This is an optimization exercise on Yosys and OpenROAD, whose aim is small area and a short achievable clock period, not a production implementation.
The series may have gaps, and a smaller design here may also do less where the tests do not look.
No run shown here included a check of the RTL's function; only the layout flow was run.
No activity file was given, so power comes from the tool's default toggle rates.

[flow/design.v]
module pfx_nnp (input gi, input pi, input gj, input pj, output go, output po);
assign go = ((~gi) | ((~pi) & (~gj)));
assign po = ((~pi) & (~pj));
endmodule
module pfx_nnp_g (input gi, input pi, input gj, output go);
assign go = ((~gi) | ((~pi) & (~gj)));
endmodule
module pfx_npp_g (input gi, input pi, input gj, output go);
assign go = ((~gi) | ((~pi) & (gj)));
endmodule
module pfx_pnn_g (input gi, input pi, input gj, output go);
assign go = ~((gi) | ((pi) & (~gj)));
endmodule
module pfx_ppn (input gi, input pi, input gj, input pj, output go, output po);
assign go = ~((gi) | ((pi) & (gj)));
assign po = ~((pi) & (pj));
endmodule
module pfx_ppn_g (input gi, input pi, input gj, output go);
assign go = ~((gi) | ((pi) & (gj)));
endmodule
module cpa (input [63:0] p, input [62:1] g, output [63:0] s);
wire g1_1, g1_3, p1_3, g1_5, p1_5, g1_7, p1_7, g1_9, p1_9, g1_11, p1_11, g1_13, p1_13, g1_15, p1_15, g1_17, p1_17, g1_19, p1_19, g1_21, p1_21, g1_23, p1_23, g1_25, p1_25, g1_27, p1_27, g1_29, p1_29, g1_31, p1_31, g1_33, p1_33, g1_35, p1_35, g1_37, p1_37, g1_39, p1_39, g1_41, p1_41, g1_43, p1_43, g1_45, p1_45, g1_47, p1_47, g1_49, p1_49, g1_51, p1_51, g1_53, p1_53, g1_55, p1_55, g1_57, p1_57, g1_59, p1_59, g1_61, p1_61, g2_3, g2_5, p2_5, g2_7, p2_7, g2_9, p2_9, g2_11, p2_11, g2_13, p2_13, g2_15, p2_15, g2_17, p2_17, g2_19, p2_19, g2_21, p2_21, g2_23, p2_23, g2_25, p2_25, g2_27, p2_27, g2_29, p2_29, g2_31, p2_31, g2_33, p2_33, g2_35, p2_35, g2_37, p2_37, g2_39, p2_39, g2_41, p2_41, g2_43, p2_43, g2_45, p2_45, g2_47, p2_47, g2_49, p2_49, g2_51, p2_51, g2_53, p2_53, g2_55, p2_55, g2_57, p2_57, g2_59, p2_59, g2_61, p2_61, g3_5, g3_7, g3_9, p3_9, g3_11, p3_11, g3_13, p3_13, g3_15, p3_15, g3_17, p3_17, g3_19, p3_19, g3_21, p3_21, g3_23, p3_23, g3_25, p3_25, g3_27, p3_27, g3_29, p3_29, g3_31, p3_31, g3_33, p3_33, g3_35, p3_35, g3_37, p3_37, g3_39, p3_39, g3_41, p3_41, g3_43, p3_43, g3_45, p3_45, g3_47, p3_47, g3_49, p3_49, g3_51, p3_51, g3_53, p3_53, g3_55, p3_55, g3_57, p3_57, g3_59, p3_59, g3_61, p3_61, g4_9, g4_11, g4_13, g4_15, g4_17, p4_17, g4_19, p4_19, g4_21, p4_21, g4_23, p4_23, g4_25, p4_25, g4_27, p4_27, g4_29, p4_29, g4_31, p4_31, g4_33, p4_33, g4_35, p4_35, g4_37, p4_37, g4_39, p4_39, g4_41, p4_41, g4_43, p4_43, g4_45, p4_45, g4_47, p4_47, g4_49, p4_49, g4_51, p4_51, g4_53, p4_53, g4_55, p4_55, g4_57, p4_57, g4_59, p4_59, g4_61, p4_61, g5_17, g5_19, g5_21, g5_23, g5_25, g5_27, g5_29, g5_31, g5_33, p5_33, g5_35, p5_35, g5_37, p5_37, g5_39, p5_39, g5_41, p5_41, g5_43, p5_43, g5_45, p5_45, g5_47, p5_47, g5_49, p5_49, g5_51, p5_51, g5_53, p5_53, g5_55, p5_55, g5_57, p5_57, g5_59, p5_59, g5_61, p5_61, g6_33, g6_35, g6_37, g6_39, g6_41, g6_43, g6_45, g6_47, g6_49, g6_51, g6_53, g6_55, g6_57, g6_59, g6_61, g7_2, g7_4, g7_6, g7_8, g7_10, g7_12, g7_14, g7_16, g7_18, g7_20, g7_22, g7_24, g7_26, g7_28, g7_30, g7_32, g7_34, g7_36, g7_38, g7_40, g7_42, g7_44, g7_46, g7_48, g7_50, g7_52, g7_54, g7_56, g7_58, g7_60;
pfx_ppn_g u_1_1 (.gi(g[2]), .pi(p[2]), .gj(g[1]), .go(g1_1));
pfx_ppn u_1_3 (.gi(g[4]), .pi(p[4]), .gj(g[3]), .pj(p[3]), .po(p1_3), .go(g1_3));
pfx_ppn u_1_5 (.gi(g[6]), .pi(p[6]), .gj(g[5]), .pj(p[5]), .po(p1_5), .go(g1_5));
pfx_ppn u_1_7 (.gi(g[8]), .pi(p[8]), .gj(g[7]), .pj(p[7]), .po(p1_7), .go(g1_7));
pfx_ppn u_1_9 (.gi(g[10]), .pi(p[10]), .gj(g[9]), .pj(p[9]), .po(p1_9), .go(g1_9));
pfx_ppn u_1_11 (.gi(g[12]), .pi(p[12]), .gj(g[11]), .pj(p[11]), .po(p1_11), .go(g1_11));
pfx_ppn u_1_13 (.gi(g[14]), .pi(p[14]), .gj(g[13]), .pj(p[13]), .po(p1_13), .go(g1_13));
pfx_ppn u_1_15 (.gi(g[16]), .pi(p[16]), .gj(g[15]), .pj(p[15]), .po(p1_15), .go(g1_15));
pfx_ppn u_1_17 (.gi(g[18]), .pi(p[18]), .gj(g[17]), .pj(p[17]), .po(p1_17), .go(g1_17));
pfx_ppn u_1_19 (.gi(g[20]), .pi(p[20]), .gj(g[19]), .pj(p[19]), .po(p1_19), .go(g1_19));
pfx_ppn u_1_21 (.gi(g[22]), .pi(p[22]), .gj(g[21]), .pj(p[21]), .po(p1_21), .go(g1_21));
pfx_ppn u_1_23 (.gi(g[24]), .pi(p[24]), .gj(g[23]), .pj(p[23]), .po(p1_23), .go(g1_23));
pfx_ppn u_1_25 (.gi(g[26]), .pi(p[26]), .gj(g[25]), .pj(p[25]), .po(p1_25), .go(g1_25));
pfx_ppn u_1_27 (.gi(g[28]), .pi(p[28]), .gj(g[27]), .pj(p[27]), .po(p1_27), .go(g1_27));
pfx_ppn u_1_29 (.gi(g[30]), .pi(p[30]), .gj(g[29]), .pj(p[29]), .po(p1_29), .go(g1_29));
pfx_ppn u_1_31 (.gi(g[32]), .pi(p[32]), .gj(g[31]), .pj(p[31]), .po(p1_31), .go(g1_31));
pfx_ppn u_1_33 (.gi(g[34]), .pi(p[34]), .gj(g[33]), .pj(p[33]), .po(p1_33), .go(g1_33));
pfx_ppn u_1_35 (.gi(g[36]), .pi(p[36]), .gj(g[35]), .pj(p[35]), .po(p1_35), .go(g1_35));
pfx_ppn u_1_37 (.gi(g[38]), .pi(p[38]), .gj(g[37]), .pj(p[37]), .po(p1_37), .go(g1_37));
pfx_ppn u_1_39 (.gi(g[40]), .pi(p[40]), .gj(g[39]), .pj(p[39]), .po(p1_39), .go(g1_39));
pfx_ppn u_1_41 (.gi(g[42]), .pi(p[42]), .gj(g[41]), .pj(p[41]), .po(p1_41), .go(g1_41));
pfx_ppn u_1_43 (.gi(g[44]), .pi(p[44]), .gj(g[43]), .pj(p[43]), .po(p1_43), .go(g1_43));
pfx_ppn u_1_45 (.gi(g[46]), .pi(p[46]), .gj(g[45]), .pj(p[45]), .po(p1_45), .go(g1_45));
pfx_ppn u_1_47 (.gi(g[48]), .pi(p[48]), .gj(g[47]), .pj(p[47]), .po(p1_47), .go(g1_47));
pfx_ppn u_1_49 (.gi(g[50]), .pi(p[50]), .gj(g[49]), .pj(p[49]), .po(p1_49), .go(g1_49));
pfx_ppn u_1_51 (.gi(g[52]), .pi(p[52]), .gj(g[51]), .pj(p[51]), .po(p1_51), .go(g1_51));
pfx_ppn u_1_53 (.gi(g[54]), .pi(p[54]), .gj(g[53]), .pj(p[53]), .po(p1_53), .go(g1_53));
pfx_ppn u_1_55 (.gi(g[56]), .pi(p[56]), .gj(g[55]), .pj(p[55]), .po(p1_55), .go(g1_55));
pfx_ppn u_1_57 (.gi(g[58]), .pi(p[58]), .gj(g[57]), .pj(p[57]), .po(p1_57), .go(g1_57));
pfx_ppn u_1_59 (.gi(g[60]), .pi(p[60]), .gj(g[59]), .pj(p[59]), .po(p1_59), .go(g1_59));
pfx_ppn u_1_61 (.gi(g[62]), .pi(p[62]), .gj(g[61]), .pj(p[61]), .po(p1_61), .go(g1_61));
pfx_nnp_g u_2_3 (.gi(g1_3), .pi(p1_3), .gj(g1_1), .go(g2_3));
pfx_nnp u_2_5 (.gi(g1_5), .pi(p1_5), .gj(g1_3), .pj(p1_3), .po(p2_5), .go(g2_5));
pfx_nnp u_2_7 (.gi(g1_7), .pi(p1_7), .gj(g1_5), .pj(p1_5), .po(p2_7), .go(g2_7));
pfx_nnp u_2_9 (.gi(g1_9), .pi(p1_9), .gj(g1_7), .pj(p1_7), .po(p2_9), .go(g2_9));
pfx_nnp u_2_11 (.gi(g1_11), .pi(p1_11), .gj(g1_9), .pj(p1_9), .po(p2_11), .go(g2_11));
pfx_nnp u_2_13 (.gi(g1_13), .pi(p1_13), .gj(g1_11), .pj(p1_11), .po(p2_13), .go(g2_13));
pfx_nnp u_2_15 (.gi(g1_15), .pi(p1_15), .gj(g1_13), .pj(p1_13), .po(p2_15), .go(g2_15));
pfx_nnp u_2_17 (.gi(g1_17), .pi(p1_17), .gj(g1_15), .pj(p1_15), .po(p2_17), .go(g2_17));
pfx_nnp u_2_19 (.gi(g1_19), .pi(p1_19), .gj(g1_17), .pj(p1_17), .po(p2_19), .go(g2_19));
pfx_nnp u_2_21 (.gi(g1_21), .pi(p1_21), .gj(g1_19), .pj(p1_19), .po(p2_21), .go(g2_21));
pfx_nnp u_2_23 (.gi(g1_23), .pi(p1_23), .gj(g1_21), .pj(p1_21), .po(p2_23), .go(g2_23));
pfx_nnp u_2_25 (.gi(g1_25), .pi(p1_25), .gj(g1_23), .pj(p1_23), .po(p2_25), .go(g2_25));
pfx_nnp u_2_27 (.gi(g1_27), .pi(p1_27), .gj(g1_25), .pj(p1_25), .po(p2_27), .go(g2_27));
pfx_nnp u_2_29 (.gi(g1_29), .pi(p1_29), .gj(g1_27), .pj(p1_27), .po(p2_29), .go(g2_29));
pfx_nnp u_2_31 (.gi(g1_31), .pi(p1_31), .gj(g1_29), .pj(p1_29), .po(p2_31), .go(g2_31));
pfx_nnp u_2_33 (.gi(g1_33), .pi(p1_33), .gj(g1_31), .pj(p1_31), .po(p2_33), .go(g2_33));
pfx_nnp u_2_35 (.gi(g1_35), .pi(p1_35), .gj(g1_33), .pj(p1_33), .po(p2_35), .go(g2_35));
pfx_nnp u_2_37 (.gi(g1_37), .pi(p1_37), .gj(g1_35), .pj(p1_35), .po(p2_37), .go(g2_37));
pfx_nnp u_2_39 (.gi(g1_39), .pi(p1_39), .gj(g1_37), .pj(p1_37), .po(p2_39), .go(g2_39));
pfx_nnp u_2_41 (.gi(g1_41), .pi(p1_41), .gj(g1_39), .pj(p1_39), .po(p2_41), .go(g2_41));
pfx_nnp u_2_43 (.gi(g1_43), .pi(p1_43), .gj(g1_41), .pj(p1_41), .po(p2_43), .go(g2_43));
pfx_nnp u_2_45 (.gi(g1_45), .pi(p1_45), .gj(g1_43), .pj(p1_43), .po(p2_45), .go(g2_45));
pfx_nnp u_2_47 (.gi(g1_47), .pi(p1_47), .gj(g1_45), .pj(p1_45), .po(p2_47), .go(g2_47));
pfx_nnp u_2_49 (.gi(g1_49), .pi(p1_49), .gj(g1_47), .pj(p1_47), .po(p2_49), .go(g2_49));
pfx_nnp u_2_51 (.gi(g1_51), .pi(p1_51), .gj(g1_49), .pj(p1_49), .po(p2_51), .go(g2_51));
pfx_nnp u_2_53 (.gi(g1_53), .pi(p1_53), .gj(g1_51), .pj(p1_51), .po(p2_53), .go(g2_53));
pfx_nnp u_2_55 (.gi(g1_55), .pi(p1_55), .gj(g1_53), .pj(p1_53), .po(p2_55), .go(g2_55));
pfx_nnp u_2_57 (.gi(g1_57), .pi(p1_57), .gj(g1_55), .pj(p1_55), .po(p2_57), .go(g2_57));
pfx_nnp u_2_59 (.gi(g1_59), .pi(p1_59), .gj(g1_57), .pj(p1_57), .po(p2_59), .go(g2_59));
pfx_nnp u_2_61 (.gi(g1_61), .pi(p1_61), .gj(g1_59), .pj(p1_59), .po(p2_61), .go(g2_61));
pfx_pnn_g u_3_5 (.gi(g2_5), .pi(p2_5), .gj(g1_1), .go(g3_5));
pfx_ppn_g u_3_7 (.gi(g2_7), .pi(p2_7), .gj(g2_3), .go(g3_7));
pfx_ppn u_3_9 (.gi(g2_9), .pi(p2_9), .gj(g2_5), .pj(p2_5), .po(p3_9), .go(g3_9));
pfx_ppn u_3_11 (.gi(g2_11), .pi(p2_11), .gj(g2_7), .pj(p2_7), .po(p3_11), .go(g3_11));
pfx_ppn u_3_13 (.gi(g2_13), .pi(p2_13), .gj(g2_9), .pj(p2_9), .po(p3_13), .go(g3_13));
pfx_ppn u_3_15 (.gi(g2_15), .pi(p2_15), .gj(g2_11), .pj(p2_11), .po(p3_15), .go(g3_15));
pfx_ppn u_3_17 (.gi(g2_17), .pi(p2_17), .gj(g2_13), .pj(p2_13), .po(p3_17), .go(g3_17));
pfx_ppn u_3_19 (.gi(g2_19), .pi(p2_19), .gj(g2_15), .pj(p2_15), .po(p3_19), .go(g3_19));
pfx_ppn u_3_21 (.gi(g2_21), .pi(p2_21), .gj(g2_17), .pj(p2_17), .po(p3_21), .go(g3_21));
pfx_ppn u_3_23 (.gi(g2_23), .pi(p2_23), .gj(g2_19), .pj(p2_19), .po(p3_23), .go(g3_23));
pfx_ppn u_3_25 (.gi(g2_25), .pi(p2_25), .gj(g2_21), .pj(p2_21), .po(p3_25), .go(g3_25));
pfx_ppn u_3_27 (.gi(g2_27), .pi(p2_27), .gj(g2_23), .pj(p2_23), .po(p3_27), .go(g3_27));
pfx_ppn u_3_29 (.gi(g2_29), .pi(p2_29), .gj(g2_25), .pj(p2_25), .po(p3_29), .go(g3_29));
pfx_ppn u_3_31 (.gi(g2_31), .pi(p2_31), .gj(g2_27), .pj(p2_27), .po(p3_31), .go(g3_31));
pfx_ppn u_3_33 (.gi(g2_33), .pi(p2_33), .gj(g2_29), .pj(p2_29), .po(p3_33), .go(g3_33));
pfx_ppn u_3_35 (.gi(g2_35), .pi(p2_35), .gj(g2_31), .pj(p2_31), .po(p3_35), .go(g3_35));
pfx_ppn u_3_37 (.gi(g2_37), .pi(p2_37), .gj(g2_33), .pj(p2_33), .po(p3_37), .go(g3_37));
pfx_ppn u_3_39 (.gi(g2_39), .pi(p2_39), .gj(g2_35), .pj(p2_35), .po(p3_39), .go(g3_39));
pfx_ppn u_3_41 (.gi(g2_41), .pi(p2_41), .gj(g2_37), .pj(p2_37), .po(p3_41), .go(g3_41));
pfx_ppn u_3_43 (.gi(g2_43), .pi(p2_43), .gj(g2_39), .pj(p2_39), .po(p3_43), .go(g3_43));
pfx_ppn u_3_45 (.gi(g2_45), .pi(p2_45), .gj(g2_41), .pj(p2_41), .po(p3_45), .go(g3_45));
pfx_ppn u_3_47 (.gi(g2_47), .pi(p2_47), .gj(g2_43), .pj(p2_43), .po(p3_47), .go(g3_47));
pfx_ppn u_3_49 (.gi(g2_49), .pi(p2_49), .gj(g2_45), .pj(p2_45), .po(p3_49), .go(g3_49));
pfx_ppn u_3_51 (.gi(g2_51), .pi(p2_51), .gj(g2_47), .pj(p2_47), .po(p3_51), .go(g3_51));
pfx_ppn u_3_53 (.gi(g2_53), .pi(p2_53), .gj(g2_49), .pj(p2_49), .po(p3_53), .go(g3_53));
pfx_ppn u_3_55 (.gi(g2_55), .pi(p2_55), .gj(g2_51), .pj(p2_51), .po(p3_55), .go(g3_55));
pfx_ppn u_3_57 (.gi(g2_57), .pi(p2_57), .gj(g2_53), .pj(p2_53), .po(p3_57), .go(g3_57));
pfx_ppn u_3_59 (.gi(g2_59), .pi(p2_59), .gj(g2_55), .pj(p2_55), .po(p3_59), .go(g3_59));
pfx_ppn u_3_61 (.gi(g2_61), .pi(p2_61), .gj(g2_57), .pj(p2_57), .po(p3_61), .go(g3_61));
pfx_nnp_g u_4_9 (.gi(g3_9), .pi(p3_9), .gj(g1_1), .go(g4_9));
pfx_npp_g u_4_11 (.gi(g3_11), .pi(p3_11), .gj(g2_3), .go(g4_11));
pfx_nnp_g u_4_13 (.gi(g3_13), .pi(p3_13), .gj(g3_5), .go(g4_13));
pfx_nnp_g u_4_15 (.gi(g3_15), .pi(p3_15), .gj(g3_7), .go(g4_15));
pfx_nnp u_4_17 (.gi(g3_17), .pi(p3_17), .gj(g3_9), .pj(p3_9), .po(p4_17), .go(g4_17));
pfx_nnp u_4_19 (.gi(g3_19), .pi(p3_19), .gj(g3_11), .pj(p3_11), .po(p4_19), .go(g4_19));
pfx_nnp u_4_21 (.gi(g3_21), .pi(p3_21), .gj(g3_13), .pj(p3_13), .po(p4_21), .go(g4_21));
pfx_nnp u_4_23 (.gi(g3_23), .pi(p3_23), .gj(g3_15), .pj(p3_15), .po(p4_23), .go(g4_23));
pfx_nnp u_4_25 (.gi(g3_25), .pi(p3_25), .gj(g3_17), .pj(p3_17), .po(p4_25), .go(g4_25));
pfx_nnp u_4_27 (.gi(g3_27), .pi(p3_27), .gj(g3_19), .pj(p3_19), .po(p4_27), .go(g4_27));
pfx_nnp u_4_29 (.gi(g3_29), .pi(p3_29), .gj(g3_21), .pj(p3_21), .po(p4_29), .go(g4_29));
pfx_nnp u_4_31 (.gi(g3_31), .pi(p3_31), .gj(g3_23), .pj(p3_23), .po(p4_31), .go(g4_31));
pfx_nnp u_4_33 (.gi(g3_33), .pi(p3_33), .gj(g3_25), .pj(p3_25), .po(p4_33), .go(g4_33));
pfx_nnp u_4_35 (.gi(g3_35), .pi(p3_35), .gj(g3_27), .pj(p3_27), .po(p4_35), .go(g4_35));
pfx_nnp u_4_37 (.gi(g3_37), .pi(p3_37), .gj(g3_29), .pj(p3_29), .po(p4_37), .go(g4_37));
pfx_nnp u_4_39 (.gi(g3_39), .pi(p3_39), .gj(g3_31), .pj(p3_31), .po(p4_39), .go(g4_39));
pfx_nnp u_4_41 (.gi(g3_41), .pi(p3_41), .gj(g3_33), .pj(p3_33), .po(p4_41), .go(g4_41));
pfx_nnp u_4_43 (.gi(g3_43), .pi(p3_43), .gj(g3_35), .pj(p3_35), .po(p4_43), .go(g4_43));
pfx_nnp u_4_45 (.gi(g3_45), .pi(p3_45), .gj(g3_37), .pj(p3_37), .po(p4_45), .go(g4_45));
pfx_nnp u_4_47 (.gi(g3_47), .pi(p3_47), .gj(g3_39), .pj(p3_39), .po(p4_47), .go(g4_47));
pfx_nnp u_4_49 (.gi(g3_49), .pi(p3_49), .gj(g3_41), .pj(p3_41), .po(p4_49), .go(g4_49));
pfx_nnp u_4_51 (.gi(g3_51), .pi(p3_51), .gj(g3_43), .pj(p3_43), .po(p4_51), .go(g4_51));
pfx_nnp u_4_53 (.gi(g3_53), .pi(p3_53), .gj(g3_45), .pj(p3_45), .po(p4_53), .go(g4_53));
pfx_nnp u_4_55 (.gi(g3_55), .pi(p3_55), .gj(g3_47), .pj(p3_47), .po(p4_55), .go(g4_55));
pfx_nnp u_4_57 (.gi(g3_57), .pi(p3_57), .gj(g3_49), .pj(p3_49), .po(p4_57), .go(g4_57));
pfx_nnp u_4_59 (.gi(g3_59), .pi(p3_59), .gj(g3_51), .pj(p3_51), .po(p4_59), .go(g4_59));
pfx_nnp u_4_61 (.gi(g3_61), .pi(p3_61), .gj(g3_53), .pj(p3_53), .po(p4_61), .go(g4_61));
pfx_pnn_g u_5_17 (.gi(g4_17), .pi(p4_17), .gj(g1_1), .go(g5_17));
pfx_ppn_g u_5_19 (.gi(g4_19), .pi(p4_19), .gj(g2_3), .go(g5_19));
pfx_pnn_g u_5_21 (.gi(g4_21), .pi(p4_21), .gj(g3_5), .go(g5_21));
pfx_pnn_g u_5_23 (.gi(g4_23), .pi(p4_23), .gj(g3_7), .go(g5_23));
pfx_ppn_g u_5_25 (.gi(g4_25), .pi(p4_25), .gj(g4_9), .go(g5_25));
pfx_ppn_g u_5_27 (.gi(g4_27), .pi(p4_27), .gj(g4_11), .go(g5_27));
pfx_ppn_g u_5_29 (.gi(g4_29), .pi(p4_29), .gj(g4_13), .go(g5_29));
pfx_ppn_g u_5_31 (.gi(g4_31), .pi(p4_31), .gj(g4_15), .go(g5_31));
pfx_ppn u_5_33 (.gi(g4_33), .pi(p4_33), .gj(g4_17), .pj(p4_17), .po(p5_33), .go(g5_33));
pfx_ppn u_5_35 (.gi(g4_35), .pi(p4_35), .gj(g4_19), .pj(p4_19), .po(p5_35), .go(g5_35));
pfx_ppn u_5_37 (.gi(g4_37), .pi(p4_37), .gj(g4_21), .pj(p4_21), .po(p5_37), .go(g5_37));
pfx_ppn u_5_39 (.gi(g4_39), .pi(p4_39), .gj(g4_23), .pj(p4_23), .po(p5_39), .go(g5_39));
pfx_ppn u_5_41 (.gi(g4_41), .pi(p4_41), .gj(g4_25), .pj(p4_25), .po(p5_41), .go(g5_41));
pfx_ppn u_5_43 (.gi(g4_43), .pi(p4_43), .gj(g4_27), .pj(p4_27), .po(p5_43), .go(g5_43));
pfx_ppn u_5_45 (.gi(g4_45), .pi(p4_45), .gj(g4_29), .pj(p4_29), .po(p5_45), .go(g5_45));
pfx_ppn u_5_47 (.gi(g4_47), .pi(p4_47), .gj(g4_31), .pj(p4_31), .po(p5_47), .go(g5_47));
pfx_ppn u_5_49 (.gi(g4_49), .pi(p4_49), .gj(g4_33), .pj(p4_33), .po(p5_49), .go(g5_49));
pfx_ppn u_5_51 (.gi(g4_51), .pi(p4_51), .gj(g4_35), .pj(p4_35), .po(p5_51), .go(g5_51));
pfx_ppn u_5_53 (.gi(g4_53), .pi(p4_53), .gj(g4_37), .pj(p4_37), .po(p5_53), .go(g5_53));
pfx_ppn u_5_55 (.gi(g4_55), .pi(p4_55), .gj(g4_39), .pj(p4_39), .po(p5_55), .go(g5_55));
pfx_ppn u_5_57 (.gi(g4_57), .pi(p4_57), .gj(g4_41), .pj(p4_41), .po(p5_57), .go(g5_57));
pfx_ppn u_5_59 (.gi(g4_59), .pi(p4_59), .gj(g4_43), .pj(p4_43), .po(p5_59), .go(g5_59));
pfx_ppn u_5_61 (.gi(g4_61), .pi(p4_61), .gj(g4_45), .pj(p4_45), .po(p5_61), .go(g5_61));
pfx_nnp_g u_6_33 (.gi(g5_33), .pi(p5_33), .gj(g1_1), .go(g6_33));
pfx_npp_g u_6_35 (.gi(g5_35), .pi(p5_35), .gj(g2_3), .go(g6_35));
pfx_nnp_g u_6_37 (.gi(g5_37), .pi(p5_37), .gj(g3_5), .go(g6_37));
pfx_nnp_g u_6_39 (.gi(g5_39), .pi(p5_39), .gj(g3_7), .go(g6_39));
pfx_npp_g u_6_41 (.gi(g5_41), .pi(p5_41), .gj(g4_9), .go(g6_41));
pfx_npp_g u_6_43 (.gi(g5_43), .pi(p5_43), .gj(g4_11), .go(g6_43));
pfx_npp_g u_6_45 (.gi(g5_45), .pi(p5_45), .gj(g4_13), .go(g6_45));
pfx_npp_g u_6_47 (.gi(g5_47), .pi(p5_47), .gj(g4_15), .go(g6_47));
pfx_nnp_g u_6_49 (.gi(g5_49), .pi(p5_49), .gj(g5_17), .go(g6_49));
pfx_nnp_g u_6_51 (.gi(g5_51), .pi(p5_51), .gj(g5_19), .go(g6_51));
pfx_nnp_g u_6_53 (.gi(g5_53), .pi(p5_53), .gj(g5_21), .go(g6_53));
pfx_nnp_g u_6_55 (.gi(g5_55), .pi(p5_55), .gj(g5_23), .go(g6_55));
pfx_nnp_g u_6_57 (.gi(g5_57), .pi(p5_57), .gj(g5_25), .go(g6_57));
pfx_nnp_g u_6_59 (.gi(g5_59), .pi(p5_59), .gj(g5_27), .go(g6_59));
pfx_nnp_g u_6_61 (.gi(g5_61), .pi(p5_61), .gj(g5_29), .go(g6_61));
pfx_pnn_g u_7_2 (.gi(g[3]), .pi(p[3]), .gj(g1_1), .go(g7_2));
pfx_ppn_g u_7_4 (.gi(g[5]), .pi(p[5]), .gj(g2_3), .go(g7_4));
pfx_pnn_g u_7_6 (.gi(g[7]), .pi(p[7]), .gj(g3_5), .go(g7_6));
pfx_pnn_g u_7_8 (.gi(g[9]), .pi(p[9]), .gj(g3_7), .go(g7_8));
pfx_ppn_g u_7_10 (.gi(g[11]), .pi(p[11]), .gj(g4_9), .go(g7_10));
pfx_ppn_g u_7_12 (.gi(g[13]), .pi(p[13]), .gj(g4_11), .go(g7_12));
pfx_ppn_g u_7_14 (.gi(g[15]), .pi(p[15]), .gj(g4_13), .go(g7_14));
pfx_ppn_g u_7_16 (.gi(g[17]), .pi(p[17]), .gj(g4_15), .go(g7_16));
pfx_pnn_g u_7_18 (.gi(g[19]), .pi(p[19]), .gj(g5_17), .go(g7_18));
pfx_pnn_g u_7_20 (.gi(g[21]), .pi(p[21]), .gj(g5_19), .go(g7_20));
pfx_pnn_g u_7_22 (.gi(g[23]), .pi(p[23]), .gj(g5_21), .go(g7_22));
pfx_pnn_g u_7_24 (.gi(g[25]), .pi(p[25]), .gj(g5_23), .go(g7_24));
pfx_pnn_g u_7_26 (.gi(g[27]), .pi(p[27]), .gj(g5_25), .go(g7_26));
pfx_pnn_g u_7_28 (.gi(g[29]), .pi(p[29]), .gj(g5_27), .go(g7_28));
pfx_pnn_g u_7_30 (.gi(g[31]), .pi(p[31]), .gj(g5_29), .go(g7_30));
pfx_pnn_g u_7_32 (.gi(g[33]), .pi(p[33]), .gj(g5_31), .go(g7_32));
pfx_ppn_g u_7_34 (.gi(g[35]), .pi(p[35]), .gj(g6_33), .go(g7_34));
pfx_ppn_g u_7_36 (.gi(g[37]), .pi(p[37]), .gj(g6_35), .go(g7_36));
pfx_ppn_g u_7_38 (.gi(g[39]), .pi(p[39]), .gj(g6_37), .go(g7_38));
pfx_ppn_g u_7_40 (.gi(g[41]), .pi(p[41]), .gj(g6_39), .go(g7_40));
pfx_ppn_g u_7_42 (.gi(g[43]), .pi(p[43]), .gj(g6_41), .go(g7_42));
pfx_ppn_g u_7_44 (.gi(g[45]), .pi(p[45]), .gj(g6_43), .go(g7_44));
pfx_ppn_g u_7_46 (.gi(g[47]), .pi(p[47]), .gj(g6_45), .go(g7_46));
pfx_ppn_g u_7_48 (.gi(g[49]), .pi(p[49]), .gj(g6_47), .go(g7_48));
pfx_ppn_g u_7_50 (.gi(g[51]), .pi(p[51]), .gj(g6_49), .go(g7_50));
pfx_ppn_g u_7_52 (.gi(g[53]), .pi(p[53]), .gj(g6_51), .go(g7_52));
pfx_ppn_g u_7_54 (.gi(g[55]), .pi(p[55]), .gj(g6_53), .go(g7_54));
pfx_ppn_g u_7_56 (.gi(g[57]), .pi(p[57]), .gj(g6_55), .go(g7_56));
pfx_ppn_g u_7_58 (.gi(g[59]), .pi(p[59]), .gj(g6_57), .go(g7_58));
pfx_ppn_g u_7_60 (.gi(g[61]), .pi(p[61]), .gj(g6_59), .go(g7_60));
assign s[0] = p[0];
assign s[1] = p[1];
assign s[2] = p[2] ^ g[1];
assign s[3] = ~(p[3] ^ g1_1);
assign s[4] = ~(p[4] ^ g7_2);
assign s[5] = p[5] ^ g2_3;
assign s[6] = ~(p[6] ^ g7_4);
assign s[7] = ~(p[7] ^ g3_5);
assign s[8] = ~(p[8] ^ g7_6);
assign s[9] = ~(p[9] ^ g3_7);
assign s[10] = ~(p[10] ^ g7_8);
assign s[11] = p[11] ^ g4_9;
assign s[12] = ~(p[12] ^ g7_10);
assign s[13] = p[13] ^ g4_11;
assign s[14] = ~(p[14] ^ g7_12);
assign s[15] = p[15] ^ g4_13;
assign s[16] = ~(p[16] ^ g7_14);
assign s[17] = p[17] ^ g4_15;
assign s[18] = ~(p[18] ^ g7_16);
assign s[19] = ~(p[19] ^ g5_17);
assign s[20] = ~(p[20] ^ g7_18);
assign s[21] = ~(p[21] ^ g5_19);
assign s[22] = ~(p[22] ^ g7_20);
assign s[23] = ~(p[23] ^ g5_21);
assign s[24] = ~(p[24] ^ g7_22);
assign s[25] = ~(p[25] ^ g5_23);
assign s[26] = ~(p[26] ^ g7_24);
assign s[27] = ~(p[27] ^ g5_25);
assign s[28] = ~(p[28] ^ g7_26);
assign s[29] = ~(p[29] ^ g5_27);
assign s[30] = ~(p[30] ^ g7_28);
assign s[31] = ~(p[31] ^ g5_29);
assign s[32] = ~(p[32] ^ g7_30);
assign s[33] = ~(p[33] ^ g5_31);
assign s[34] = ~(p[34] ^ g7_32);
assign s[35] = p[35] ^ g6_33;
assign s[36] = ~(p[36] ^ g7_34);
assign s[37] = p[37] ^ g6_35;
assign s[38] = ~(p[38] ^ g7_36);
assign s[39] = p[39] ^ g6_37;
assign s[40] = ~(p[40] ^ g7_38);
assign s[41] = p[41] ^ g6_39;
assign s[42] = ~(p[42] ^ g7_40);
assign s[43] = p[43] ^ g6_41;
assign s[44] = ~(p[44] ^ g7_42);
assign s[45] = p[45] ^ g6_43;
assign s[46] = ~(p[46] ^ g7_44);
assign s[47] = p[47] ^ g6_45;
assign s[48] = ~(p[48] ^ g7_46);
assign s[49] = p[49] ^ g6_47;
assign s[50] = ~(p[50] ^ g7_48);
assign s[51] = p[51] ^ g6_49;
assign s[52] = ~(p[52] ^ g7_50);
assign s[53] = p[53] ^ g6_51;
assign s[54] = ~(p[54] ^ g7_52);
assign s[55] = p[55] ^ g6_53;
assign s[56] = ~(p[56] ^ g7_54);
assign s[57] = p[57] ^ g6_55;
assign s[58] = ~(p[58] ^ g7_56);
assign s[59] = p[59] ^ g6_57;
assign s[60] = ~(p[60] ^ g7_58);
assign s[61] = p[61] ^ g6_59;
assign s[62] = ~(p[62] ^ g7_60);
assign s[63] = p[63] ^ g6_61;
endmodule
module fa_m (input a, input b, input c, output s, output co);
assign s = a ^ b ^ c;
assign co = (a & b) | (a & c) | (b & c);
endmodule
module ha_m (input a, input b, output s, output co);
assign s = a ^ b;
assign co = a & b;
endmodule
module xor_m (input a, input b, output y);
assign y = a ^ b;
endmodule
module and_m (input a, input b, output y);
assign y = a & b;
endmodule
module adder_1 #(parameter DSIZE = 64)
            (
                in_a,
                in_b,
                in_c,
                in_d,
                sum,
                clk,
                rst_n
            );
input   [DSIZE-1:0]     in_a;
input   [DSIZE-1:0]     in_b;
input   [DSIZE-1:0]     in_c;
input   [DSIZE-1:0]     in_d;
output  [DSIZE-1:0]     sum ;
input                   clk;
input                   rst_n;
wire   [DSIZE-2:0]      s1, s2;
wire   [DSIZE-1:0]      pv;
wire   [DSIZE-2:0]      c1, c2;
wire   [DSIZE-2:1]      gv;
fa_m u_fa1_0 (.a(in_a[0]), .b(in_b[0]), .c(in_c[0]), .s(s1[0]), .co(c1[0]));
fa_m u_fa1_1 (.a(in_a[1]), .b(in_b[1]), .c(in_c[1]), .s(s1[1]), .co(c1[1]));
fa_m u_fa1_2 (.a(in_a[2]), .b(in_b[2]), .c(in_c[2]), .s(s1[2]), .co(c1[2]));
fa_m u_fa1_3 (.a(in_a[3]), .b(in_b[3]), .c(in_c[3]), .s(s1[3]), .co(c1[3]));
fa_m u_fa1_4 (.a(in_a[4]), .b(in_b[4]), .c(in_c[4]), .s(s1[4]), .co(c1[4]));
fa_m u_fa1_5 (.a(in_a[5]), .b(in_b[5]), .c(in_c[5]), .s(s1[5]), .co(c1[5]));
fa_m u_fa1_6 (.a(in_a[6]), .b(in_b[6]), .c(in_c[6]), .s(s1[6]), .co(c1[6]));
fa_m u_fa1_7 (.a(in_a[7]), .b(in_b[7]), .c(in_c[7]), .s(s1[7]), .co(c1[7]));
fa_m u_fa1_8 (.a(in_a[8]), .b(in_b[8]), .c(in_c[8]), .s(s1[8]), .co(c1[8]));
fa_m u_fa1_9 (.a(in_a[9]), .b(in_b[9]), .c(in_c[9]), .s(s1[9]), .co(c1[9]));
fa_m u_fa1_10 (.a(in_a[10]), .b(in_b[10]), .c(in_c[10]), .s(s1[10]), .co(c1[10]));
fa_m u_fa1_11 (.a(in_a[11]), .b(in_b[11]), .c(in_c[11]), .s(s1[11]), .co(c1[11]));
fa_m u_fa1_12 (.a(in_a[12]), .b(in_b[12]), .c(in_c[12]), .s(s1[12]), .co(c1[12]));
fa_m u_fa1_13 (.a(in_a[13]), .b(in_b[13]), .c(in_c[13]), .s(s1[13]), .co(c1[13]));
fa_m u_fa1_14 (.a(in_a[14]), .b(in_b[14]), .c(in_c[14]), .s(s1[14]), .co(c1[14]));
fa_m u_fa1_15 (.a(in_a[15]), .b(in_b[15]), .c(in_c[15]), .s(s1[15]), .co(c1[15]));
fa_m u_fa1_16 (.a(in_a[16]), .b(in_b[16]), .c(in_c[16]), .s(s1[16]), .co(c1[16]));
fa_m u_fa1_17 (.a(in_a[17]), .b(in_b[17]), .c(in_c[17]), .s(s1[17]), .co(c1[17]));
fa_m u_fa1_18 (.a(in_a[18]), .b(in_b[18]), .c(in_c[18]), .s(s1[18]), .co(c1[18]));
fa_m u_fa1_19 (.a(in_a[19]), .b(in_b[19]), .c(in_c[19]), .s(s1[19]), .co(c1[19]));
fa_m u_fa1_20 (.a(in_a[20]), .b(in_b[20]), .c(in_c[20]), .s(s1[20]), .co(c1[20]));
fa_m u_fa1_21 (.a(in_a[21]), .b(in_b[21]), .c(in_c[21]), .s(s1[21]), .co(c1[21]));
fa_m u_fa1_22 (.a(in_a[22]), .b(in_b[22]), .c(in_c[22]), .s(s1[22]), .co(c1[22]));
fa_m u_fa1_23 (.a(in_a[23]), .b(in_b[23]), .c(in_c[23]), .s(s1[23]), .co(c1[23]));
fa_m u_fa1_24 (.a(in_a[24]), .b(in_b[24]), .c(in_c[24]), .s(s1[24]), .co(c1[24]));
fa_m u_fa1_25 (.a(in_a[25]), .b(in_b[25]), .c(in_c[25]), .s(s1[25]), .co(c1[25]));
fa_m u_fa1_26 (.a(in_a[26]), .b(in_b[26]), .c(in_c[26]), .s(s1[26]), .co(c1[26]));
fa_m u_fa1_27 (.a(in_a[27]), .b(in_b[27]), .c(in_c[27]), .s(s1[27]), .co(c1[27]));
fa_m u_fa1_28 (.a(in_a[28]), .b(in_b[28]), .c(in_c[28]), .s(s1[28]), .co(c1[28]));
fa_m u_fa1_29 (.a(in_a[29]), .b(in_b[29]), .c(in_c[29]), .s(s1[29]), .co(c1[29]));
fa_m u_fa1_30 (.a(in_a[30]), .b(in_b[30]), .c(in_c[30]), .s(s1[30]), .co(c1[30]));
fa_m u_fa1_31 (.a(in_a[31]), .b(in_b[31]), .c(in_c[31]), .s(s1[31]), .co(c1[31]));
fa_m u_fa1_32 (.a(in_a[32]), .b(in_b[32]), .c(in_c[32]), .s(s1[32]), .co(c1[32]));
fa_m u_fa1_33 (.a(in_a[33]), .b(in_b[33]), .c(in_c[33]), .s(s1[33]), .co(c1[33]));
fa_m u_fa1_34 (.a(in_a[34]), .b(in_b[34]), .c(in_c[34]), .s(s1[34]), .co(c1[34]));
fa_m u_fa1_35 (.a(in_a[35]), .b(in_b[35]), .c(in_c[35]), .s(s1[35]), .co(c1[35]));
fa_m u_fa1_36 (.a(in_a[36]), .b(in_b[36]), .c(in_c[36]), .s(s1[36]), .co(c1[36]));
fa_m u_fa1_37 (.a(in_a[37]), .b(in_b[37]), .c(in_c[37]), .s(s1[37]), .co(c1[37]));
fa_m u_fa1_38 (.a(in_a[38]), .b(in_b[38]), .c(in_c[38]), .s(s1[38]), .co(c1[38]));
fa_m u_fa1_39 (.a(in_a[39]), .b(in_b[39]), .c(in_c[39]), .s(s1[39]), .co(c1[39]));
fa_m u_fa1_40 (.a(in_a[40]), .b(in_b[40]), .c(in_c[40]), .s(s1[40]), .co(c1[40]));
fa_m u_fa1_41 (.a(in_a[41]), .b(in_b[41]), .c(in_c[41]), .s(s1[41]), .co(c1[41]));
fa_m u_fa1_42 (.a(in_a[42]), .b(in_b[42]), .c(in_c[42]), .s(s1[42]), .co(c1[42]));
fa_m u_fa1_43 (.a(in_a[43]), .b(in_b[43]), .c(in_c[43]), .s(s1[43]), .co(c1[43]));
fa_m u_fa1_44 (.a(in_a[44]), .b(in_b[44]), .c(in_c[44]), .s(s1[44]), .co(c1[44]));
fa_m u_fa1_45 (.a(in_a[45]), .b(in_b[45]), .c(in_c[45]), .s(s1[45]), .co(c1[45]));
fa_m u_fa1_46 (.a(in_a[46]), .b(in_b[46]), .c(in_c[46]), .s(s1[46]), .co(c1[46]));
fa_m u_fa1_47 (.a(in_a[47]), .b(in_b[47]), .c(in_c[47]), .s(s1[47]), .co(c1[47]));
fa_m u_fa1_48 (.a(in_a[48]), .b(in_b[48]), .c(in_c[48]), .s(s1[48]), .co(c1[48]));
fa_m u_fa1_49 (.a(in_a[49]), .b(in_b[49]), .c(in_c[49]), .s(s1[49]), .co(c1[49]));
fa_m u_fa1_50 (.a(in_a[50]), .b(in_b[50]), .c(in_c[50]), .s(s1[50]), .co(c1[50]));
fa_m u_fa1_51 (.a(in_a[51]), .b(in_b[51]), .c(in_c[51]), .s(s1[51]), .co(c1[51]));
fa_m u_fa1_52 (.a(in_a[52]), .b(in_b[52]), .c(in_c[52]), .s(s1[52]), .co(c1[52]));
fa_m u_fa1_53 (.a(in_a[53]), .b(in_b[53]), .c(in_c[53]), .s(s1[53]), .co(c1[53]));
fa_m u_fa1_54 (.a(in_a[54]), .b(in_b[54]), .c(in_c[54]), .s(s1[54]), .co(c1[54]));
fa_m u_fa1_55 (.a(in_a[55]), .b(in_b[55]), .c(in_c[55]), .s(s1[55]), .co(c1[55]));
fa_m u_fa1_56 (.a(in_a[56]), .b(in_b[56]), .c(in_c[56]), .s(s1[56]), .co(c1[56]));
fa_m u_fa1_57 (.a(in_a[57]), .b(in_b[57]), .c(in_c[57]), .s(s1[57]), .co(c1[57]));
fa_m u_fa1_58 (.a(in_a[58]), .b(in_b[58]), .c(in_c[58]), .s(s1[58]), .co(c1[58]));
fa_m u_fa1_59 (.a(in_a[59]), .b(in_b[59]), .c(in_c[59]), .s(s1[59]), .co(c1[59]));
fa_m u_fa1_60 (.a(in_a[60]), .b(in_b[60]), .c(in_c[60]), .s(s1[60]), .co(c1[60]));
fa_m u_fa1_61 (.a(in_a[61]), .b(in_b[61]), .c(in_c[61]), .s(s1[61]), .co(c1[61]));
fa_m u_fa1_62 (.a(in_a[62]), .b(in_b[62]), .c(in_c[62]), .s(s1[62]), .co(c1[62]));
ha_m u_fa2_0 (.a(s1[0]), .b(in_d[0]), .s(s2[0]), .co(c2[0]));
fa_m u_fa2_1 (.a(in_d[1]), .b(c1[0]), .c(s1[1]), .s(s2[1]), .co(c2[1]));
fa_m u_fa2_2 (.a(in_d[2]), .b(c1[1]), .c(s1[2]), .s(s2[2]), .co(c2[2]));
fa_m u_fa2_3 (.a(in_d[3]), .b(c1[2]), .c(s1[3]), .s(s2[3]), .co(c2[3]));
fa_m u_fa2_4 (.a(in_d[4]), .b(c1[3]), .c(s1[4]), .s(s2[4]), .co(c2[4]));
fa_m u_fa2_5 (.a(in_d[5]), .b(c1[4]), .c(s1[5]), .s(s2[5]), .co(c2[5]));
fa_m u_fa2_6 (.a(in_d[6]), .b(c1[5]), .c(s1[6]), .s(s2[6]), .co(c2[6]));
fa_m u_fa2_7 (.a(in_d[7]), .b(c1[6]), .c(s1[7]), .s(s2[7]), .co(c2[7]));
fa_m u_fa2_8 (.a(in_d[8]), .b(c1[7]), .c(s1[8]), .s(s2[8]), .co(c2[8]));
fa_m u_fa2_9 (.a(in_d[9]), .b(c1[8]), .c(s1[9]), .s(s2[9]), .co(c2[9]));
fa_m u_fa2_10 (.a(in_d[10]), .b(c1[9]), .c(s1[10]), .s(s2[10]), .co(c2[10]));
fa_m u_fa2_11 (.a(in_d[11]), .b(c1[10]), .c(s1[11]), .s(s2[11]), .co(c2[11]));
fa_m u_fa2_12 (.a(in_d[12]), .b(c1[11]), .c(s1[12]), .s(s2[12]), .co(c2[12]));
fa_m u_fa2_13 (.a(in_d[13]), .b(c1[12]), .c(s1[13]), .s(s2[13]), .co(c2[13]));
fa_m u_fa2_14 (.a(in_d[14]), .b(c1[13]), .c(s1[14]), .s(s2[14]), .co(c2[14]));
fa_m u_fa2_15 (.a(in_d[15]), .b(c1[14]), .c(s1[15]), .s(s2[15]), .co(c2[15]));
fa_m u_fa2_16 (.a(in_d[16]), .b(c1[15]), .c(s1[16]), .s(s2[16]), .co(c2[16]));
fa_m u_fa2_17 (.a(in_d[17]), .b(c1[16]), .c(s1[17]), .s(s2[17]), .co(c2[17]));
fa_m u_fa2_18 (.a(in_d[18]), .b(c1[17]), .c(s1[18]), .s(s2[18]), .co(c2[18]));
fa_m u_fa2_19 (.a(in_d[19]), .b(c1[18]), .c(s1[19]), .s(s2[19]), .co(c2[19]));
fa_m u_fa2_20 (.a(in_d[20]), .b(c1[19]), .c(s1[20]), .s(s2[20]), .co(c2[20]));
fa_m u_fa2_21 (.a(in_d[21]), .b(c1[20]), .c(s1[21]), .s(s2[21]), .co(c2[21]));
fa_m u_fa2_22 (.a(in_d[22]), .b(c1[21]), .c(s1[22]), .s(s2[22]), .co(c2[22]));
fa_m u_fa2_23 (.a(in_d[23]), .b(c1[22]), .c(s1[23]), .s(s2[23]), .co(c2[23]));
fa_m u_fa2_24 (.a(in_d[24]), .b(c1[23]), .c(s1[24]), .s(s2[24]), .co(c2[24]));
fa_m u_fa2_25 (.a(in_d[25]), .b(c1[24]), .c(s1[25]), .s(s2[25]), .co(c2[25]));
fa_m u_fa2_26 (.a(in_d[26]), .b(c1[25]), .c(s1[26]), .s(s2[26]), .co(c2[26]));
fa_m u_fa2_27 (.a(in_d[27]), .b(c1[26]), .c(s1[27]), .s(s2[27]), .co(c2[27]));
fa_m u_fa2_28 (.a(in_d[28]), .b(c1[27]), .c(s1[28]), .s(s2[28]), .co(c2[28]));
fa_m u_fa2_29 (.a(in_d[29]), .b(c1[28]), .c(s1[29]), .s(s2[29]), .co(c2[29]));
fa_m u_fa2_30 (.a(in_d[30]), .b(c1[29]), .c(s1[30]), .s(s2[30]), .co(c2[30]));
fa_m u_fa2_31 (.a(in_d[31]), .b(c1[30]), .c(s1[31]), .s(s2[31]), .co(c2[31]));
fa_m u_fa2_32 (.a(in_d[32]), .b(c1[31]), .c(s1[32]), .s(s2[32]), .co(c2[32]));
fa_m u_fa2_33 (.a(in_d[33]), .b(c1[32]), .c(s1[33]), .s(s2[33]), .co(c2[33]));
fa_m u_fa2_34 (.a(in_d[34]), .b(c1[33]), .c(s1[34]), .s(s2[34]), .co(c2[34]));
fa_m u_fa2_35 (.a(in_d[35]), .b(c1[34]), .c(s1[35]), .s(s2[35]), .co(c2[35]));
fa_m u_fa2_36 (.a(in_d[36]), .b(c1[35]), .c(s1[36]), .s(s2[36]), .co(c2[36]));
fa_m u_fa2_37 (.a(in_d[37]), .b(c1[36]), .c(s1[37]), .s(s2[37]), .co(c2[37]));
fa_m u_fa2_38 (.a(in_d[38]), .b(c1[37]), .c(s1[38]), .s(s2[38]), .co(c2[38]));
fa_m u_fa2_39 (.a(in_d[39]), .b(c1[38]), .c(s1[39]), .s(s2[39]), .co(c2[39]));
fa_m u_fa2_40 (.a(in_d[40]), .b(c1[39]), .c(s1[40]), .s(s2[40]), .co(c2[40]));
fa_m u_fa2_41 (.a(in_d[41]), .b(c1[40]), .c(s1[41]), .s(s2[41]), .co(c2[41]));
fa_m u_fa2_42 (.a(in_d[42]), .b(c1[41]), .c(s1[42]), .s(s2[42]), .co(c2[42]));
fa_m u_fa2_43 (.a(in_d[43]), .b(c1[42]), .c(s1[43]), .s(s2[43]), .co(c2[43]));
fa_m u_fa2_44 (.a(in_d[44]), .b(c1[43]), .c(s1[44]), .s(s2[44]), .co(c2[44]));
fa_m u_fa2_45 (.a(in_d[45]), .b(c1[44]), .c(s1[45]), .s(s2[45]), .co(c2[45]));
fa_m u_fa2_46 (.a(in_d[46]), .b(c1[45]), .c(s1[46]), .s(s2[46]), .co(c2[46]));
fa_m u_fa2_47 (.a(in_d[47]), .b(c1[46]), .c(s1[47]), .s(s2[47]), .co(c2[47]));
fa_m u_fa2_48 (.a(in_d[48]), .b(c1[47]), .c(s1[48]), .s(s2[48]), .co(c2[48]));
fa_m u_fa2_49 (.a(in_d[49]), .b(c1[48]), .c(s1[49]), .s(s2[49]), .co(c2[49]));
fa_m u_fa2_50 (.a(in_d[50]), .b(c1[49]), .c(s1[50]), .s(s2[50]), .co(c2[50]));
fa_m u_fa2_51 (.a(in_d[51]), .b(c1[50]), .c(s1[51]), .s(s2[51]), .co(c2[51]));
fa_m u_fa2_52 (.a(in_d[52]), .b(c1[51]), .c(s1[52]), .s(s2[52]), .co(c2[52]));
fa_m u_fa2_53 (.a(in_d[53]), .b(c1[52]), .c(s1[53]), .s(s2[53]), .co(c2[53]));
fa_m u_fa2_54 (.a(in_d[54]), .b(c1[53]), .c(s1[54]), .s(s2[54]), .co(c2[54]));
fa_m u_fa2_55 (.a(in_d[55]), .b(c1[54]), .c(s1[55]), .s(s2[55]), .co(c2[55]));
fa_m u_fa2_56 (.a(in_d[56]), .b(c1[55]), .c(s1[56]), .s(s2[56]), .co(c2[56]));
fa_m u_fa2_57 (.a(in_d[57]), .b(c1[56]), .c(s1[57]), .s(s2[57]), .co(c2[57]));
fa_m u_fa2_58 (.a(in_d[58]), .b(c1[57]), .c(s1[58]), .s(s2[58]), .co(c2[58]));
fa_m u_fa2_59 (.a(in_d[59]), .b(c1[58]), .c(s1[59]), .s(s2[59]), .co(c2[59]));
fa_m u_fa2_60 (.a(in_d[60]), .b(c1[59]), .c(s1[60]), .s(s2[60]), .co(c2[60]));
fa_m u_fa2_61 (.a(in_d[61]), .b(c1[60]), .c(s1[61]), .s(s2[61]), .co(c2[61]));
fa_m u_fa2_62 (.a(in_d[62]), .b(c1[61]), .c(s1[62]), .s(s2[62]), .co(c2[62]));
assign pv[0] = s2[0];
xor_m u_px_1 (.a(c2[0]), .b(s2[1]), .y(pv[1]));
and_m u_ga_1 (.a(c2[0]), .b(s2[1]), .y(gv[1]));
xor_m u_px_2 (.a(c2[1]), .b(s2[2]), .y(pv[2]));
and_m u_ga_2 (.a(c2[1]), .b(s2[2]), .y(gv[2]));
xor_m u_px_3 (.a(c2[2]), .b(s2[3]), .y(pv[3]));
and_m u_ga_3 (.a(c2[2]), .b(s2[3]), .y(gv[3]));
xor_m u_px_4 (.a(c2[3]), .b(s2[4]), .y(pv[4]));
and_m u_ga_4 (.a(c2[3]), .b(s2[4]), .y(gv[4]));
xor_m u_px_5 (.a(c2[4]), .b(s2[5]), .y(pv[5]));
and_m u_ga_5 (.a(c2[4]), .b(s2[5]), .y(gv[5]));
xor_m u_px_6 (.a(c2[5]), .b(s2[6]), .y(pv[6]));
and_m u_ga_6 (.a(c2[5]), .b(s2[6]), .y(gv[6]));
xor_m u_px_7 (.a(c2[6]), .b(s2[7]), .y(pv[7]));
and_m u_ga_7 (.a(c2[6]), .b(s2[7]), .y(gv[7]));
xor_m u_px_8 (.a(c2[7]), .b(s2[8]), .y(pv[8]));
and_m u_ga_8 (.a(c2[7]), .b(s2[8]), .y(gv[8]));
xor_m u_px_9 (.a(c2[8]), .b(s2[9]), .y(pv[9]));
and_m u_ga_9 (.a(c2[8]), .b(s2[9]), .y(gv[9]));
xor_m u_px_10 (.a(c2[9]), .b(s2[10]), .y(pv[10]));
and_m u_ga_10 (.a(c2[9]), .b(s2[10]), .y(gv[10]));
xor_m u_px_11 (.a(c2[10]), .b(s2[11]), .y(pv[11]));
and_m u_ga_11 (.a(c2[10]), .b(s2[11]), .y(gv[11]));
xor_m u_px_12 (.a(c2[11]), .b(s2[12]), .y(pv[12]));
and_m u_ga_12 (.a(c2[11]), .b(s2[12]), .y(gv[12]));
xor_m u_px_13 (.a(c2[12]), .b(s2[13]), .y(pv[13]));
and_m u_ga_13 (.a(c2[12]), .b(s2[13]), .y(gv[13]));
xor_m u_px_14 (.a(c2[13]), .b(s2[14]), .y(pv[14]));
and_m u_ga_14 (.a(c2[13]), .b(s2[14]), .y(gv[14]));
xor_m u_px_15 (.a(c2[14]), .b(s2[15]), .y(pv[15]));
and_m u_ga_15 (.a(c2[14]), .b(s2[15]), .y(gv[15]));
xor_m u_px_16 (.a(c2[15]), .b(s2[16]), .y(pv[16]));
and_m u_ga_16 (.a(c2[15]), .b(s2[16]), .y(gv[16]));
xor_m u_px_17 (.a(c2[16]), .b(s2[17]), .y(pv[17]));
and_m u_ga_17 (.a(c2[16]), .b(s2[17]), .y(gv[17]));
xor_m u_px_18 (.a(c2[17]), .b(s2[18]), .y(pv[18]));
and_m u_ga_18 (.a(c2[17]), .b(s2[18]), .y(gv[18]));
xor_m u_px_19 (.a(c2[18]), .b(s2[19]), .y(pv[19]));
and_m u_ga_19 (.a(c2[18]), .b(s2[19]), .y(gv[19]));
xor_m u_px_20 (.a(c2[19]), .b(s2[20]), .y(pv[20]));
and_m u_ga_20 (.a(c2[19]), .b(s2[20]), .y(gv[20]));
xor_m u_px_21 (.a(c2[20]), .b(s2[21]), .y(pv[21]));
and_m u_ga_21 (.a(c2[20]), .b(s2[21]), .y(gv[21]));
xor_m u_px_22 (.a(c2[21]), .b(s2[22]), .y(pv[22]));
and_m u_ga_22 (.a(c2[21]), .b(s2[22]), .y(gv[22]));
xor_m u_px_23 (.a(c2[22]), .b(s2[23]), .y(pv[23]));
and_m u_ga_23 (.a(c2[22]), .b(s2[23]), .y(gv[23]));
xor_m u_px_24 (.a(c2[23]), .b(s2[24]), .y(pv[24]));
and_m u_ga_24 (.a(c2[23]), .b(s2[24]), .y(gv[24]));
xor_m u_px_25 (.a(c2[24]), .b(s2[25]), .y(pv[25]));
and_m u_ga_25 (.a(c2[24]), .b(s2[25]), .y(gv[25]));
xor_m u_px_26 (.a(c2[25]), .b(s2[26]), .y(pv[26]));
and_m u_ga_26 (.a(c2[25]), .b(s2[26]), .y(gv[26]));
xor_m u_px_27 (.a(c2[26]), .b(s2[27]), .y(pv[27]));
and_m u_ga_27 (.a(c2[26]), .b(s2[27]), .y(gv[27]));
xor_m u_px_28 (.a(c2[27]), .b(s2[28]), .y(pv[28]));
and_m u_ga_28 (.a(c2[27]), .b(s2[28]), .y(gv[28]));
xor_m u_px_29 (.a(c2[28]), .b(s2[29]), .y(pv[29]));
and_m u_ga_29 (.a(c2[28]), .b(s2[29]), .y(gv[29]));
xor_m u_px_30 (.a(c2[29]), .b(s2[30]), .y(pv[30]));
and_m u_ga_30 (.a(c2[29]), .b(s2[30]), .y(gv[30]));
xor_m u_px_31 (.a(c2[30]), .b(s2[31]), .y(pv[31]));
and_m u_ga_31 (.a(c2[30]), .b(s2[31]), .y(gv[31]));
xor_m u_px_32 (.a(c2[31]), .b(s2[32]), .y(pv[32]));
and_m u_ga_32 (.a(c2[31]), .b(s2[32]), .y(gv[32]));
xor_m u_px_33 (.a(c2[32]), .b(s2[33]), .y(pv[33]));
and_m u_ga_33 (.a(c2[32]), .b(s2[33]), .y(gv[33]));
xor_m u_px_34 (.a(c2[33]), .b(s2[34]), .y(pv[34]));
and_m u_ga_34 (.a(c2[33]), .b(s2[34]), .y(gv[34]));
xor_m u_px_35 (.a(c2[34]), .b(s2[35]), .y(pv[35]));
and_m u_ga_35 (.a(c2[34]), .b(s2[35]), .y(gv[35]));
xor_m u_px_36 (.a(c2[35]), .b(s2[36]), .y(pv[36]));
and_m u_ga_36 (.a(c2[35]), .b(s2[36]), .y(gv[36]));
xor_m u_px_37 (.a(c2[36]), .b(s2[37]), .y(pv[37]));
and_m u_ga_37 (.a(c2[36]), .b(s2[37]), .y(gv[37]));
xor_m u_px_38 (.a(c2[37]), .b(s2[38]), .y(pv[38]));
and_m u_ga_38 (.a(c2[37]), .b(s2[38]), .y(gv[38]));
xor_m u_px_39 (.a(c2[38]), .b(s2[39]), .y(pv[39]));
and_m u_ga_39 (.a(c2[38]), .b(s2[39]), .y(gv[39]));
xor_m u_px_40 (.a(c2[39]), .b(s2[40]), .y(pv[40]));
and_m u_ga_40 (.a(c2[39]), .b(s2[40]), .y(gv[40]));
xor_m u_px_41 (.a(c2[40]), .b(s2[41]), .y(pv[41]));
and_m u_ga_41 (.a(c2[40]), .b(s2[41]), .y(gv[41]));
xor_m u_px_42 (.a(c2[41]), .b(s2[42]), .y(pv[42]));
and_m u_ga_42 (.a(c2[41]), .b(s2[42]), .y(gv[42]));
xor_m u_px_43 (.a(c2[42]), .b(s2[43]), .y(pv[43]));
and_m u_ga_43 (.a(c2[42]), .b(s2[43]), .y(gv[43]));
xor_m u_px_44 (.a(c2[43]), .b(s2[44]), .y(pv[44]));
and_m u_ga_44 (.a(c2[43]), .b(s2[44]), .y(gv[44]));
xor_m u_px_45 (.a(c2[44]), .b(s2[45]), .y(pv[45]));
and_m u_ga_45 (.a(c2[44]), .b(s2[45]), .y(gv[45]));
xor_m u_px_46 (.a(c2[45]), .b(s2[46]), .y(pv[46]));
and_m u_ga_46 (.a(c2[45]), .b(s2[46]), .y(gv[46]));
xor_m u_px_47 (.a(c2[46]), .b(s2[47]), .y(pv[47]));
and_m u_ga_47 (.a(c2[46]), .b(s2[47]), .y(gv[47]));
xor_m u_px_48 (.a(c2[47]), .b(s2[48]), .y(pv[48]));
and_m u_ga_48 (.a(c2[47]), .b(s2[48]), .y(gv[48]));
xor_m u_px_49 (.a(c2[48]), .b(s2[49]), .y(pv[49]));
and_m u_ga_49 (.a(c2[48]), .b(s2[49]), .y(gv[49]));
xor_m u_px_50 (.a(c2[49]), .b(s2[50]), .y(pv[50]));
and_m u_ga_50 (.a(c2[49]), .b(s2[50]), .y(gv[50]));
xor_m u_px_51 (.a(c2[50]), .b(s2[51]), .y(pv[51]));
and_m u_ga_51 (.a(c2[50]), .b(s2[51]), .y(gv[51]));
xor_m u_px_52 (.a(c2[51]), .b(s2[52]), .y(pv[52]));
and_m u_ga_52 (.a(c2[51]), .b(s2[52]), .y(gv[52]));
xor_m u_px_53 (.a(c2[52]), .b(s2[53]), .y(pv[53]));
and_m u_ga_53 (.a(c2[52]), .b(s2[53]), .y(gv[53]));
xor_m u_px_54 (.a(c2[53]), .b(s2[54]), .y(pv[54]));
and_m u_ga_54 (.a(c2[53]), .b(s2[54]), .y(gv[54]));
xor_m u_px_55 (.a(c2[54]), .b(s2[55]), .y(pv[55]));
and_m u_ga_55 (.a(c2[54]), .b(s2[55]), .y(gv[55]));
xor_m u_px_56 (.a(c2[55]), .b(s2[56]), .y(pv[56]));
and_m u_ga_56 (.a(c2[55]), .b(s2[56]), .y(gv[56]));
xor_m u_px_57 (.a(c2[56]), .b(s2[57]), .y(pv[57]));
and_m u_ga_57 (.a(c2[56]), .b(s2[57]), .y(gv[57]));
xor_m u_px_58 (.a(c2[57]), .b(s2[58]), .y(pv[58]));
and_m u_ga_58 (.a(c2[57]), .b(s2[58]), .y(gv[58]));
xor_m u_px_59 (.a(c2[58]), .b(s2[59]), .y(pv[59]));
and_m u_ga_59 (.a(c2[58]), .b(s2[59]), .y(gv[59]));
xor_m u_px_60 (.a(c2[59]), .b(s2[60]), .y(pv[60]));
and_m u_ga_60 (.a(c2[59]), .b(s2[60]), .y(gv[60]));
xor_m u_px_61 (.a(c2[60]), .b(s2[61]), .y(pv[61]));
and_m u_ga_61 (.a(c2[60]), .b(s2[61]), .y(gv[61]));
xor_m u_px_62 (.a(c2[61]), .b(s2[62]), .y(pv[62]));
and_m u_ga_62 (.a(c2[61]), .b(s2[62]), .y(gv[62]));
assign pv[63] = (in_a[63] ^ in_b[63] ^ in_c[63] ^ in_d[63]) ^ c1[62] ^ c2[62];
reg    [DSIZE-1:0]      pv_l;
reg    [DSIZE-2:1]      gv_l;
reg    [DSIZE-1:0]      sum_l;
wire   [DSIZE-1:0]      sum_n;
cpa u_cpa (.p(pv_l), .g(gv_l), .s(sum_n));
always @(posedge clk or negedge rst_n)
begin
    if(~rst_n)
    begin
        pv_l    <= 0;
        gv_l    <= 0;
        sum_l   <= 0;
    end
    else
    begin
        pv_l    <= pv;
        gv_l    <= gv;
        sum_l   <= sum_n;
    end
end
assign sum = sum_l;
endmodule
[flow/flow/run.sh]
#!/bin/bash
export BUFFER_PORTS_ARGS="-buffer_cell sky130_fd_sc_hd__buf_1"
bash standard.sh ABC_LOAD_IN_FF=3 finish > standard.log 2>&1
[flow/standard.sh]
#!/bin/bash
# synth_recipe.tcl (not shown) runs the flow's synth.tcl, then flattens the netlist and writes it again
# the make line also repeats each setting of config.mk as NAME=value (left out here)
make -C /OpenROAD-flow-scripts/flow DESIGN_CONFIG=/design/flow/config.mk WORK_HOME=/design/flow/orfs CLKGATE_MAP_FILE= SYNTH_SCRIPT=/design/flow/synth_recipe.tcl "${@:-finish}"
[flow/config.mk]
export PLATFORM = sky130hd
export DESIGN_NAME = adder_1
export DESIGN_NICKNAME = adder_1
export VERILOG_FILES = /design/flow/design.v
export SDC_FILE = /design/flow/constraint.sdc
export NUM_CORES = 4
export LEC_CHECK = 0
export CAP_MARGIN = 20
export CORE_MARGIN = 2
export CORE_UTILIZATION = 40
export CTS_BUF_LIST = sky130_fd_sc_hd__clkbuf_4 sky130_fd_sc_hd__clkbuf_8
export SETUP_SLACK_MARGIN = 2.0
export SLEW_MARGIN = 20
export SYNTH_HIERARCHICAL = 1
export SYNTH_MINIMUM_KEEP_SIZE = 0
[flow/constraint.sdc]
create_clock -name core_clock -period 4.0 [get_ports {clk}]
set_input_delay 0.8000 -clock core_clock [delete_from_list [all_inputs] [get_ports {clk}]]
set_output_delay 0.8000 -clock core_clock [all_outputs]
set_load 0.01 [all_outputs]
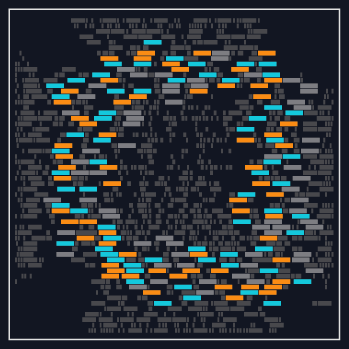
(run_1/flops_by_reg.png)
(2 px per um) Other sequential cells in the stronger gray, the rest of the logic in the fainter gray.
[cyan] pv_l | flops: 64 | where: all over the die
[orange] gv_l | flops: 62 | where: all over the die
not colored: 64
final core utilization: 0.5076
Sequential Area: 4756 um^2

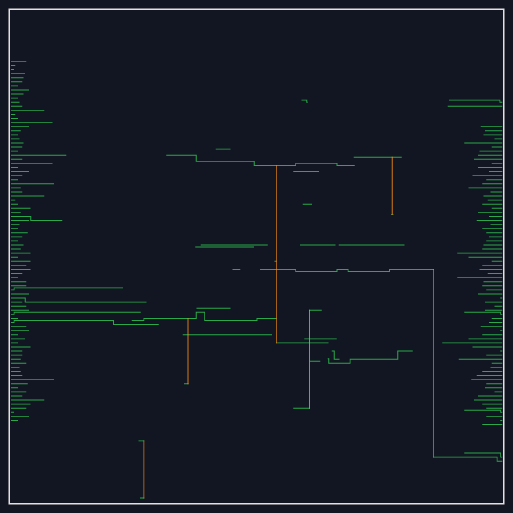
(run_1/wires.png)
(3 px per um) Only two layers are drawn.
[green] metal 3 | wire length: 1,550 um
[orange] metal 4 | wire length: 214 um
Tot GR Track Use: 0.1881
drt wl/cell: 16.12 um

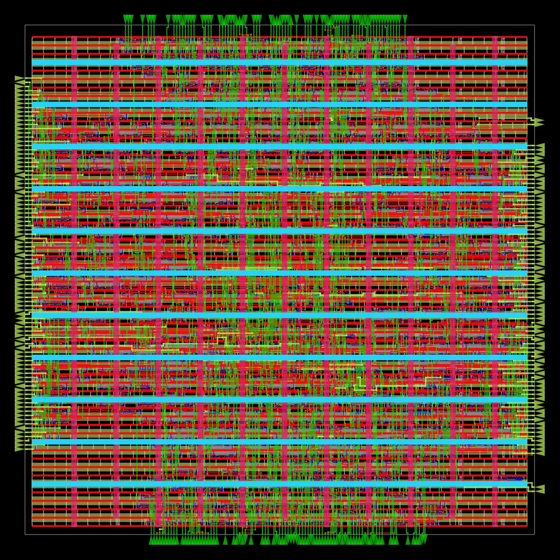
(run_1/layout.png)
FP Rows: 58
die span in x: 164.4 um

==> impl_metrics.ini, run 1 <==
[layout]
dominant_cells = multi-input combinational cells
clk_share = 0.02946
fin_nets = 1575
area_growth_pct = 24.28
multi_input_gates = 625
fin_area_um2 = 12780
final_cell_count_no_fill = 1534
multi_input_area_um2 = 5804
drive_gt1_frac = 0.1047
diodes = 0
inv_count = 21
buffer_area_frac = 0.1059
seq_cell_count = 190
top_regs = pv_l (64), sum_l (64), gv_l (62)
multi_input_area_share = 0.4541
layout_common_cells = 320 x buf_1, 189 x dfrtp_1, 124 x fa_1

[clock_tree]
cts_made_buffers = 17
postCtsHoldBufs = 0
cts-root-buf = clkbuf_8
clock_latency_ns = 0.47
cts_resized = 28
cts_tree = built
path_clk_slew_ns = 0.09
post-cts-setup-buffers = 6
cts_max_level = 4
clockBufferDepth = 2
clock-sinks = 190

[logic_synthesis]
ys_types = 14
netlist_area_um2 = 10280
yosys.cell_count.top_type = dfrtp_1
synth_compound_area_frac = 0.09002
ys_ff_latch = 190
synth_common_cells = 190 x dfrtp_1, 125 x fa_1, 113 x a21oi_1
synth_top_cell_by_area = dfrtp_1
synth_top_family_by_area = adder cells
synth_nets = 1222
syn_inst = 838
synth_area_leaders = dfrtp_1 46%, fa_1 24%, xor2_1 7.1%

[critical_path]
reg2reg_from = pv_l[10]$_DFF_PN0_
cp_slowest_stage_delay_ns = 0.41
end_kind = register
crit_end = sum_l[63]$_DFF_PN0_
r2r-end = sum_l[63]$_DFF_PN0_
cp.required_ns = 4.35
cp-start-kind = register
worstPathArrival_ns = 2.29
path_delay_family = compound AO/OA/AOI/OAI gates
cp.depth = 8
timing.critical_path.fanout_max = 4
crit_chain = a21oi_1 -> o21ai_1 -> a21oi_2 -> buf_4 -> o21ai_4 -> a21oi_2 -> o21ai_1 -> xor2_1
cp-startpoint = pv_l[10]$_DFF_PN0_
rr_worst_depth = 8

[job]
maxCapViolations = 0

[pwr]
power_leader = combinational logic
p_leak_nw = 5.052
power_frac_seq = 0.406
finalPower_mw = 7.694
sw_frac_of_total = 0.4023
p_comb_mw = 3.37
power.switching_mw = 3.095
internal_power_mw = 4.599
power_density_nw_per_um2 = 601.9

[floorplanning]
coreArea_um2 = 25180
tap_cells = 330
initial_core_util = 0.4084
ios = 322
fp.dieArea_um2 = 27010

[placed_design]
gp_congestion = 0.8579
dp_hpwl_mm = 20.66
dp_slack_ns = 1.493
dp.cells = 1488

[run_status]
status = finished clean

[timing]
tightestPinTransition_ns = 0.5307
finalHoldViolCount = 0
whs_ns = 0.3405
skew_ns = 0.01708
min_period_over_period = 0.4869
rsz0062_at_grt = true

[drt]
vias = 7200
drtPass1Iterations = 5
wl_mm = 24.73
met3_length_mm = 1.547
wl_met1_mm = 10.57
post-route-drc-count = 0
routed.top_layer = met4
drt_iter0_markers = 251
via_per_inst = 4.694

[grt]
grt_busiest_layer = met2
gr-total-overflow = 0
use_met2 = 0.3186
grt_pass1_vias = 7605
grt_max_degree = 191
antenna_found_initial = 0
met3_usage = 0.04167
==> run_1/cell_density.png <==
(2 px per um) 16 x 16 tiles, from black (low) to pale yellow (high), 0 to 100% covered.
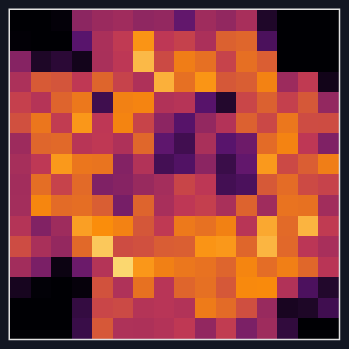

==> run 1 -> run 2 <==
--- a/flow/config.mk
+++ b/flow/config.mk
@@ -11,3 +11,3 @@
 export CTS_BUF_LIST = sky130_fd_sc_hd__clkbuf_4 sky130_fd_sc_hd__clkbuf_8
-export SETUP_SLACK_MARGIN = 2.0
+export SETUP_SLACK_MARGIN = 2.05
 export SLEW_MARGIN = 20
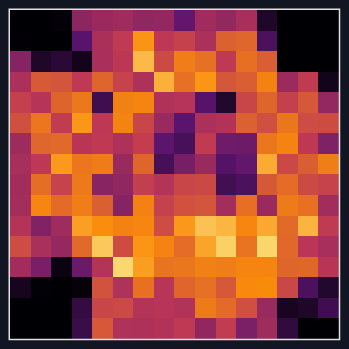
(run_2/cell_density.png)
(2 px per um) 16 x 16 tiles, from black (low) to pale yellow (high), 0 to 100% covered.
tiles over 75% full: 8.2%
mean over tiles: 47%
fullest tile: 91%
Initial Util: 0.4084
final core utilization: 0.5203
total core area: 25,180 um^2

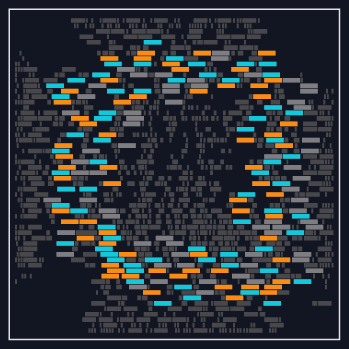
(run_2/flops_by_reg.png)
(2 px per um) Other sequential cells in the stronger gray, the rest of the logic in the fainter gray.
[orange] gv_l | flops: 62 | where: all over the die
[cyan] pv_l | flops: 64 | where: all over the die
Sequential Area: 4757 um^2
sequential share of cell area: 0.3631

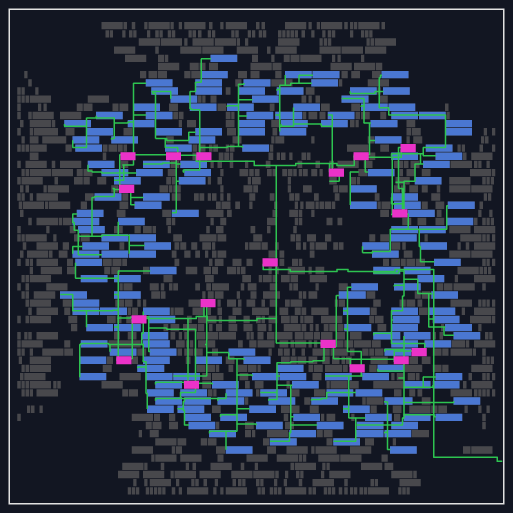
(run_2/clk_routes.png)
(3 px per um)
[magenta] clock drivers | count: 17
[blue] flip-flops | count: 190
[green] clock wires | length: 2,140 um
flops lie: all over the die
routed clock nets: 18
Clk. pwr: 1.20 mW
Clock Latency Late Sink: 0.47 ns
Worst Skew: 0.01811 ns
Clock Power Share: 0.152

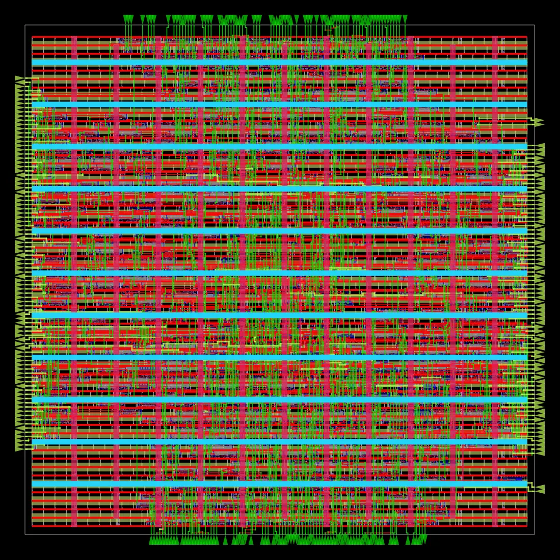
(run_2/layout.png)
final WL: 24.99 mm
Ports: 322

==> impl_metrics.ini, run 2 <==
[run_status]
status = finished clean

[clock_tree]
cts_resized = 38
clockBufferDepth = 2
post-cts-setup-buffers = 6
cts-root-buf = clkbuf_8
cts_max_level = 4
path_clk_slew_ns = 0.10
cts_made_buffers = 17
postCtsHoldBufs = 0
cts_tree = built

[timing]
rsz0062_at_grt = true
min_period_over_period = 0.4788
final.min_clock_period_ns = 1.915
whs_ns = 0.3484
finalHoldViolCount = 0
tightestPinTransition_ns = 0.5331

[grt]
grt_use_total = 0.1887
grt_max_degree = 191
grt_pass1_vias = 7643
gr-total-overflow = 0
grt_busiest_layer = met2
antenna_found_initial = 0
met3_usage = 0.04167
use_met2 = 0.3208

[drt]
routed.top_layer = met4
vias = 7273
post-route-drc-count = 0
met3_length_mm = 1.502
drt-wirelength-per-cell_um = 16.23
wl_met1_mm = 10.64
via_per_inst = 4.723
met2_length_mm = 12.65
drt_iter0_markers = 246

[critical_path]
cp.required_ns = 4.38
cp.depth = 9
crit_end = sum_l[50]$_DFF_PN0_
worstPathArrival_ns = 2.30
cp-start-kind = register
rr_worst_depth = 9
r2r-end = sum_l[50]$_DFF_PN0_
cp-startpoint = pv_l[2]$_DFF_PN0_
cp_slowest_stage_delay_ns = 0.42
crit_type = register to register
end_kind = register
path_delay_family = compound AO/OA/AOI/OAI gates
reg2reg_from = pv_l[2]$_DFF_PN0_

[pwr]
p_leak_nw = 5.117
power.switching_mw = 3.246
p_comb_mw = 3.58
power_frac_seq = 0.398
power_leader = combinational logic
power_density_nw_per_um2 = 606.0
sw_frac_of_total = 0.4089
finalPower_mw = 7.939
internal_power_mw = 4.693

[logic_synthesis]
synth_area_leaders = dfrtp_1 46%, fa_1 24%, xor2_1 7.1%
ys_ff_latch = 190
syn_inst = 838
yosys.cell_count.top_type = dfrtp_1
synth-xor-area-share = 0.1111
synth_top_cell_by_area = dfrtp_1
synth_flop_cell = dfrtp_1
synth_top_family_by_area = adder cells
ys_types = 14
synth_compound_area_frac = 0.09002
synth_nets = 1222
synth_common_cells = 190 x dfrtp_1, 125 x fa_1, 113 x a21oi_1
netlist_area_um2 = 10280

[layout]
seq_cell_count = 190
top_regs = pv_l (64), sum_l (64), gv_l (62)
layout_common_cells = 319 x buf_1, 188 x dfrtp_1, 124 x fa_1
multi_input_area_um2 = 6076
nNonClkBuffers = 342
multi_input_gates = 625
inv_count = 21
multi_input_area_share = 0.4638
drive_gt1_frac = 0.1537
diodes = 0
final_cell_count_no_fill = 1540
clk_share = 0.02875
dominant_cells = multi-input combinational cells
fin_nets = 1581
final_common_cell = buf_1
area_growth_pct = 27.38
fin_area_um2 = 13100
buffer_area_frac = 0.1069

[placed_design]
dp_slack_ns = 1.493
gp_congestion = 0.8579
dp_hpwl_mm = 20.66
dp.cells = 1488

[floorplanning]
rows = 58
tap_cells = 330
die_width_um = 164.4
fp.dieArea_um2 = 27010

[job]
maxCapViolations = 0
==> run_2/wires.png <==
(3 px per um) Only two layers are drawn.
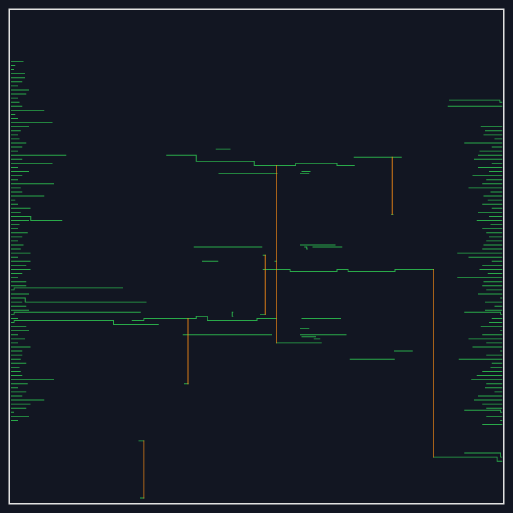

==> run 2 -> run 3 <==
--- a/flow/config.mk
+++ b/flow/config.mk
@@ -11,3 +11,4 @@
 export CTS_BUF_LIST = sky130_fd_sc_hd__clkbuf_4 sky130_fd_sc_hd__clkbuf_8
-export SETUP_SLACK_MARGIN = 2.05
+export GPL_ROUTABILITY_DRIVEN = 0
+export SETUP_SLACK_MARGIN = 2.0
 export SLEW_MARGIN = 20
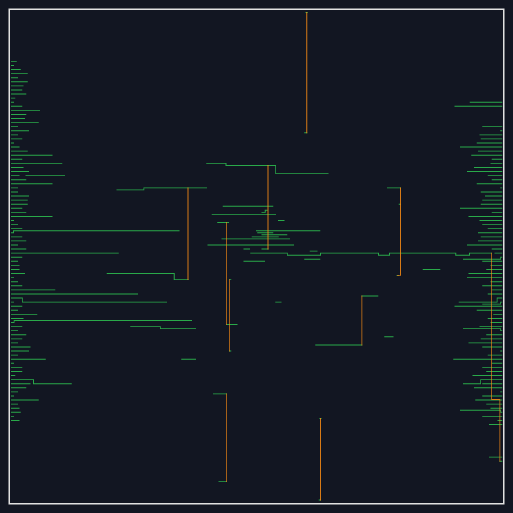
(run_3/wires.png)
(3 px per um) Only two layers are drawn.
[orange] metal 4 | wire length: 331 um
[green] metal 3 | wire length: 1,600 um
Tot GR Track Use: 0.1873
drt wl/cell: 15.97 um

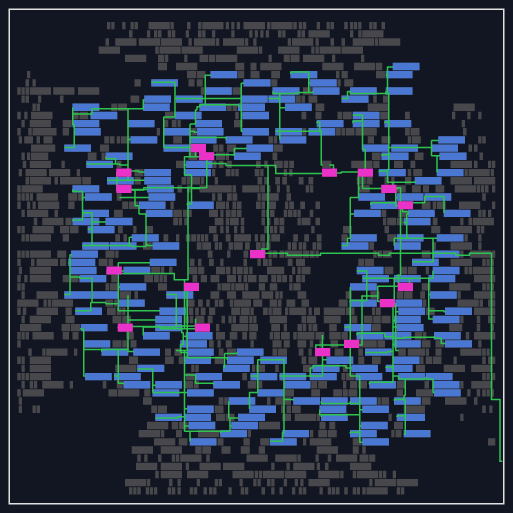
(run_3/clk_routes.png)
(3 px per um)
[blue] flip-flops | count: 190
[green] clock wires | length: 2,090 um
[magenta] clock drivers | count: 17
routed clock nets: 18
Worst Skew: 0.01750 ns
Clock Power Share: 0.156

==> impl_metrics.ini, run 3 <==
[grt]
use_met2 = 0.3184
antenna_found_initial = 0
grt_pass1_vias = 7620
met3_usage = 0.04571
grt_busiest_layer = met2
grt_max_degree = 95
gr-total-overflow = 0

[job]
maxCapViolations = 0

[critical_path]
end_kind = register
cp-start-kind = register
path_delay_family = simple AND/OR/NAND/NOR gates
r2r-end = sum_l[40]$_DFF_PN0_
cp.depth = 8
rrSetupSlack_ns = 2.02
cp-startpoint = pv_l[34]$_DFF_PN0_
worstPathArrival_ns = 2.35
cp.required_ns = 4.38
cp_slowest_stage_delay_ns = 0.42
crit_type = register to register
reg2reg_from = pv_l[34]$_DFF_PN0_
crit_end = sum_l[40]$_DFF_PN0_
timing.critical_path.fanout_max = 3
rr_worst_depth = 8

[clock_tree]
cts_tree = built
post-cts-setup-buffers = 5
cts_max_level = 4
clock_latency_ns = 0.47
cts-root-buf = clkbuf_8
cts_made_buffers = 17
postCtsHoldBufs = 0
cts_resized = 25
clockBufferDepth = 2
path_clk_slew_ns = 0.09

[layout]
area_growth_pct = 24.44
layout_common_cells = 320 x buf_1, 189 x dfrtp_1, 124 x fa_1
seq_share = 0.3716
clk_share = 0.02913
seq_cell_count = 190
fin_nets = 1577
buffer_area_frac = 0.1054
nNonClkBuffers = 338
top_regs = pv_l (64), sum_l (64), gv_l (62)
diodes = 0
inv_count = 21
dominant_cells = multi-input combinational cells
drive_gt1_frac = 0.1070
final_common_cell = buf_1
multi_input_area_share = 0.4555
multi_input_gates = 625
final-seq-area_um2 = 4756
multi_input_area_um2 = 5829

[placed_design]
dp_hpwl_mm = 20.72
dp.cells = 1490
dp_slack_ns = 1.539

[logic_synthesis]
synth_flop_cell = dfrtp_1
synth_top_family_by_area = adder cells
synth_top_cell_by_area = dfrtp_1
synth_nets = 1222
syn_inst = 838
synth_compound_area_frac = 0.09002
synth_common_cells = 190 x dfrtp_1, 125 x fa_1, 113 x a21oi_1
synth-xor-area-share = 0.1111
netlist_area_um2 = 10280
ys_types = 14
yosys.cell_count.top_type = dfrtp_1
ys_ff_latch = 190
synth_area_leaders = dfrtp_1 46%, fa_1 24%, xor2_1 7.1%

[drt]
wl_mm = 24.53
drt_iter0_markers = 275
routed.top_layer = met4
met3_length_mm = 1.601
vias = 7312
wl_met1_mm = 10.31
via_per_inst = 4.760
met2_length_mm = 12.29
post-route-drc-count = 0

[pwr]
powerClk_mw = 1.20
sw_frac_of_total = 0.4089
power_leader = combinational logic
power_density_nw_per_um2 = 603.8
power.switching_mw = 3.160
finalPower_mw = 7.727
p_comb_mw = 3.41
p_leak_nw = 5.063
max-vdd-ir-drop_mv = 0.2142
internal_power_mw = 4.567
power_frac_seq = 0.403

[floorplanning]
ios = 322
rows = 58
coreArea_um2 = 25180
tap_cells = 330
initial_core_util = 0.4084
die_width_um = 164.4

[timing]
finalHoldViolCount = 0
tightestPinTransition_ns = 0.7482
rsz0062_at_grt = true
drv_slew = 0
final.min_clock_period_ns = 1.977
min_period_over_period = 0.4941
whs_ns = 0.3601

[run_status]
status = finished clean
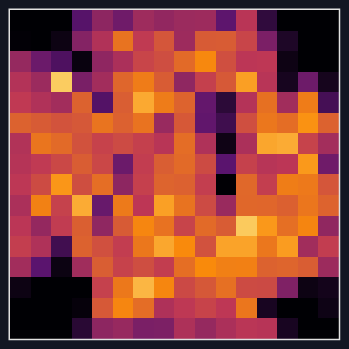
(run_3/cell_density.png)
(2 px per um) 16 x 16 tiles, from black (low) to pale yellow (high), 0 to 100% covered.
fullest tile: 89%
mean over tiles: 46%
nearly empty tiles: 11%
tiles over 75% full: 6.6%
emptiest ninth of the die: south-west
final core utilization: 0.5082

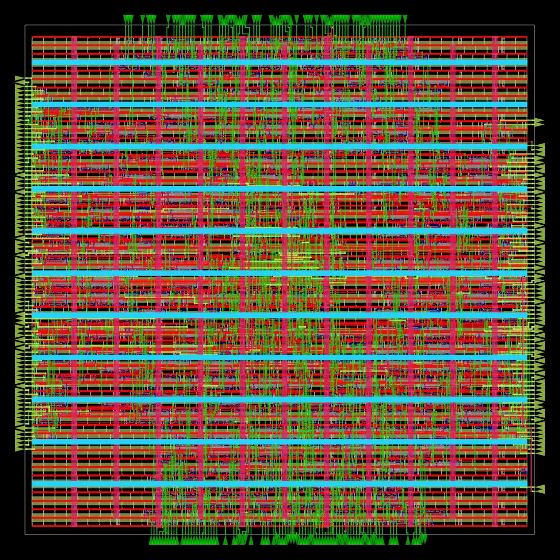
(run_3/layout.png)
die area: 27,010 um^2
fin cells: 1,536
die height: 164.4 um
design area: 12,800 um^2

==> run 3 -> run 4 <==
--- a/flow/config.mk
+++ b/flow/config.mk
@@ -8,2 +8,4 @@
 export CAP_MARGIN = 20
+export CELL_PAD_IN_SITES_DETAIL_PLACEMENT = 0
+export CELL_PAD_IN_SITES_GLOBAL_PLACEMENT = 0
 export CORE_MARGIN = 2
@@ -11,3 +13,2 @@
 export CTS_BUF_LIST = sky130_fd_sc_hd__clkbuf_4 sky130_fd_sc_hd__clkbuf_8
-export GPL_ROUTABILITY_DRIVEN = 0
 export SETUP_SLACK_MARGIN = 2.0
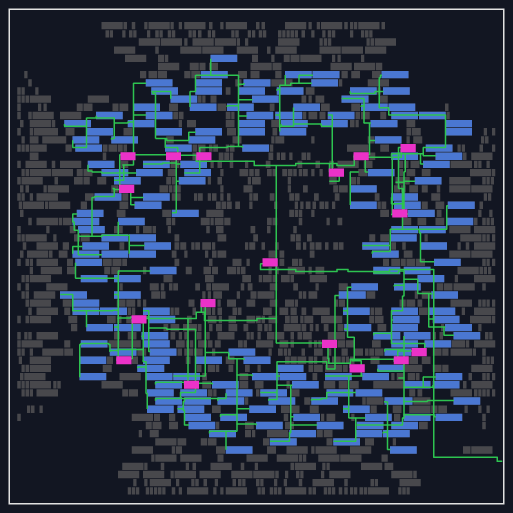
(run_4/clk_routes.png)
(3 px per um)
[magenta] clock drivers | count: 17
[green] clock wires | length: 2,150 um
[blue] flip-flops | count: 190
routed clock nets: 18
flops lie: all over the die
Clock Power Share: 0.157
Worst Skew: 0.01708 ns

==> impl_metrics.ini, run 4 <==
[run_status]
status = finished clean

[pwr]
power_leader = combinational logic
powerClk_mw = 1.20
finalPower_mw = 7.694
internal_power_mw = 4.599
power_density_nw_per_um2 = 601.9
power.switching_mw = 3.095
sw_frac_of_total = 0.4023
max-vdd-ir-drop_mv = 0.2202
p_comb_mw = 3.37

[layout]
final-seq-area_um2 = 4756
area_growth_pct = 24.28
finish.utilization = 0.5076
final_cell_count_no_fill = 1534
top_regs = pv_l (64), sum_l (64), gv_l (62)
multi_input_area_um2 = 5804
multi_input_gates = 625
diodes = 0
final_common_cell = buf_1
fin_nets = 1575
seq_cell_count = 190
inv_count = 21
buffer_area_frac = 0.1059
nNonClkBuffers = 336
clk_share = 0.02946
dominant_cells = multi-input combinational cells

[drt]
post-route-drc-count = 0
drt_iter0_markers = 251
wl_met1_mm = 10.57
vias = 7200
via_per_inst = 4.694
met2_length_mm = 12.41

[critical_path]
crit_end = sum_l[63]$_DFF_PN0_
worstPathArrival_ns = 2.29
rrSetupSlack_ns = 2.05
reg2reg_from = pv_l[10]$_DFF_PN0_
rr_worst_depth = 8
cp-start-kind = register
path_delay_family = compound AO/OA/AOI/OAI gates
cp.depth = 8
timing.critical_path.fanout_max = 4

[logic_synthesis]
synth_common_cells = 190 x dfrtp_1, 125 x fa_1, 113 x a21oi_1
synth_compound_area_frac = 0.09002
ys_ff_latch = 190
synth_top_cell_by_area = dfrtp_1
yosys.cell_count.top_type = dfrtp_1

[grt]
grt_pass1_vias = 7605
grt_busiest_layer = met2
grt_max_degree = 191
use_met2 = 0.3186
antenna_found_initial = 0
gr-total-overflow = 0

[clock_tree]
clock_latency_ns = 0.47
post-cts-setup-buffers = 6
cts_made_buffers = 17
cts_resized = 28
cts-root-buf = clkbuf_8
cts_max_level = 4
postCtsHoldBufs = 0

[floorplanning]
coreArea_um2 = 25180
initial_core_util = 0.4084
fp.dieArea_um2 = 27010
fp.dieH_um = 164.4
ios = 322

[timing]
rsz0062_at_grt = true
min_period_over_period = 0.4869
finalHoldViolCount = 0
drv_slew = 0
final.min_clock_period_ns = 1.948

[placed_design]
dp.cells = 1488
dp_slack_ns = 1.493
## Run 5: large edit since run 4, in outline
flow/design.v: 581 -> 620 lines; modules unchanged: 11
  cpa: edited, 252 -> 282 lines
  xnor_m: new, 3 lines
  xnor_or_m: new, 3 lines
  muxi_m: new, 3 lines
==> module xnor_m as of run 5 <==
module xnor_m (input a, input b, output y);
assign y = ~(a ^ b);
endmodule
==> module xnor_or_m as of run 5 <==
module xnor_or_m (input a, input b, input c, output y);
assign y = ~(a ^ (b | c));
endmodule
==> module muxi_m as of run 5 <==
module muxi_m (input s, input a1, input a0, output y);
assign y = ~(s ? a1 : a0);
endmodule
--- a/flow/config.mk
+++ b/flow/config.mk
@@ -7,10 +7,8 @@
 export LEC_CHECK = 0
 export CAP_MARGIN = 20
-export CELL_PAD_IN_SITES_DETAIL_PLACEMENT = 0
-export CELL_PAD_IN_SITES_GLOBAL_PLACEMENT = 0
 export CORE_MARGIN = 2
 export CORE_UTILIZATION = 40
 export CTS_BUF_LIST = sky130_fd_sc_hd__clkbuf_4 sky130_fd_sc_hd__clkbuf_8
-export SETUP_SLACK_MARGIN = 2.0
+export SETUP_SLACK_MARGIN = 2.1
 export SLEW_MARGIN = 20
 export SYNTH_HIERARCHICAL = 1
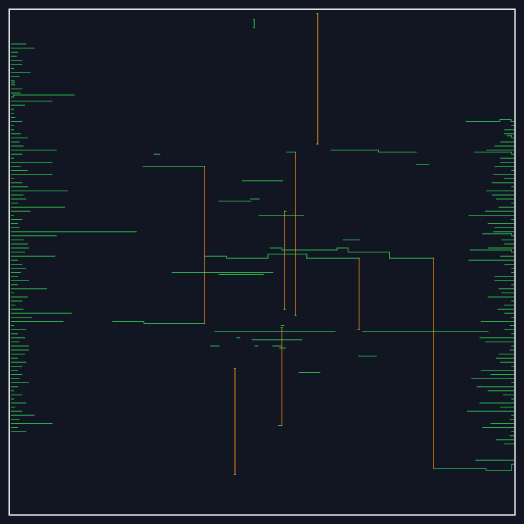
(run_5/wires.png)
(3 px per um) Only two layers are drawn.
[green] metal 3 | wire length: 1,430 um
[orange] metal 4 | wire length: 345 um
Vias: 7,512
final WL: 25.01 mm
drt wl/cell: 15.67 um
Tot GR Track Use: 0.1828

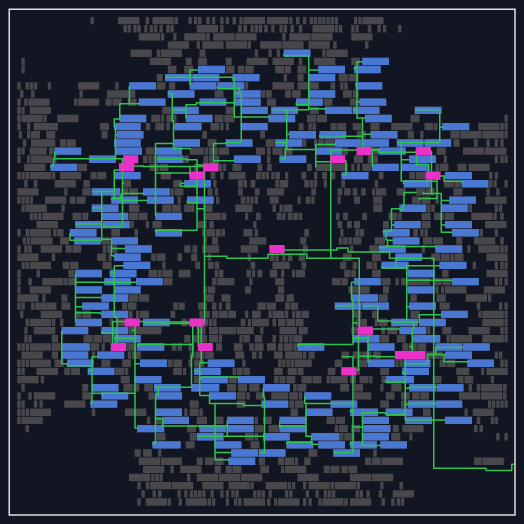
(run_5/clk_routes.png)
(3 px per um)
[blue] flip-flops | count: 190
[magenta] clock drivers | count: 17
[green] clock wires | length: 2,240 um
flops lie: all over the die
routed clock nets: 18
Clock Power Share: 0.156
Clock Latency Late Sink: 0.46 ns
Clk. pwr: 1.29 mW
Worst Skew: 0.01846 ns

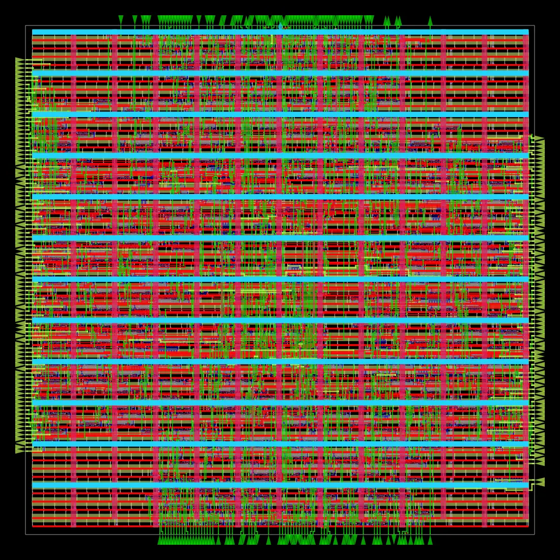
(run_5/layout.png)
final core utilization: 0.5041
fin cells: 1,596

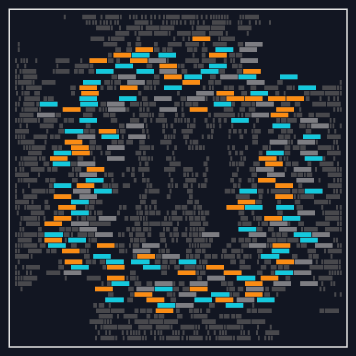
(run_5/flops_by_reg.png)
(2 px per um) Other sequential cells in the stronger gray, the rest of the logic in the fainter gray.
[cyan] pv_l | flops: 64 | where: all over the die
[orange] gv_l | flops: 62 | where: all over the die
not colored: 64
sequential share of cell area: 0.3536
P_seq: 3.22 mW
Sequential Area: 4763 um^2

==> impl_metrics.ini, run 5 <==
[timing]
finalHoldViolCount = 0
tightestPinTransition_ns = 0.5429
rsz0062_at_grt = true
min_period_over_period = 0.4638
final.min_clock_period_ns = 1.855
drv_slew = 0

[logic_synthesis]
synth_area_leaders = dfrtp_1 44%, fa_1 23%, xor2_1 9.2%
synth_common_cells = 190 x dfrtp_1, 125 x fa_1, 113 x xor2_1
synth_top_cell_by_area = dfrtp_1
ys_ff_latch = 190
synth_edf_count = 0
synth_nets = 1271
yosys.cell_count.top_type = dfrtp_1
synth_top_family_by_area = adder cells
synth_compound_area_frac = 0.07203

[critical_path]
path_delay_family = simple AND/OR/NAND/NOR gates
cp.depth = 7
cp_slowest_stage_delay_ns = 0.42
rr_worst_depth = 7
rrSetupSlack_ns = 2.14
crit_end = sum_l[48]$_DFF_PN0_
reg2reg_from = pv_l[16]$_DFF_PN0_
timing.critical_path.fanout_max = 4
cp-startpoint = pv_l[16]$_DFF_PN0_
crit_top_cell = nand2_1
cp-start-kind = register
worstPathArrival_ns = 2.23

[layout]
multi_input_gates = 685
clk_share = 0.03009
final_common_cell = buf_1
dominant_cells = multi-input combinational cells
multi_input_area_um2 = 6469
buffer_area_frac = 0.1017
area_growth_pct = 25.10
top_regs = pv_l (64), sum_l (64), gv_l (62)
diodes = 0
seq_cell_count = 190
fin_nets = 1626
inv_count = 10
nNonClkBuffers = 338

[pwr]
finalPower_mw = 8.278
max-vdd-ir-drop_mv = 0.2480
power.switching_mw = 3.412
internal_power_mw = 4.867
power_leader = combinational logic
sw_frac_of_total = 0.4121
p_comb_mw = 3.76
power_density_nw_per_um2 = 614.5

[placed_design]
dp_slack_ns = 1.515
dp.cells = 1548

[floorplanning]
initial_core_util = 0.4029
coreArea_um2 = 26730
rows = 60
die_width_um = 168.1
fp.dieArea_um2 = 28250
fp.dieH_um = 168.1
ios = 322

[grt]
use_met2 = 0.3097
gr-total-overflow = 0
grt_pass1_vias = 8030
antenna_found_initial = 0
grt_max_degree = 191
grt_busiest_layer = met2

[drt]
wl_met1_mm = 11.00
post-route-drc-count = 0
drt_iter0_markers = 286
met2_length_mm = 12.24
via_per_inst = 4.707
routed.top_layer = met4

[clock_tree]
post-cts-setup-buffers = 7
cts_made_buffers = 17
postCtsHoldBufs = 0
cts_max_level = 4
cts-root-buf = clkbuf_8
path_clk_slew_ns = 0.11
cts_resized = 53

[job]
maxCapViolations = 0

[hold_path]
worst_hold_path.num_cells = 0

[run_status]
status = finished clean
==> run_5/cell_density.png <==
(2 px per um) 17 x 17 tiles, from black (low) to pale yellow (high), 0 to 100% covered.
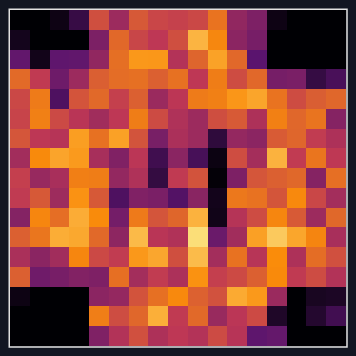

==> run 5 -> run 6 <==
--- a/flow/config.mk
+++ b/flow/config.mk
@@ -11,3 +11,3 @@
 export CTS_BUF_LIST = sky130_fd_sc_hd__clkbuf_4 sky130_fd_sc_hd__clkbuf_8
-export SETUP_SLACK_MARGIN = 2.1
+export SETUP_SLACK_MARGIN = 2.0
 export SLEW_MARGIN = 20
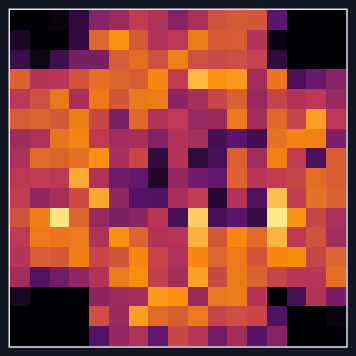
(run_6/cell_density.png)
(2 px per um) 17 x 17 tiles, from black (low) to pale yellow (high), 0 to 100% covered.
mean over tiles: 45%
tiles over 75% full: 7.3%
fullest tile: 95%
nearly empty tiles: 10%
Initial Util: 0.4029
final core utilization: 0.4954
total core area: 26,730 um^2

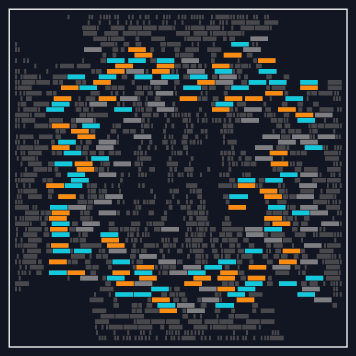
(run_6/flops_by_reg.png)
(2 px per um) Other sequential cells in the stronger gray, the rest of the logic in the fainter gray.
[cyan] pv_l | flops: 64 | where: all over the die
[orange] gv_l | flops: 62 | where: all over the die
not colored: 64
Sequential Area: 4757 um^2
sequential share of cell area: 0.3593

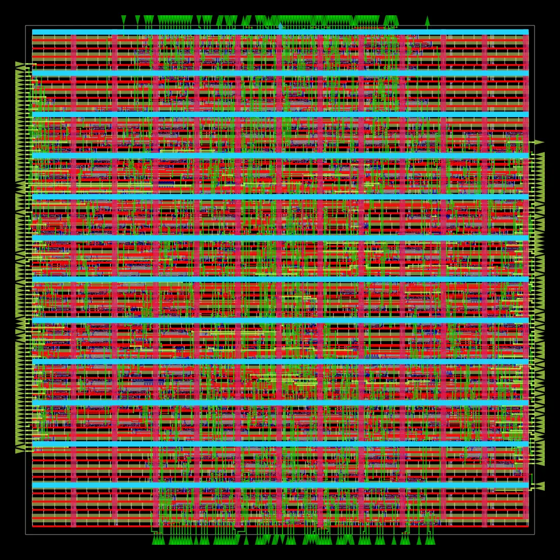
(run_6/layout.png)
FP Rows: 60
die height: 168.1 um
die span in x: 168.1 um
final WL: 25.39 mm

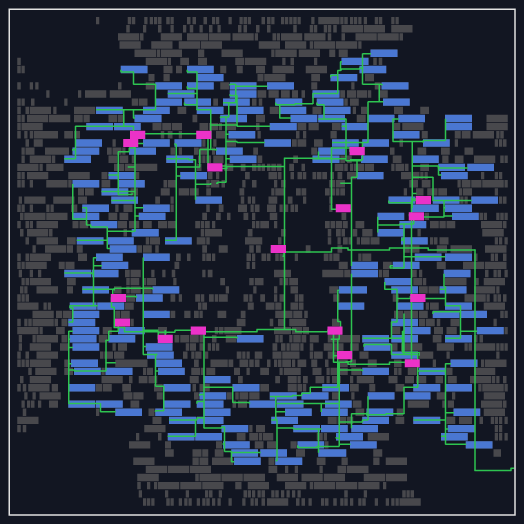
(run_6/clk_routes.png)
(3 px per um)
[magenta] clock drivers | count: 17
[blue] flip-flops | count: 190
[green] clock wires | length: 2,300 um
routed clock nets: 18
flops lie: all over the die
Clk. pwr: 1.35 mW
Clock Latency Late Sink: 0.47 ns
Worst Skew: 0.01363 ns
Clock Power Share: 0.165

==> impl_metrics.ini, run 6 <==
[logic_synthesis]
synth_edf_count = 0
yosys_warnings = 7
synth_flop_cell = dfrtp_1
synth_compound_area_frac = 0.07203
ys_types = 15
synth_nets = 1271
synth_common_cells = 190 x dfrtp_1, 125 x fa_1, 113 x xor2_1
synthMuxAreaShare = 0.02788
synth-xor-area-share = 0.1305
synth_top_family_by_area = adder cells
ys_ff_latch = 190
yosys.cell_count.top_type = dfrtp_1
synth_area_leaders = dfrtp_1 44%, fa_1 23%, xor2_1 9.2%
async_flop_share = 1.000
synth_top_cell_by_area = dfrtp_1

[grt]
grt_busiest_layer = met2
antenna_found_initial = 0
use_met2 = 0.3164
met3_usage = 0.04114
gr-total-overflow = 0
grt_use_total = 0.1841
grt_pass1_wl_mm = 39.54
grt_max_degree = 91
grt_pass1_vias = 7820
grtUsageMet1 = 0.2417

[layout]
layout_common_cells = 320 x buf_1, 188 x dfrtp_1, 124 x fa_1
multi_input_area_share = 0.4734
buffer_area_frac = 0.09999
final_cell_count_no_fill = 1591
multi_input_gates = 685
multi_input_area_um2 = 6267
clkbuf_count = 20
num-fill-cells = 2525
clk_share = 0.03223
final_common_cell = buf_1
area_growth_pct = 22.93
dominant_cells = multi-input combinational cells
nNonClkBuffers = 333
inv_count = 10
diodes = 0
seq_cell_count = 190
fin_nets = 1621
drive_gt1_frac = 0.08800
top_regs = pv_l (64), sum_l (64), gv_l (62)

[placed_design]
gp_congestion = 0.8831
dp_slack_ns = 1.360
dpl_cell_area_um2 = 12440
port_buffers = 321
dp.cells = 1549

[floorplanning]
ios = 322
fp.dieArea_um2 = 28250
tap_cells = 341

[timing]
finalHoldViolCount = 0
whs_ns = 0.2732
min_period_over_period = 0.4876
tightestPinTransition_ns = 0.4682
final.min_clock_period_ns = 1.950
rsz0062_at_grt = true
relSlewSlack = 0.6879
fin_ws_ns = 2.050
drv_slew = 0
final-setup-viol-count = 0

[drt]
drt-wirelength-per-cell_um = 15.96
drtAntennaViolNets = 0
drt_iter0_markers = 355
routed.top_layer = met4
vias = 7506
post-route-drc-count = 0
met2_length_mm = 12.67
via_per_inst = 4.718
wl_met1_mm = 11.00
drtPass1Iterations = 5

[pwr]
power_density_nw_per_um2 = 617.6
sw_frac_of_total = 0.4058
finalPower_mw = 8.177
max-vdd-ir-drop_mv = 0.2550
power_leader = combinational logic
internal_power_mw = 4.858
seq_cell_power_mw = 3.22
p_leak_nw = 5.290
power_frac_seq = 0.394
power.switching_mw = 3.319
p_comb_mw = 3.60

[critical_path]
reg2reg_from = pv_l[4]$_DFF_PN0_
crit_path_top_delay_cell = dfrtp_1
crit_chain = nand2_1 -> nor2_2 -> nand2_1 -> o21ai_4 -> a21oi_4 -> o21ai_2 -> mux2i_1
rr_worst_depth = 7
end_kind = register
cp-start-kind = register
cp.depth = 7
rrSetupSlack_ns = 2.05
crit_top_cell = nand2_1
path_delay_family = compound AO/OA/AOI/OAI gates
timing.critical_path.fanout_max = 4
cp_slowest_stage_delay_ns = 0.45
cp-startpoint = pv_l[4]$_DFF_PN0_
worstPathArrival_ns = 2.35
crit_end = sum_l[60]$_DFF_PN0_

[clock_tree]
cts-root-buf = clkbuf_8
cts_made_buffers = 17
cts_resized = 28
postCtsHoldBufs = 0
cts_tree = built
path_clk_slew_ns = 0.10
post-cts-setup-buffers = 2
cts_max_level = 4

[hold_path]
min_path_type = primary input to async pin

[job]
maxCapViolations = 0

[run_status]
status = finished clean

static timing again, ports no longer ideal:
How much do the figures lean on ideal ports? The routed layouts below were timed once more, with nothing changed but the port constraints. Step 1 assumes that a clkbuf_16 drives the clock port and a buf_2 every other input. Step 2 adds t to the input delays and takes it off the output delays; t is the mean of the earliest and latest rising clock arrival at the registers after step 1. Input paths then give back, and output paths get back, about the clock's delay inside the block. Three values: ideal, step 1, step 2; two values: the first two.
run | t, ns | setup slack, ns | worst setup path at the end | slew at the worst register clock pin (ns) | worst slew at a driven data input, ns
run 1 | 0.500 | 2.052 / 2.052 / 1.699 | input to register | 0.09 / 0.09 | 0.07
run 2 | 0.500 | 2.085 / 2.085 / 1.696 | input to register | 0.10 / 0.10 | 0.07
run 3 | 0.510 | 2.023 / 2.023 / 1.720 | input to register | 0.10 / 0.10 | 0.05
run 4 | 0.500 | 2.052 / 2.052 / 1.699 | input to register | 0.09 / 0.09 | 0.07
run 5 | 0.498 | 2.145 / 2.133 / 1.688 | input to register | 0.11 / 0.11 | 0.06
run 6 | 0.509 | 2.050 / 2.050 / 1.691 | input to register | 0.10 / 0.10 | 0.06
After both steps every run listed still meets setup and hold. For run 5, which loses most, drivers alone change the setup slack by -0.012 ns; drivers and shift together by -0.457 ns.
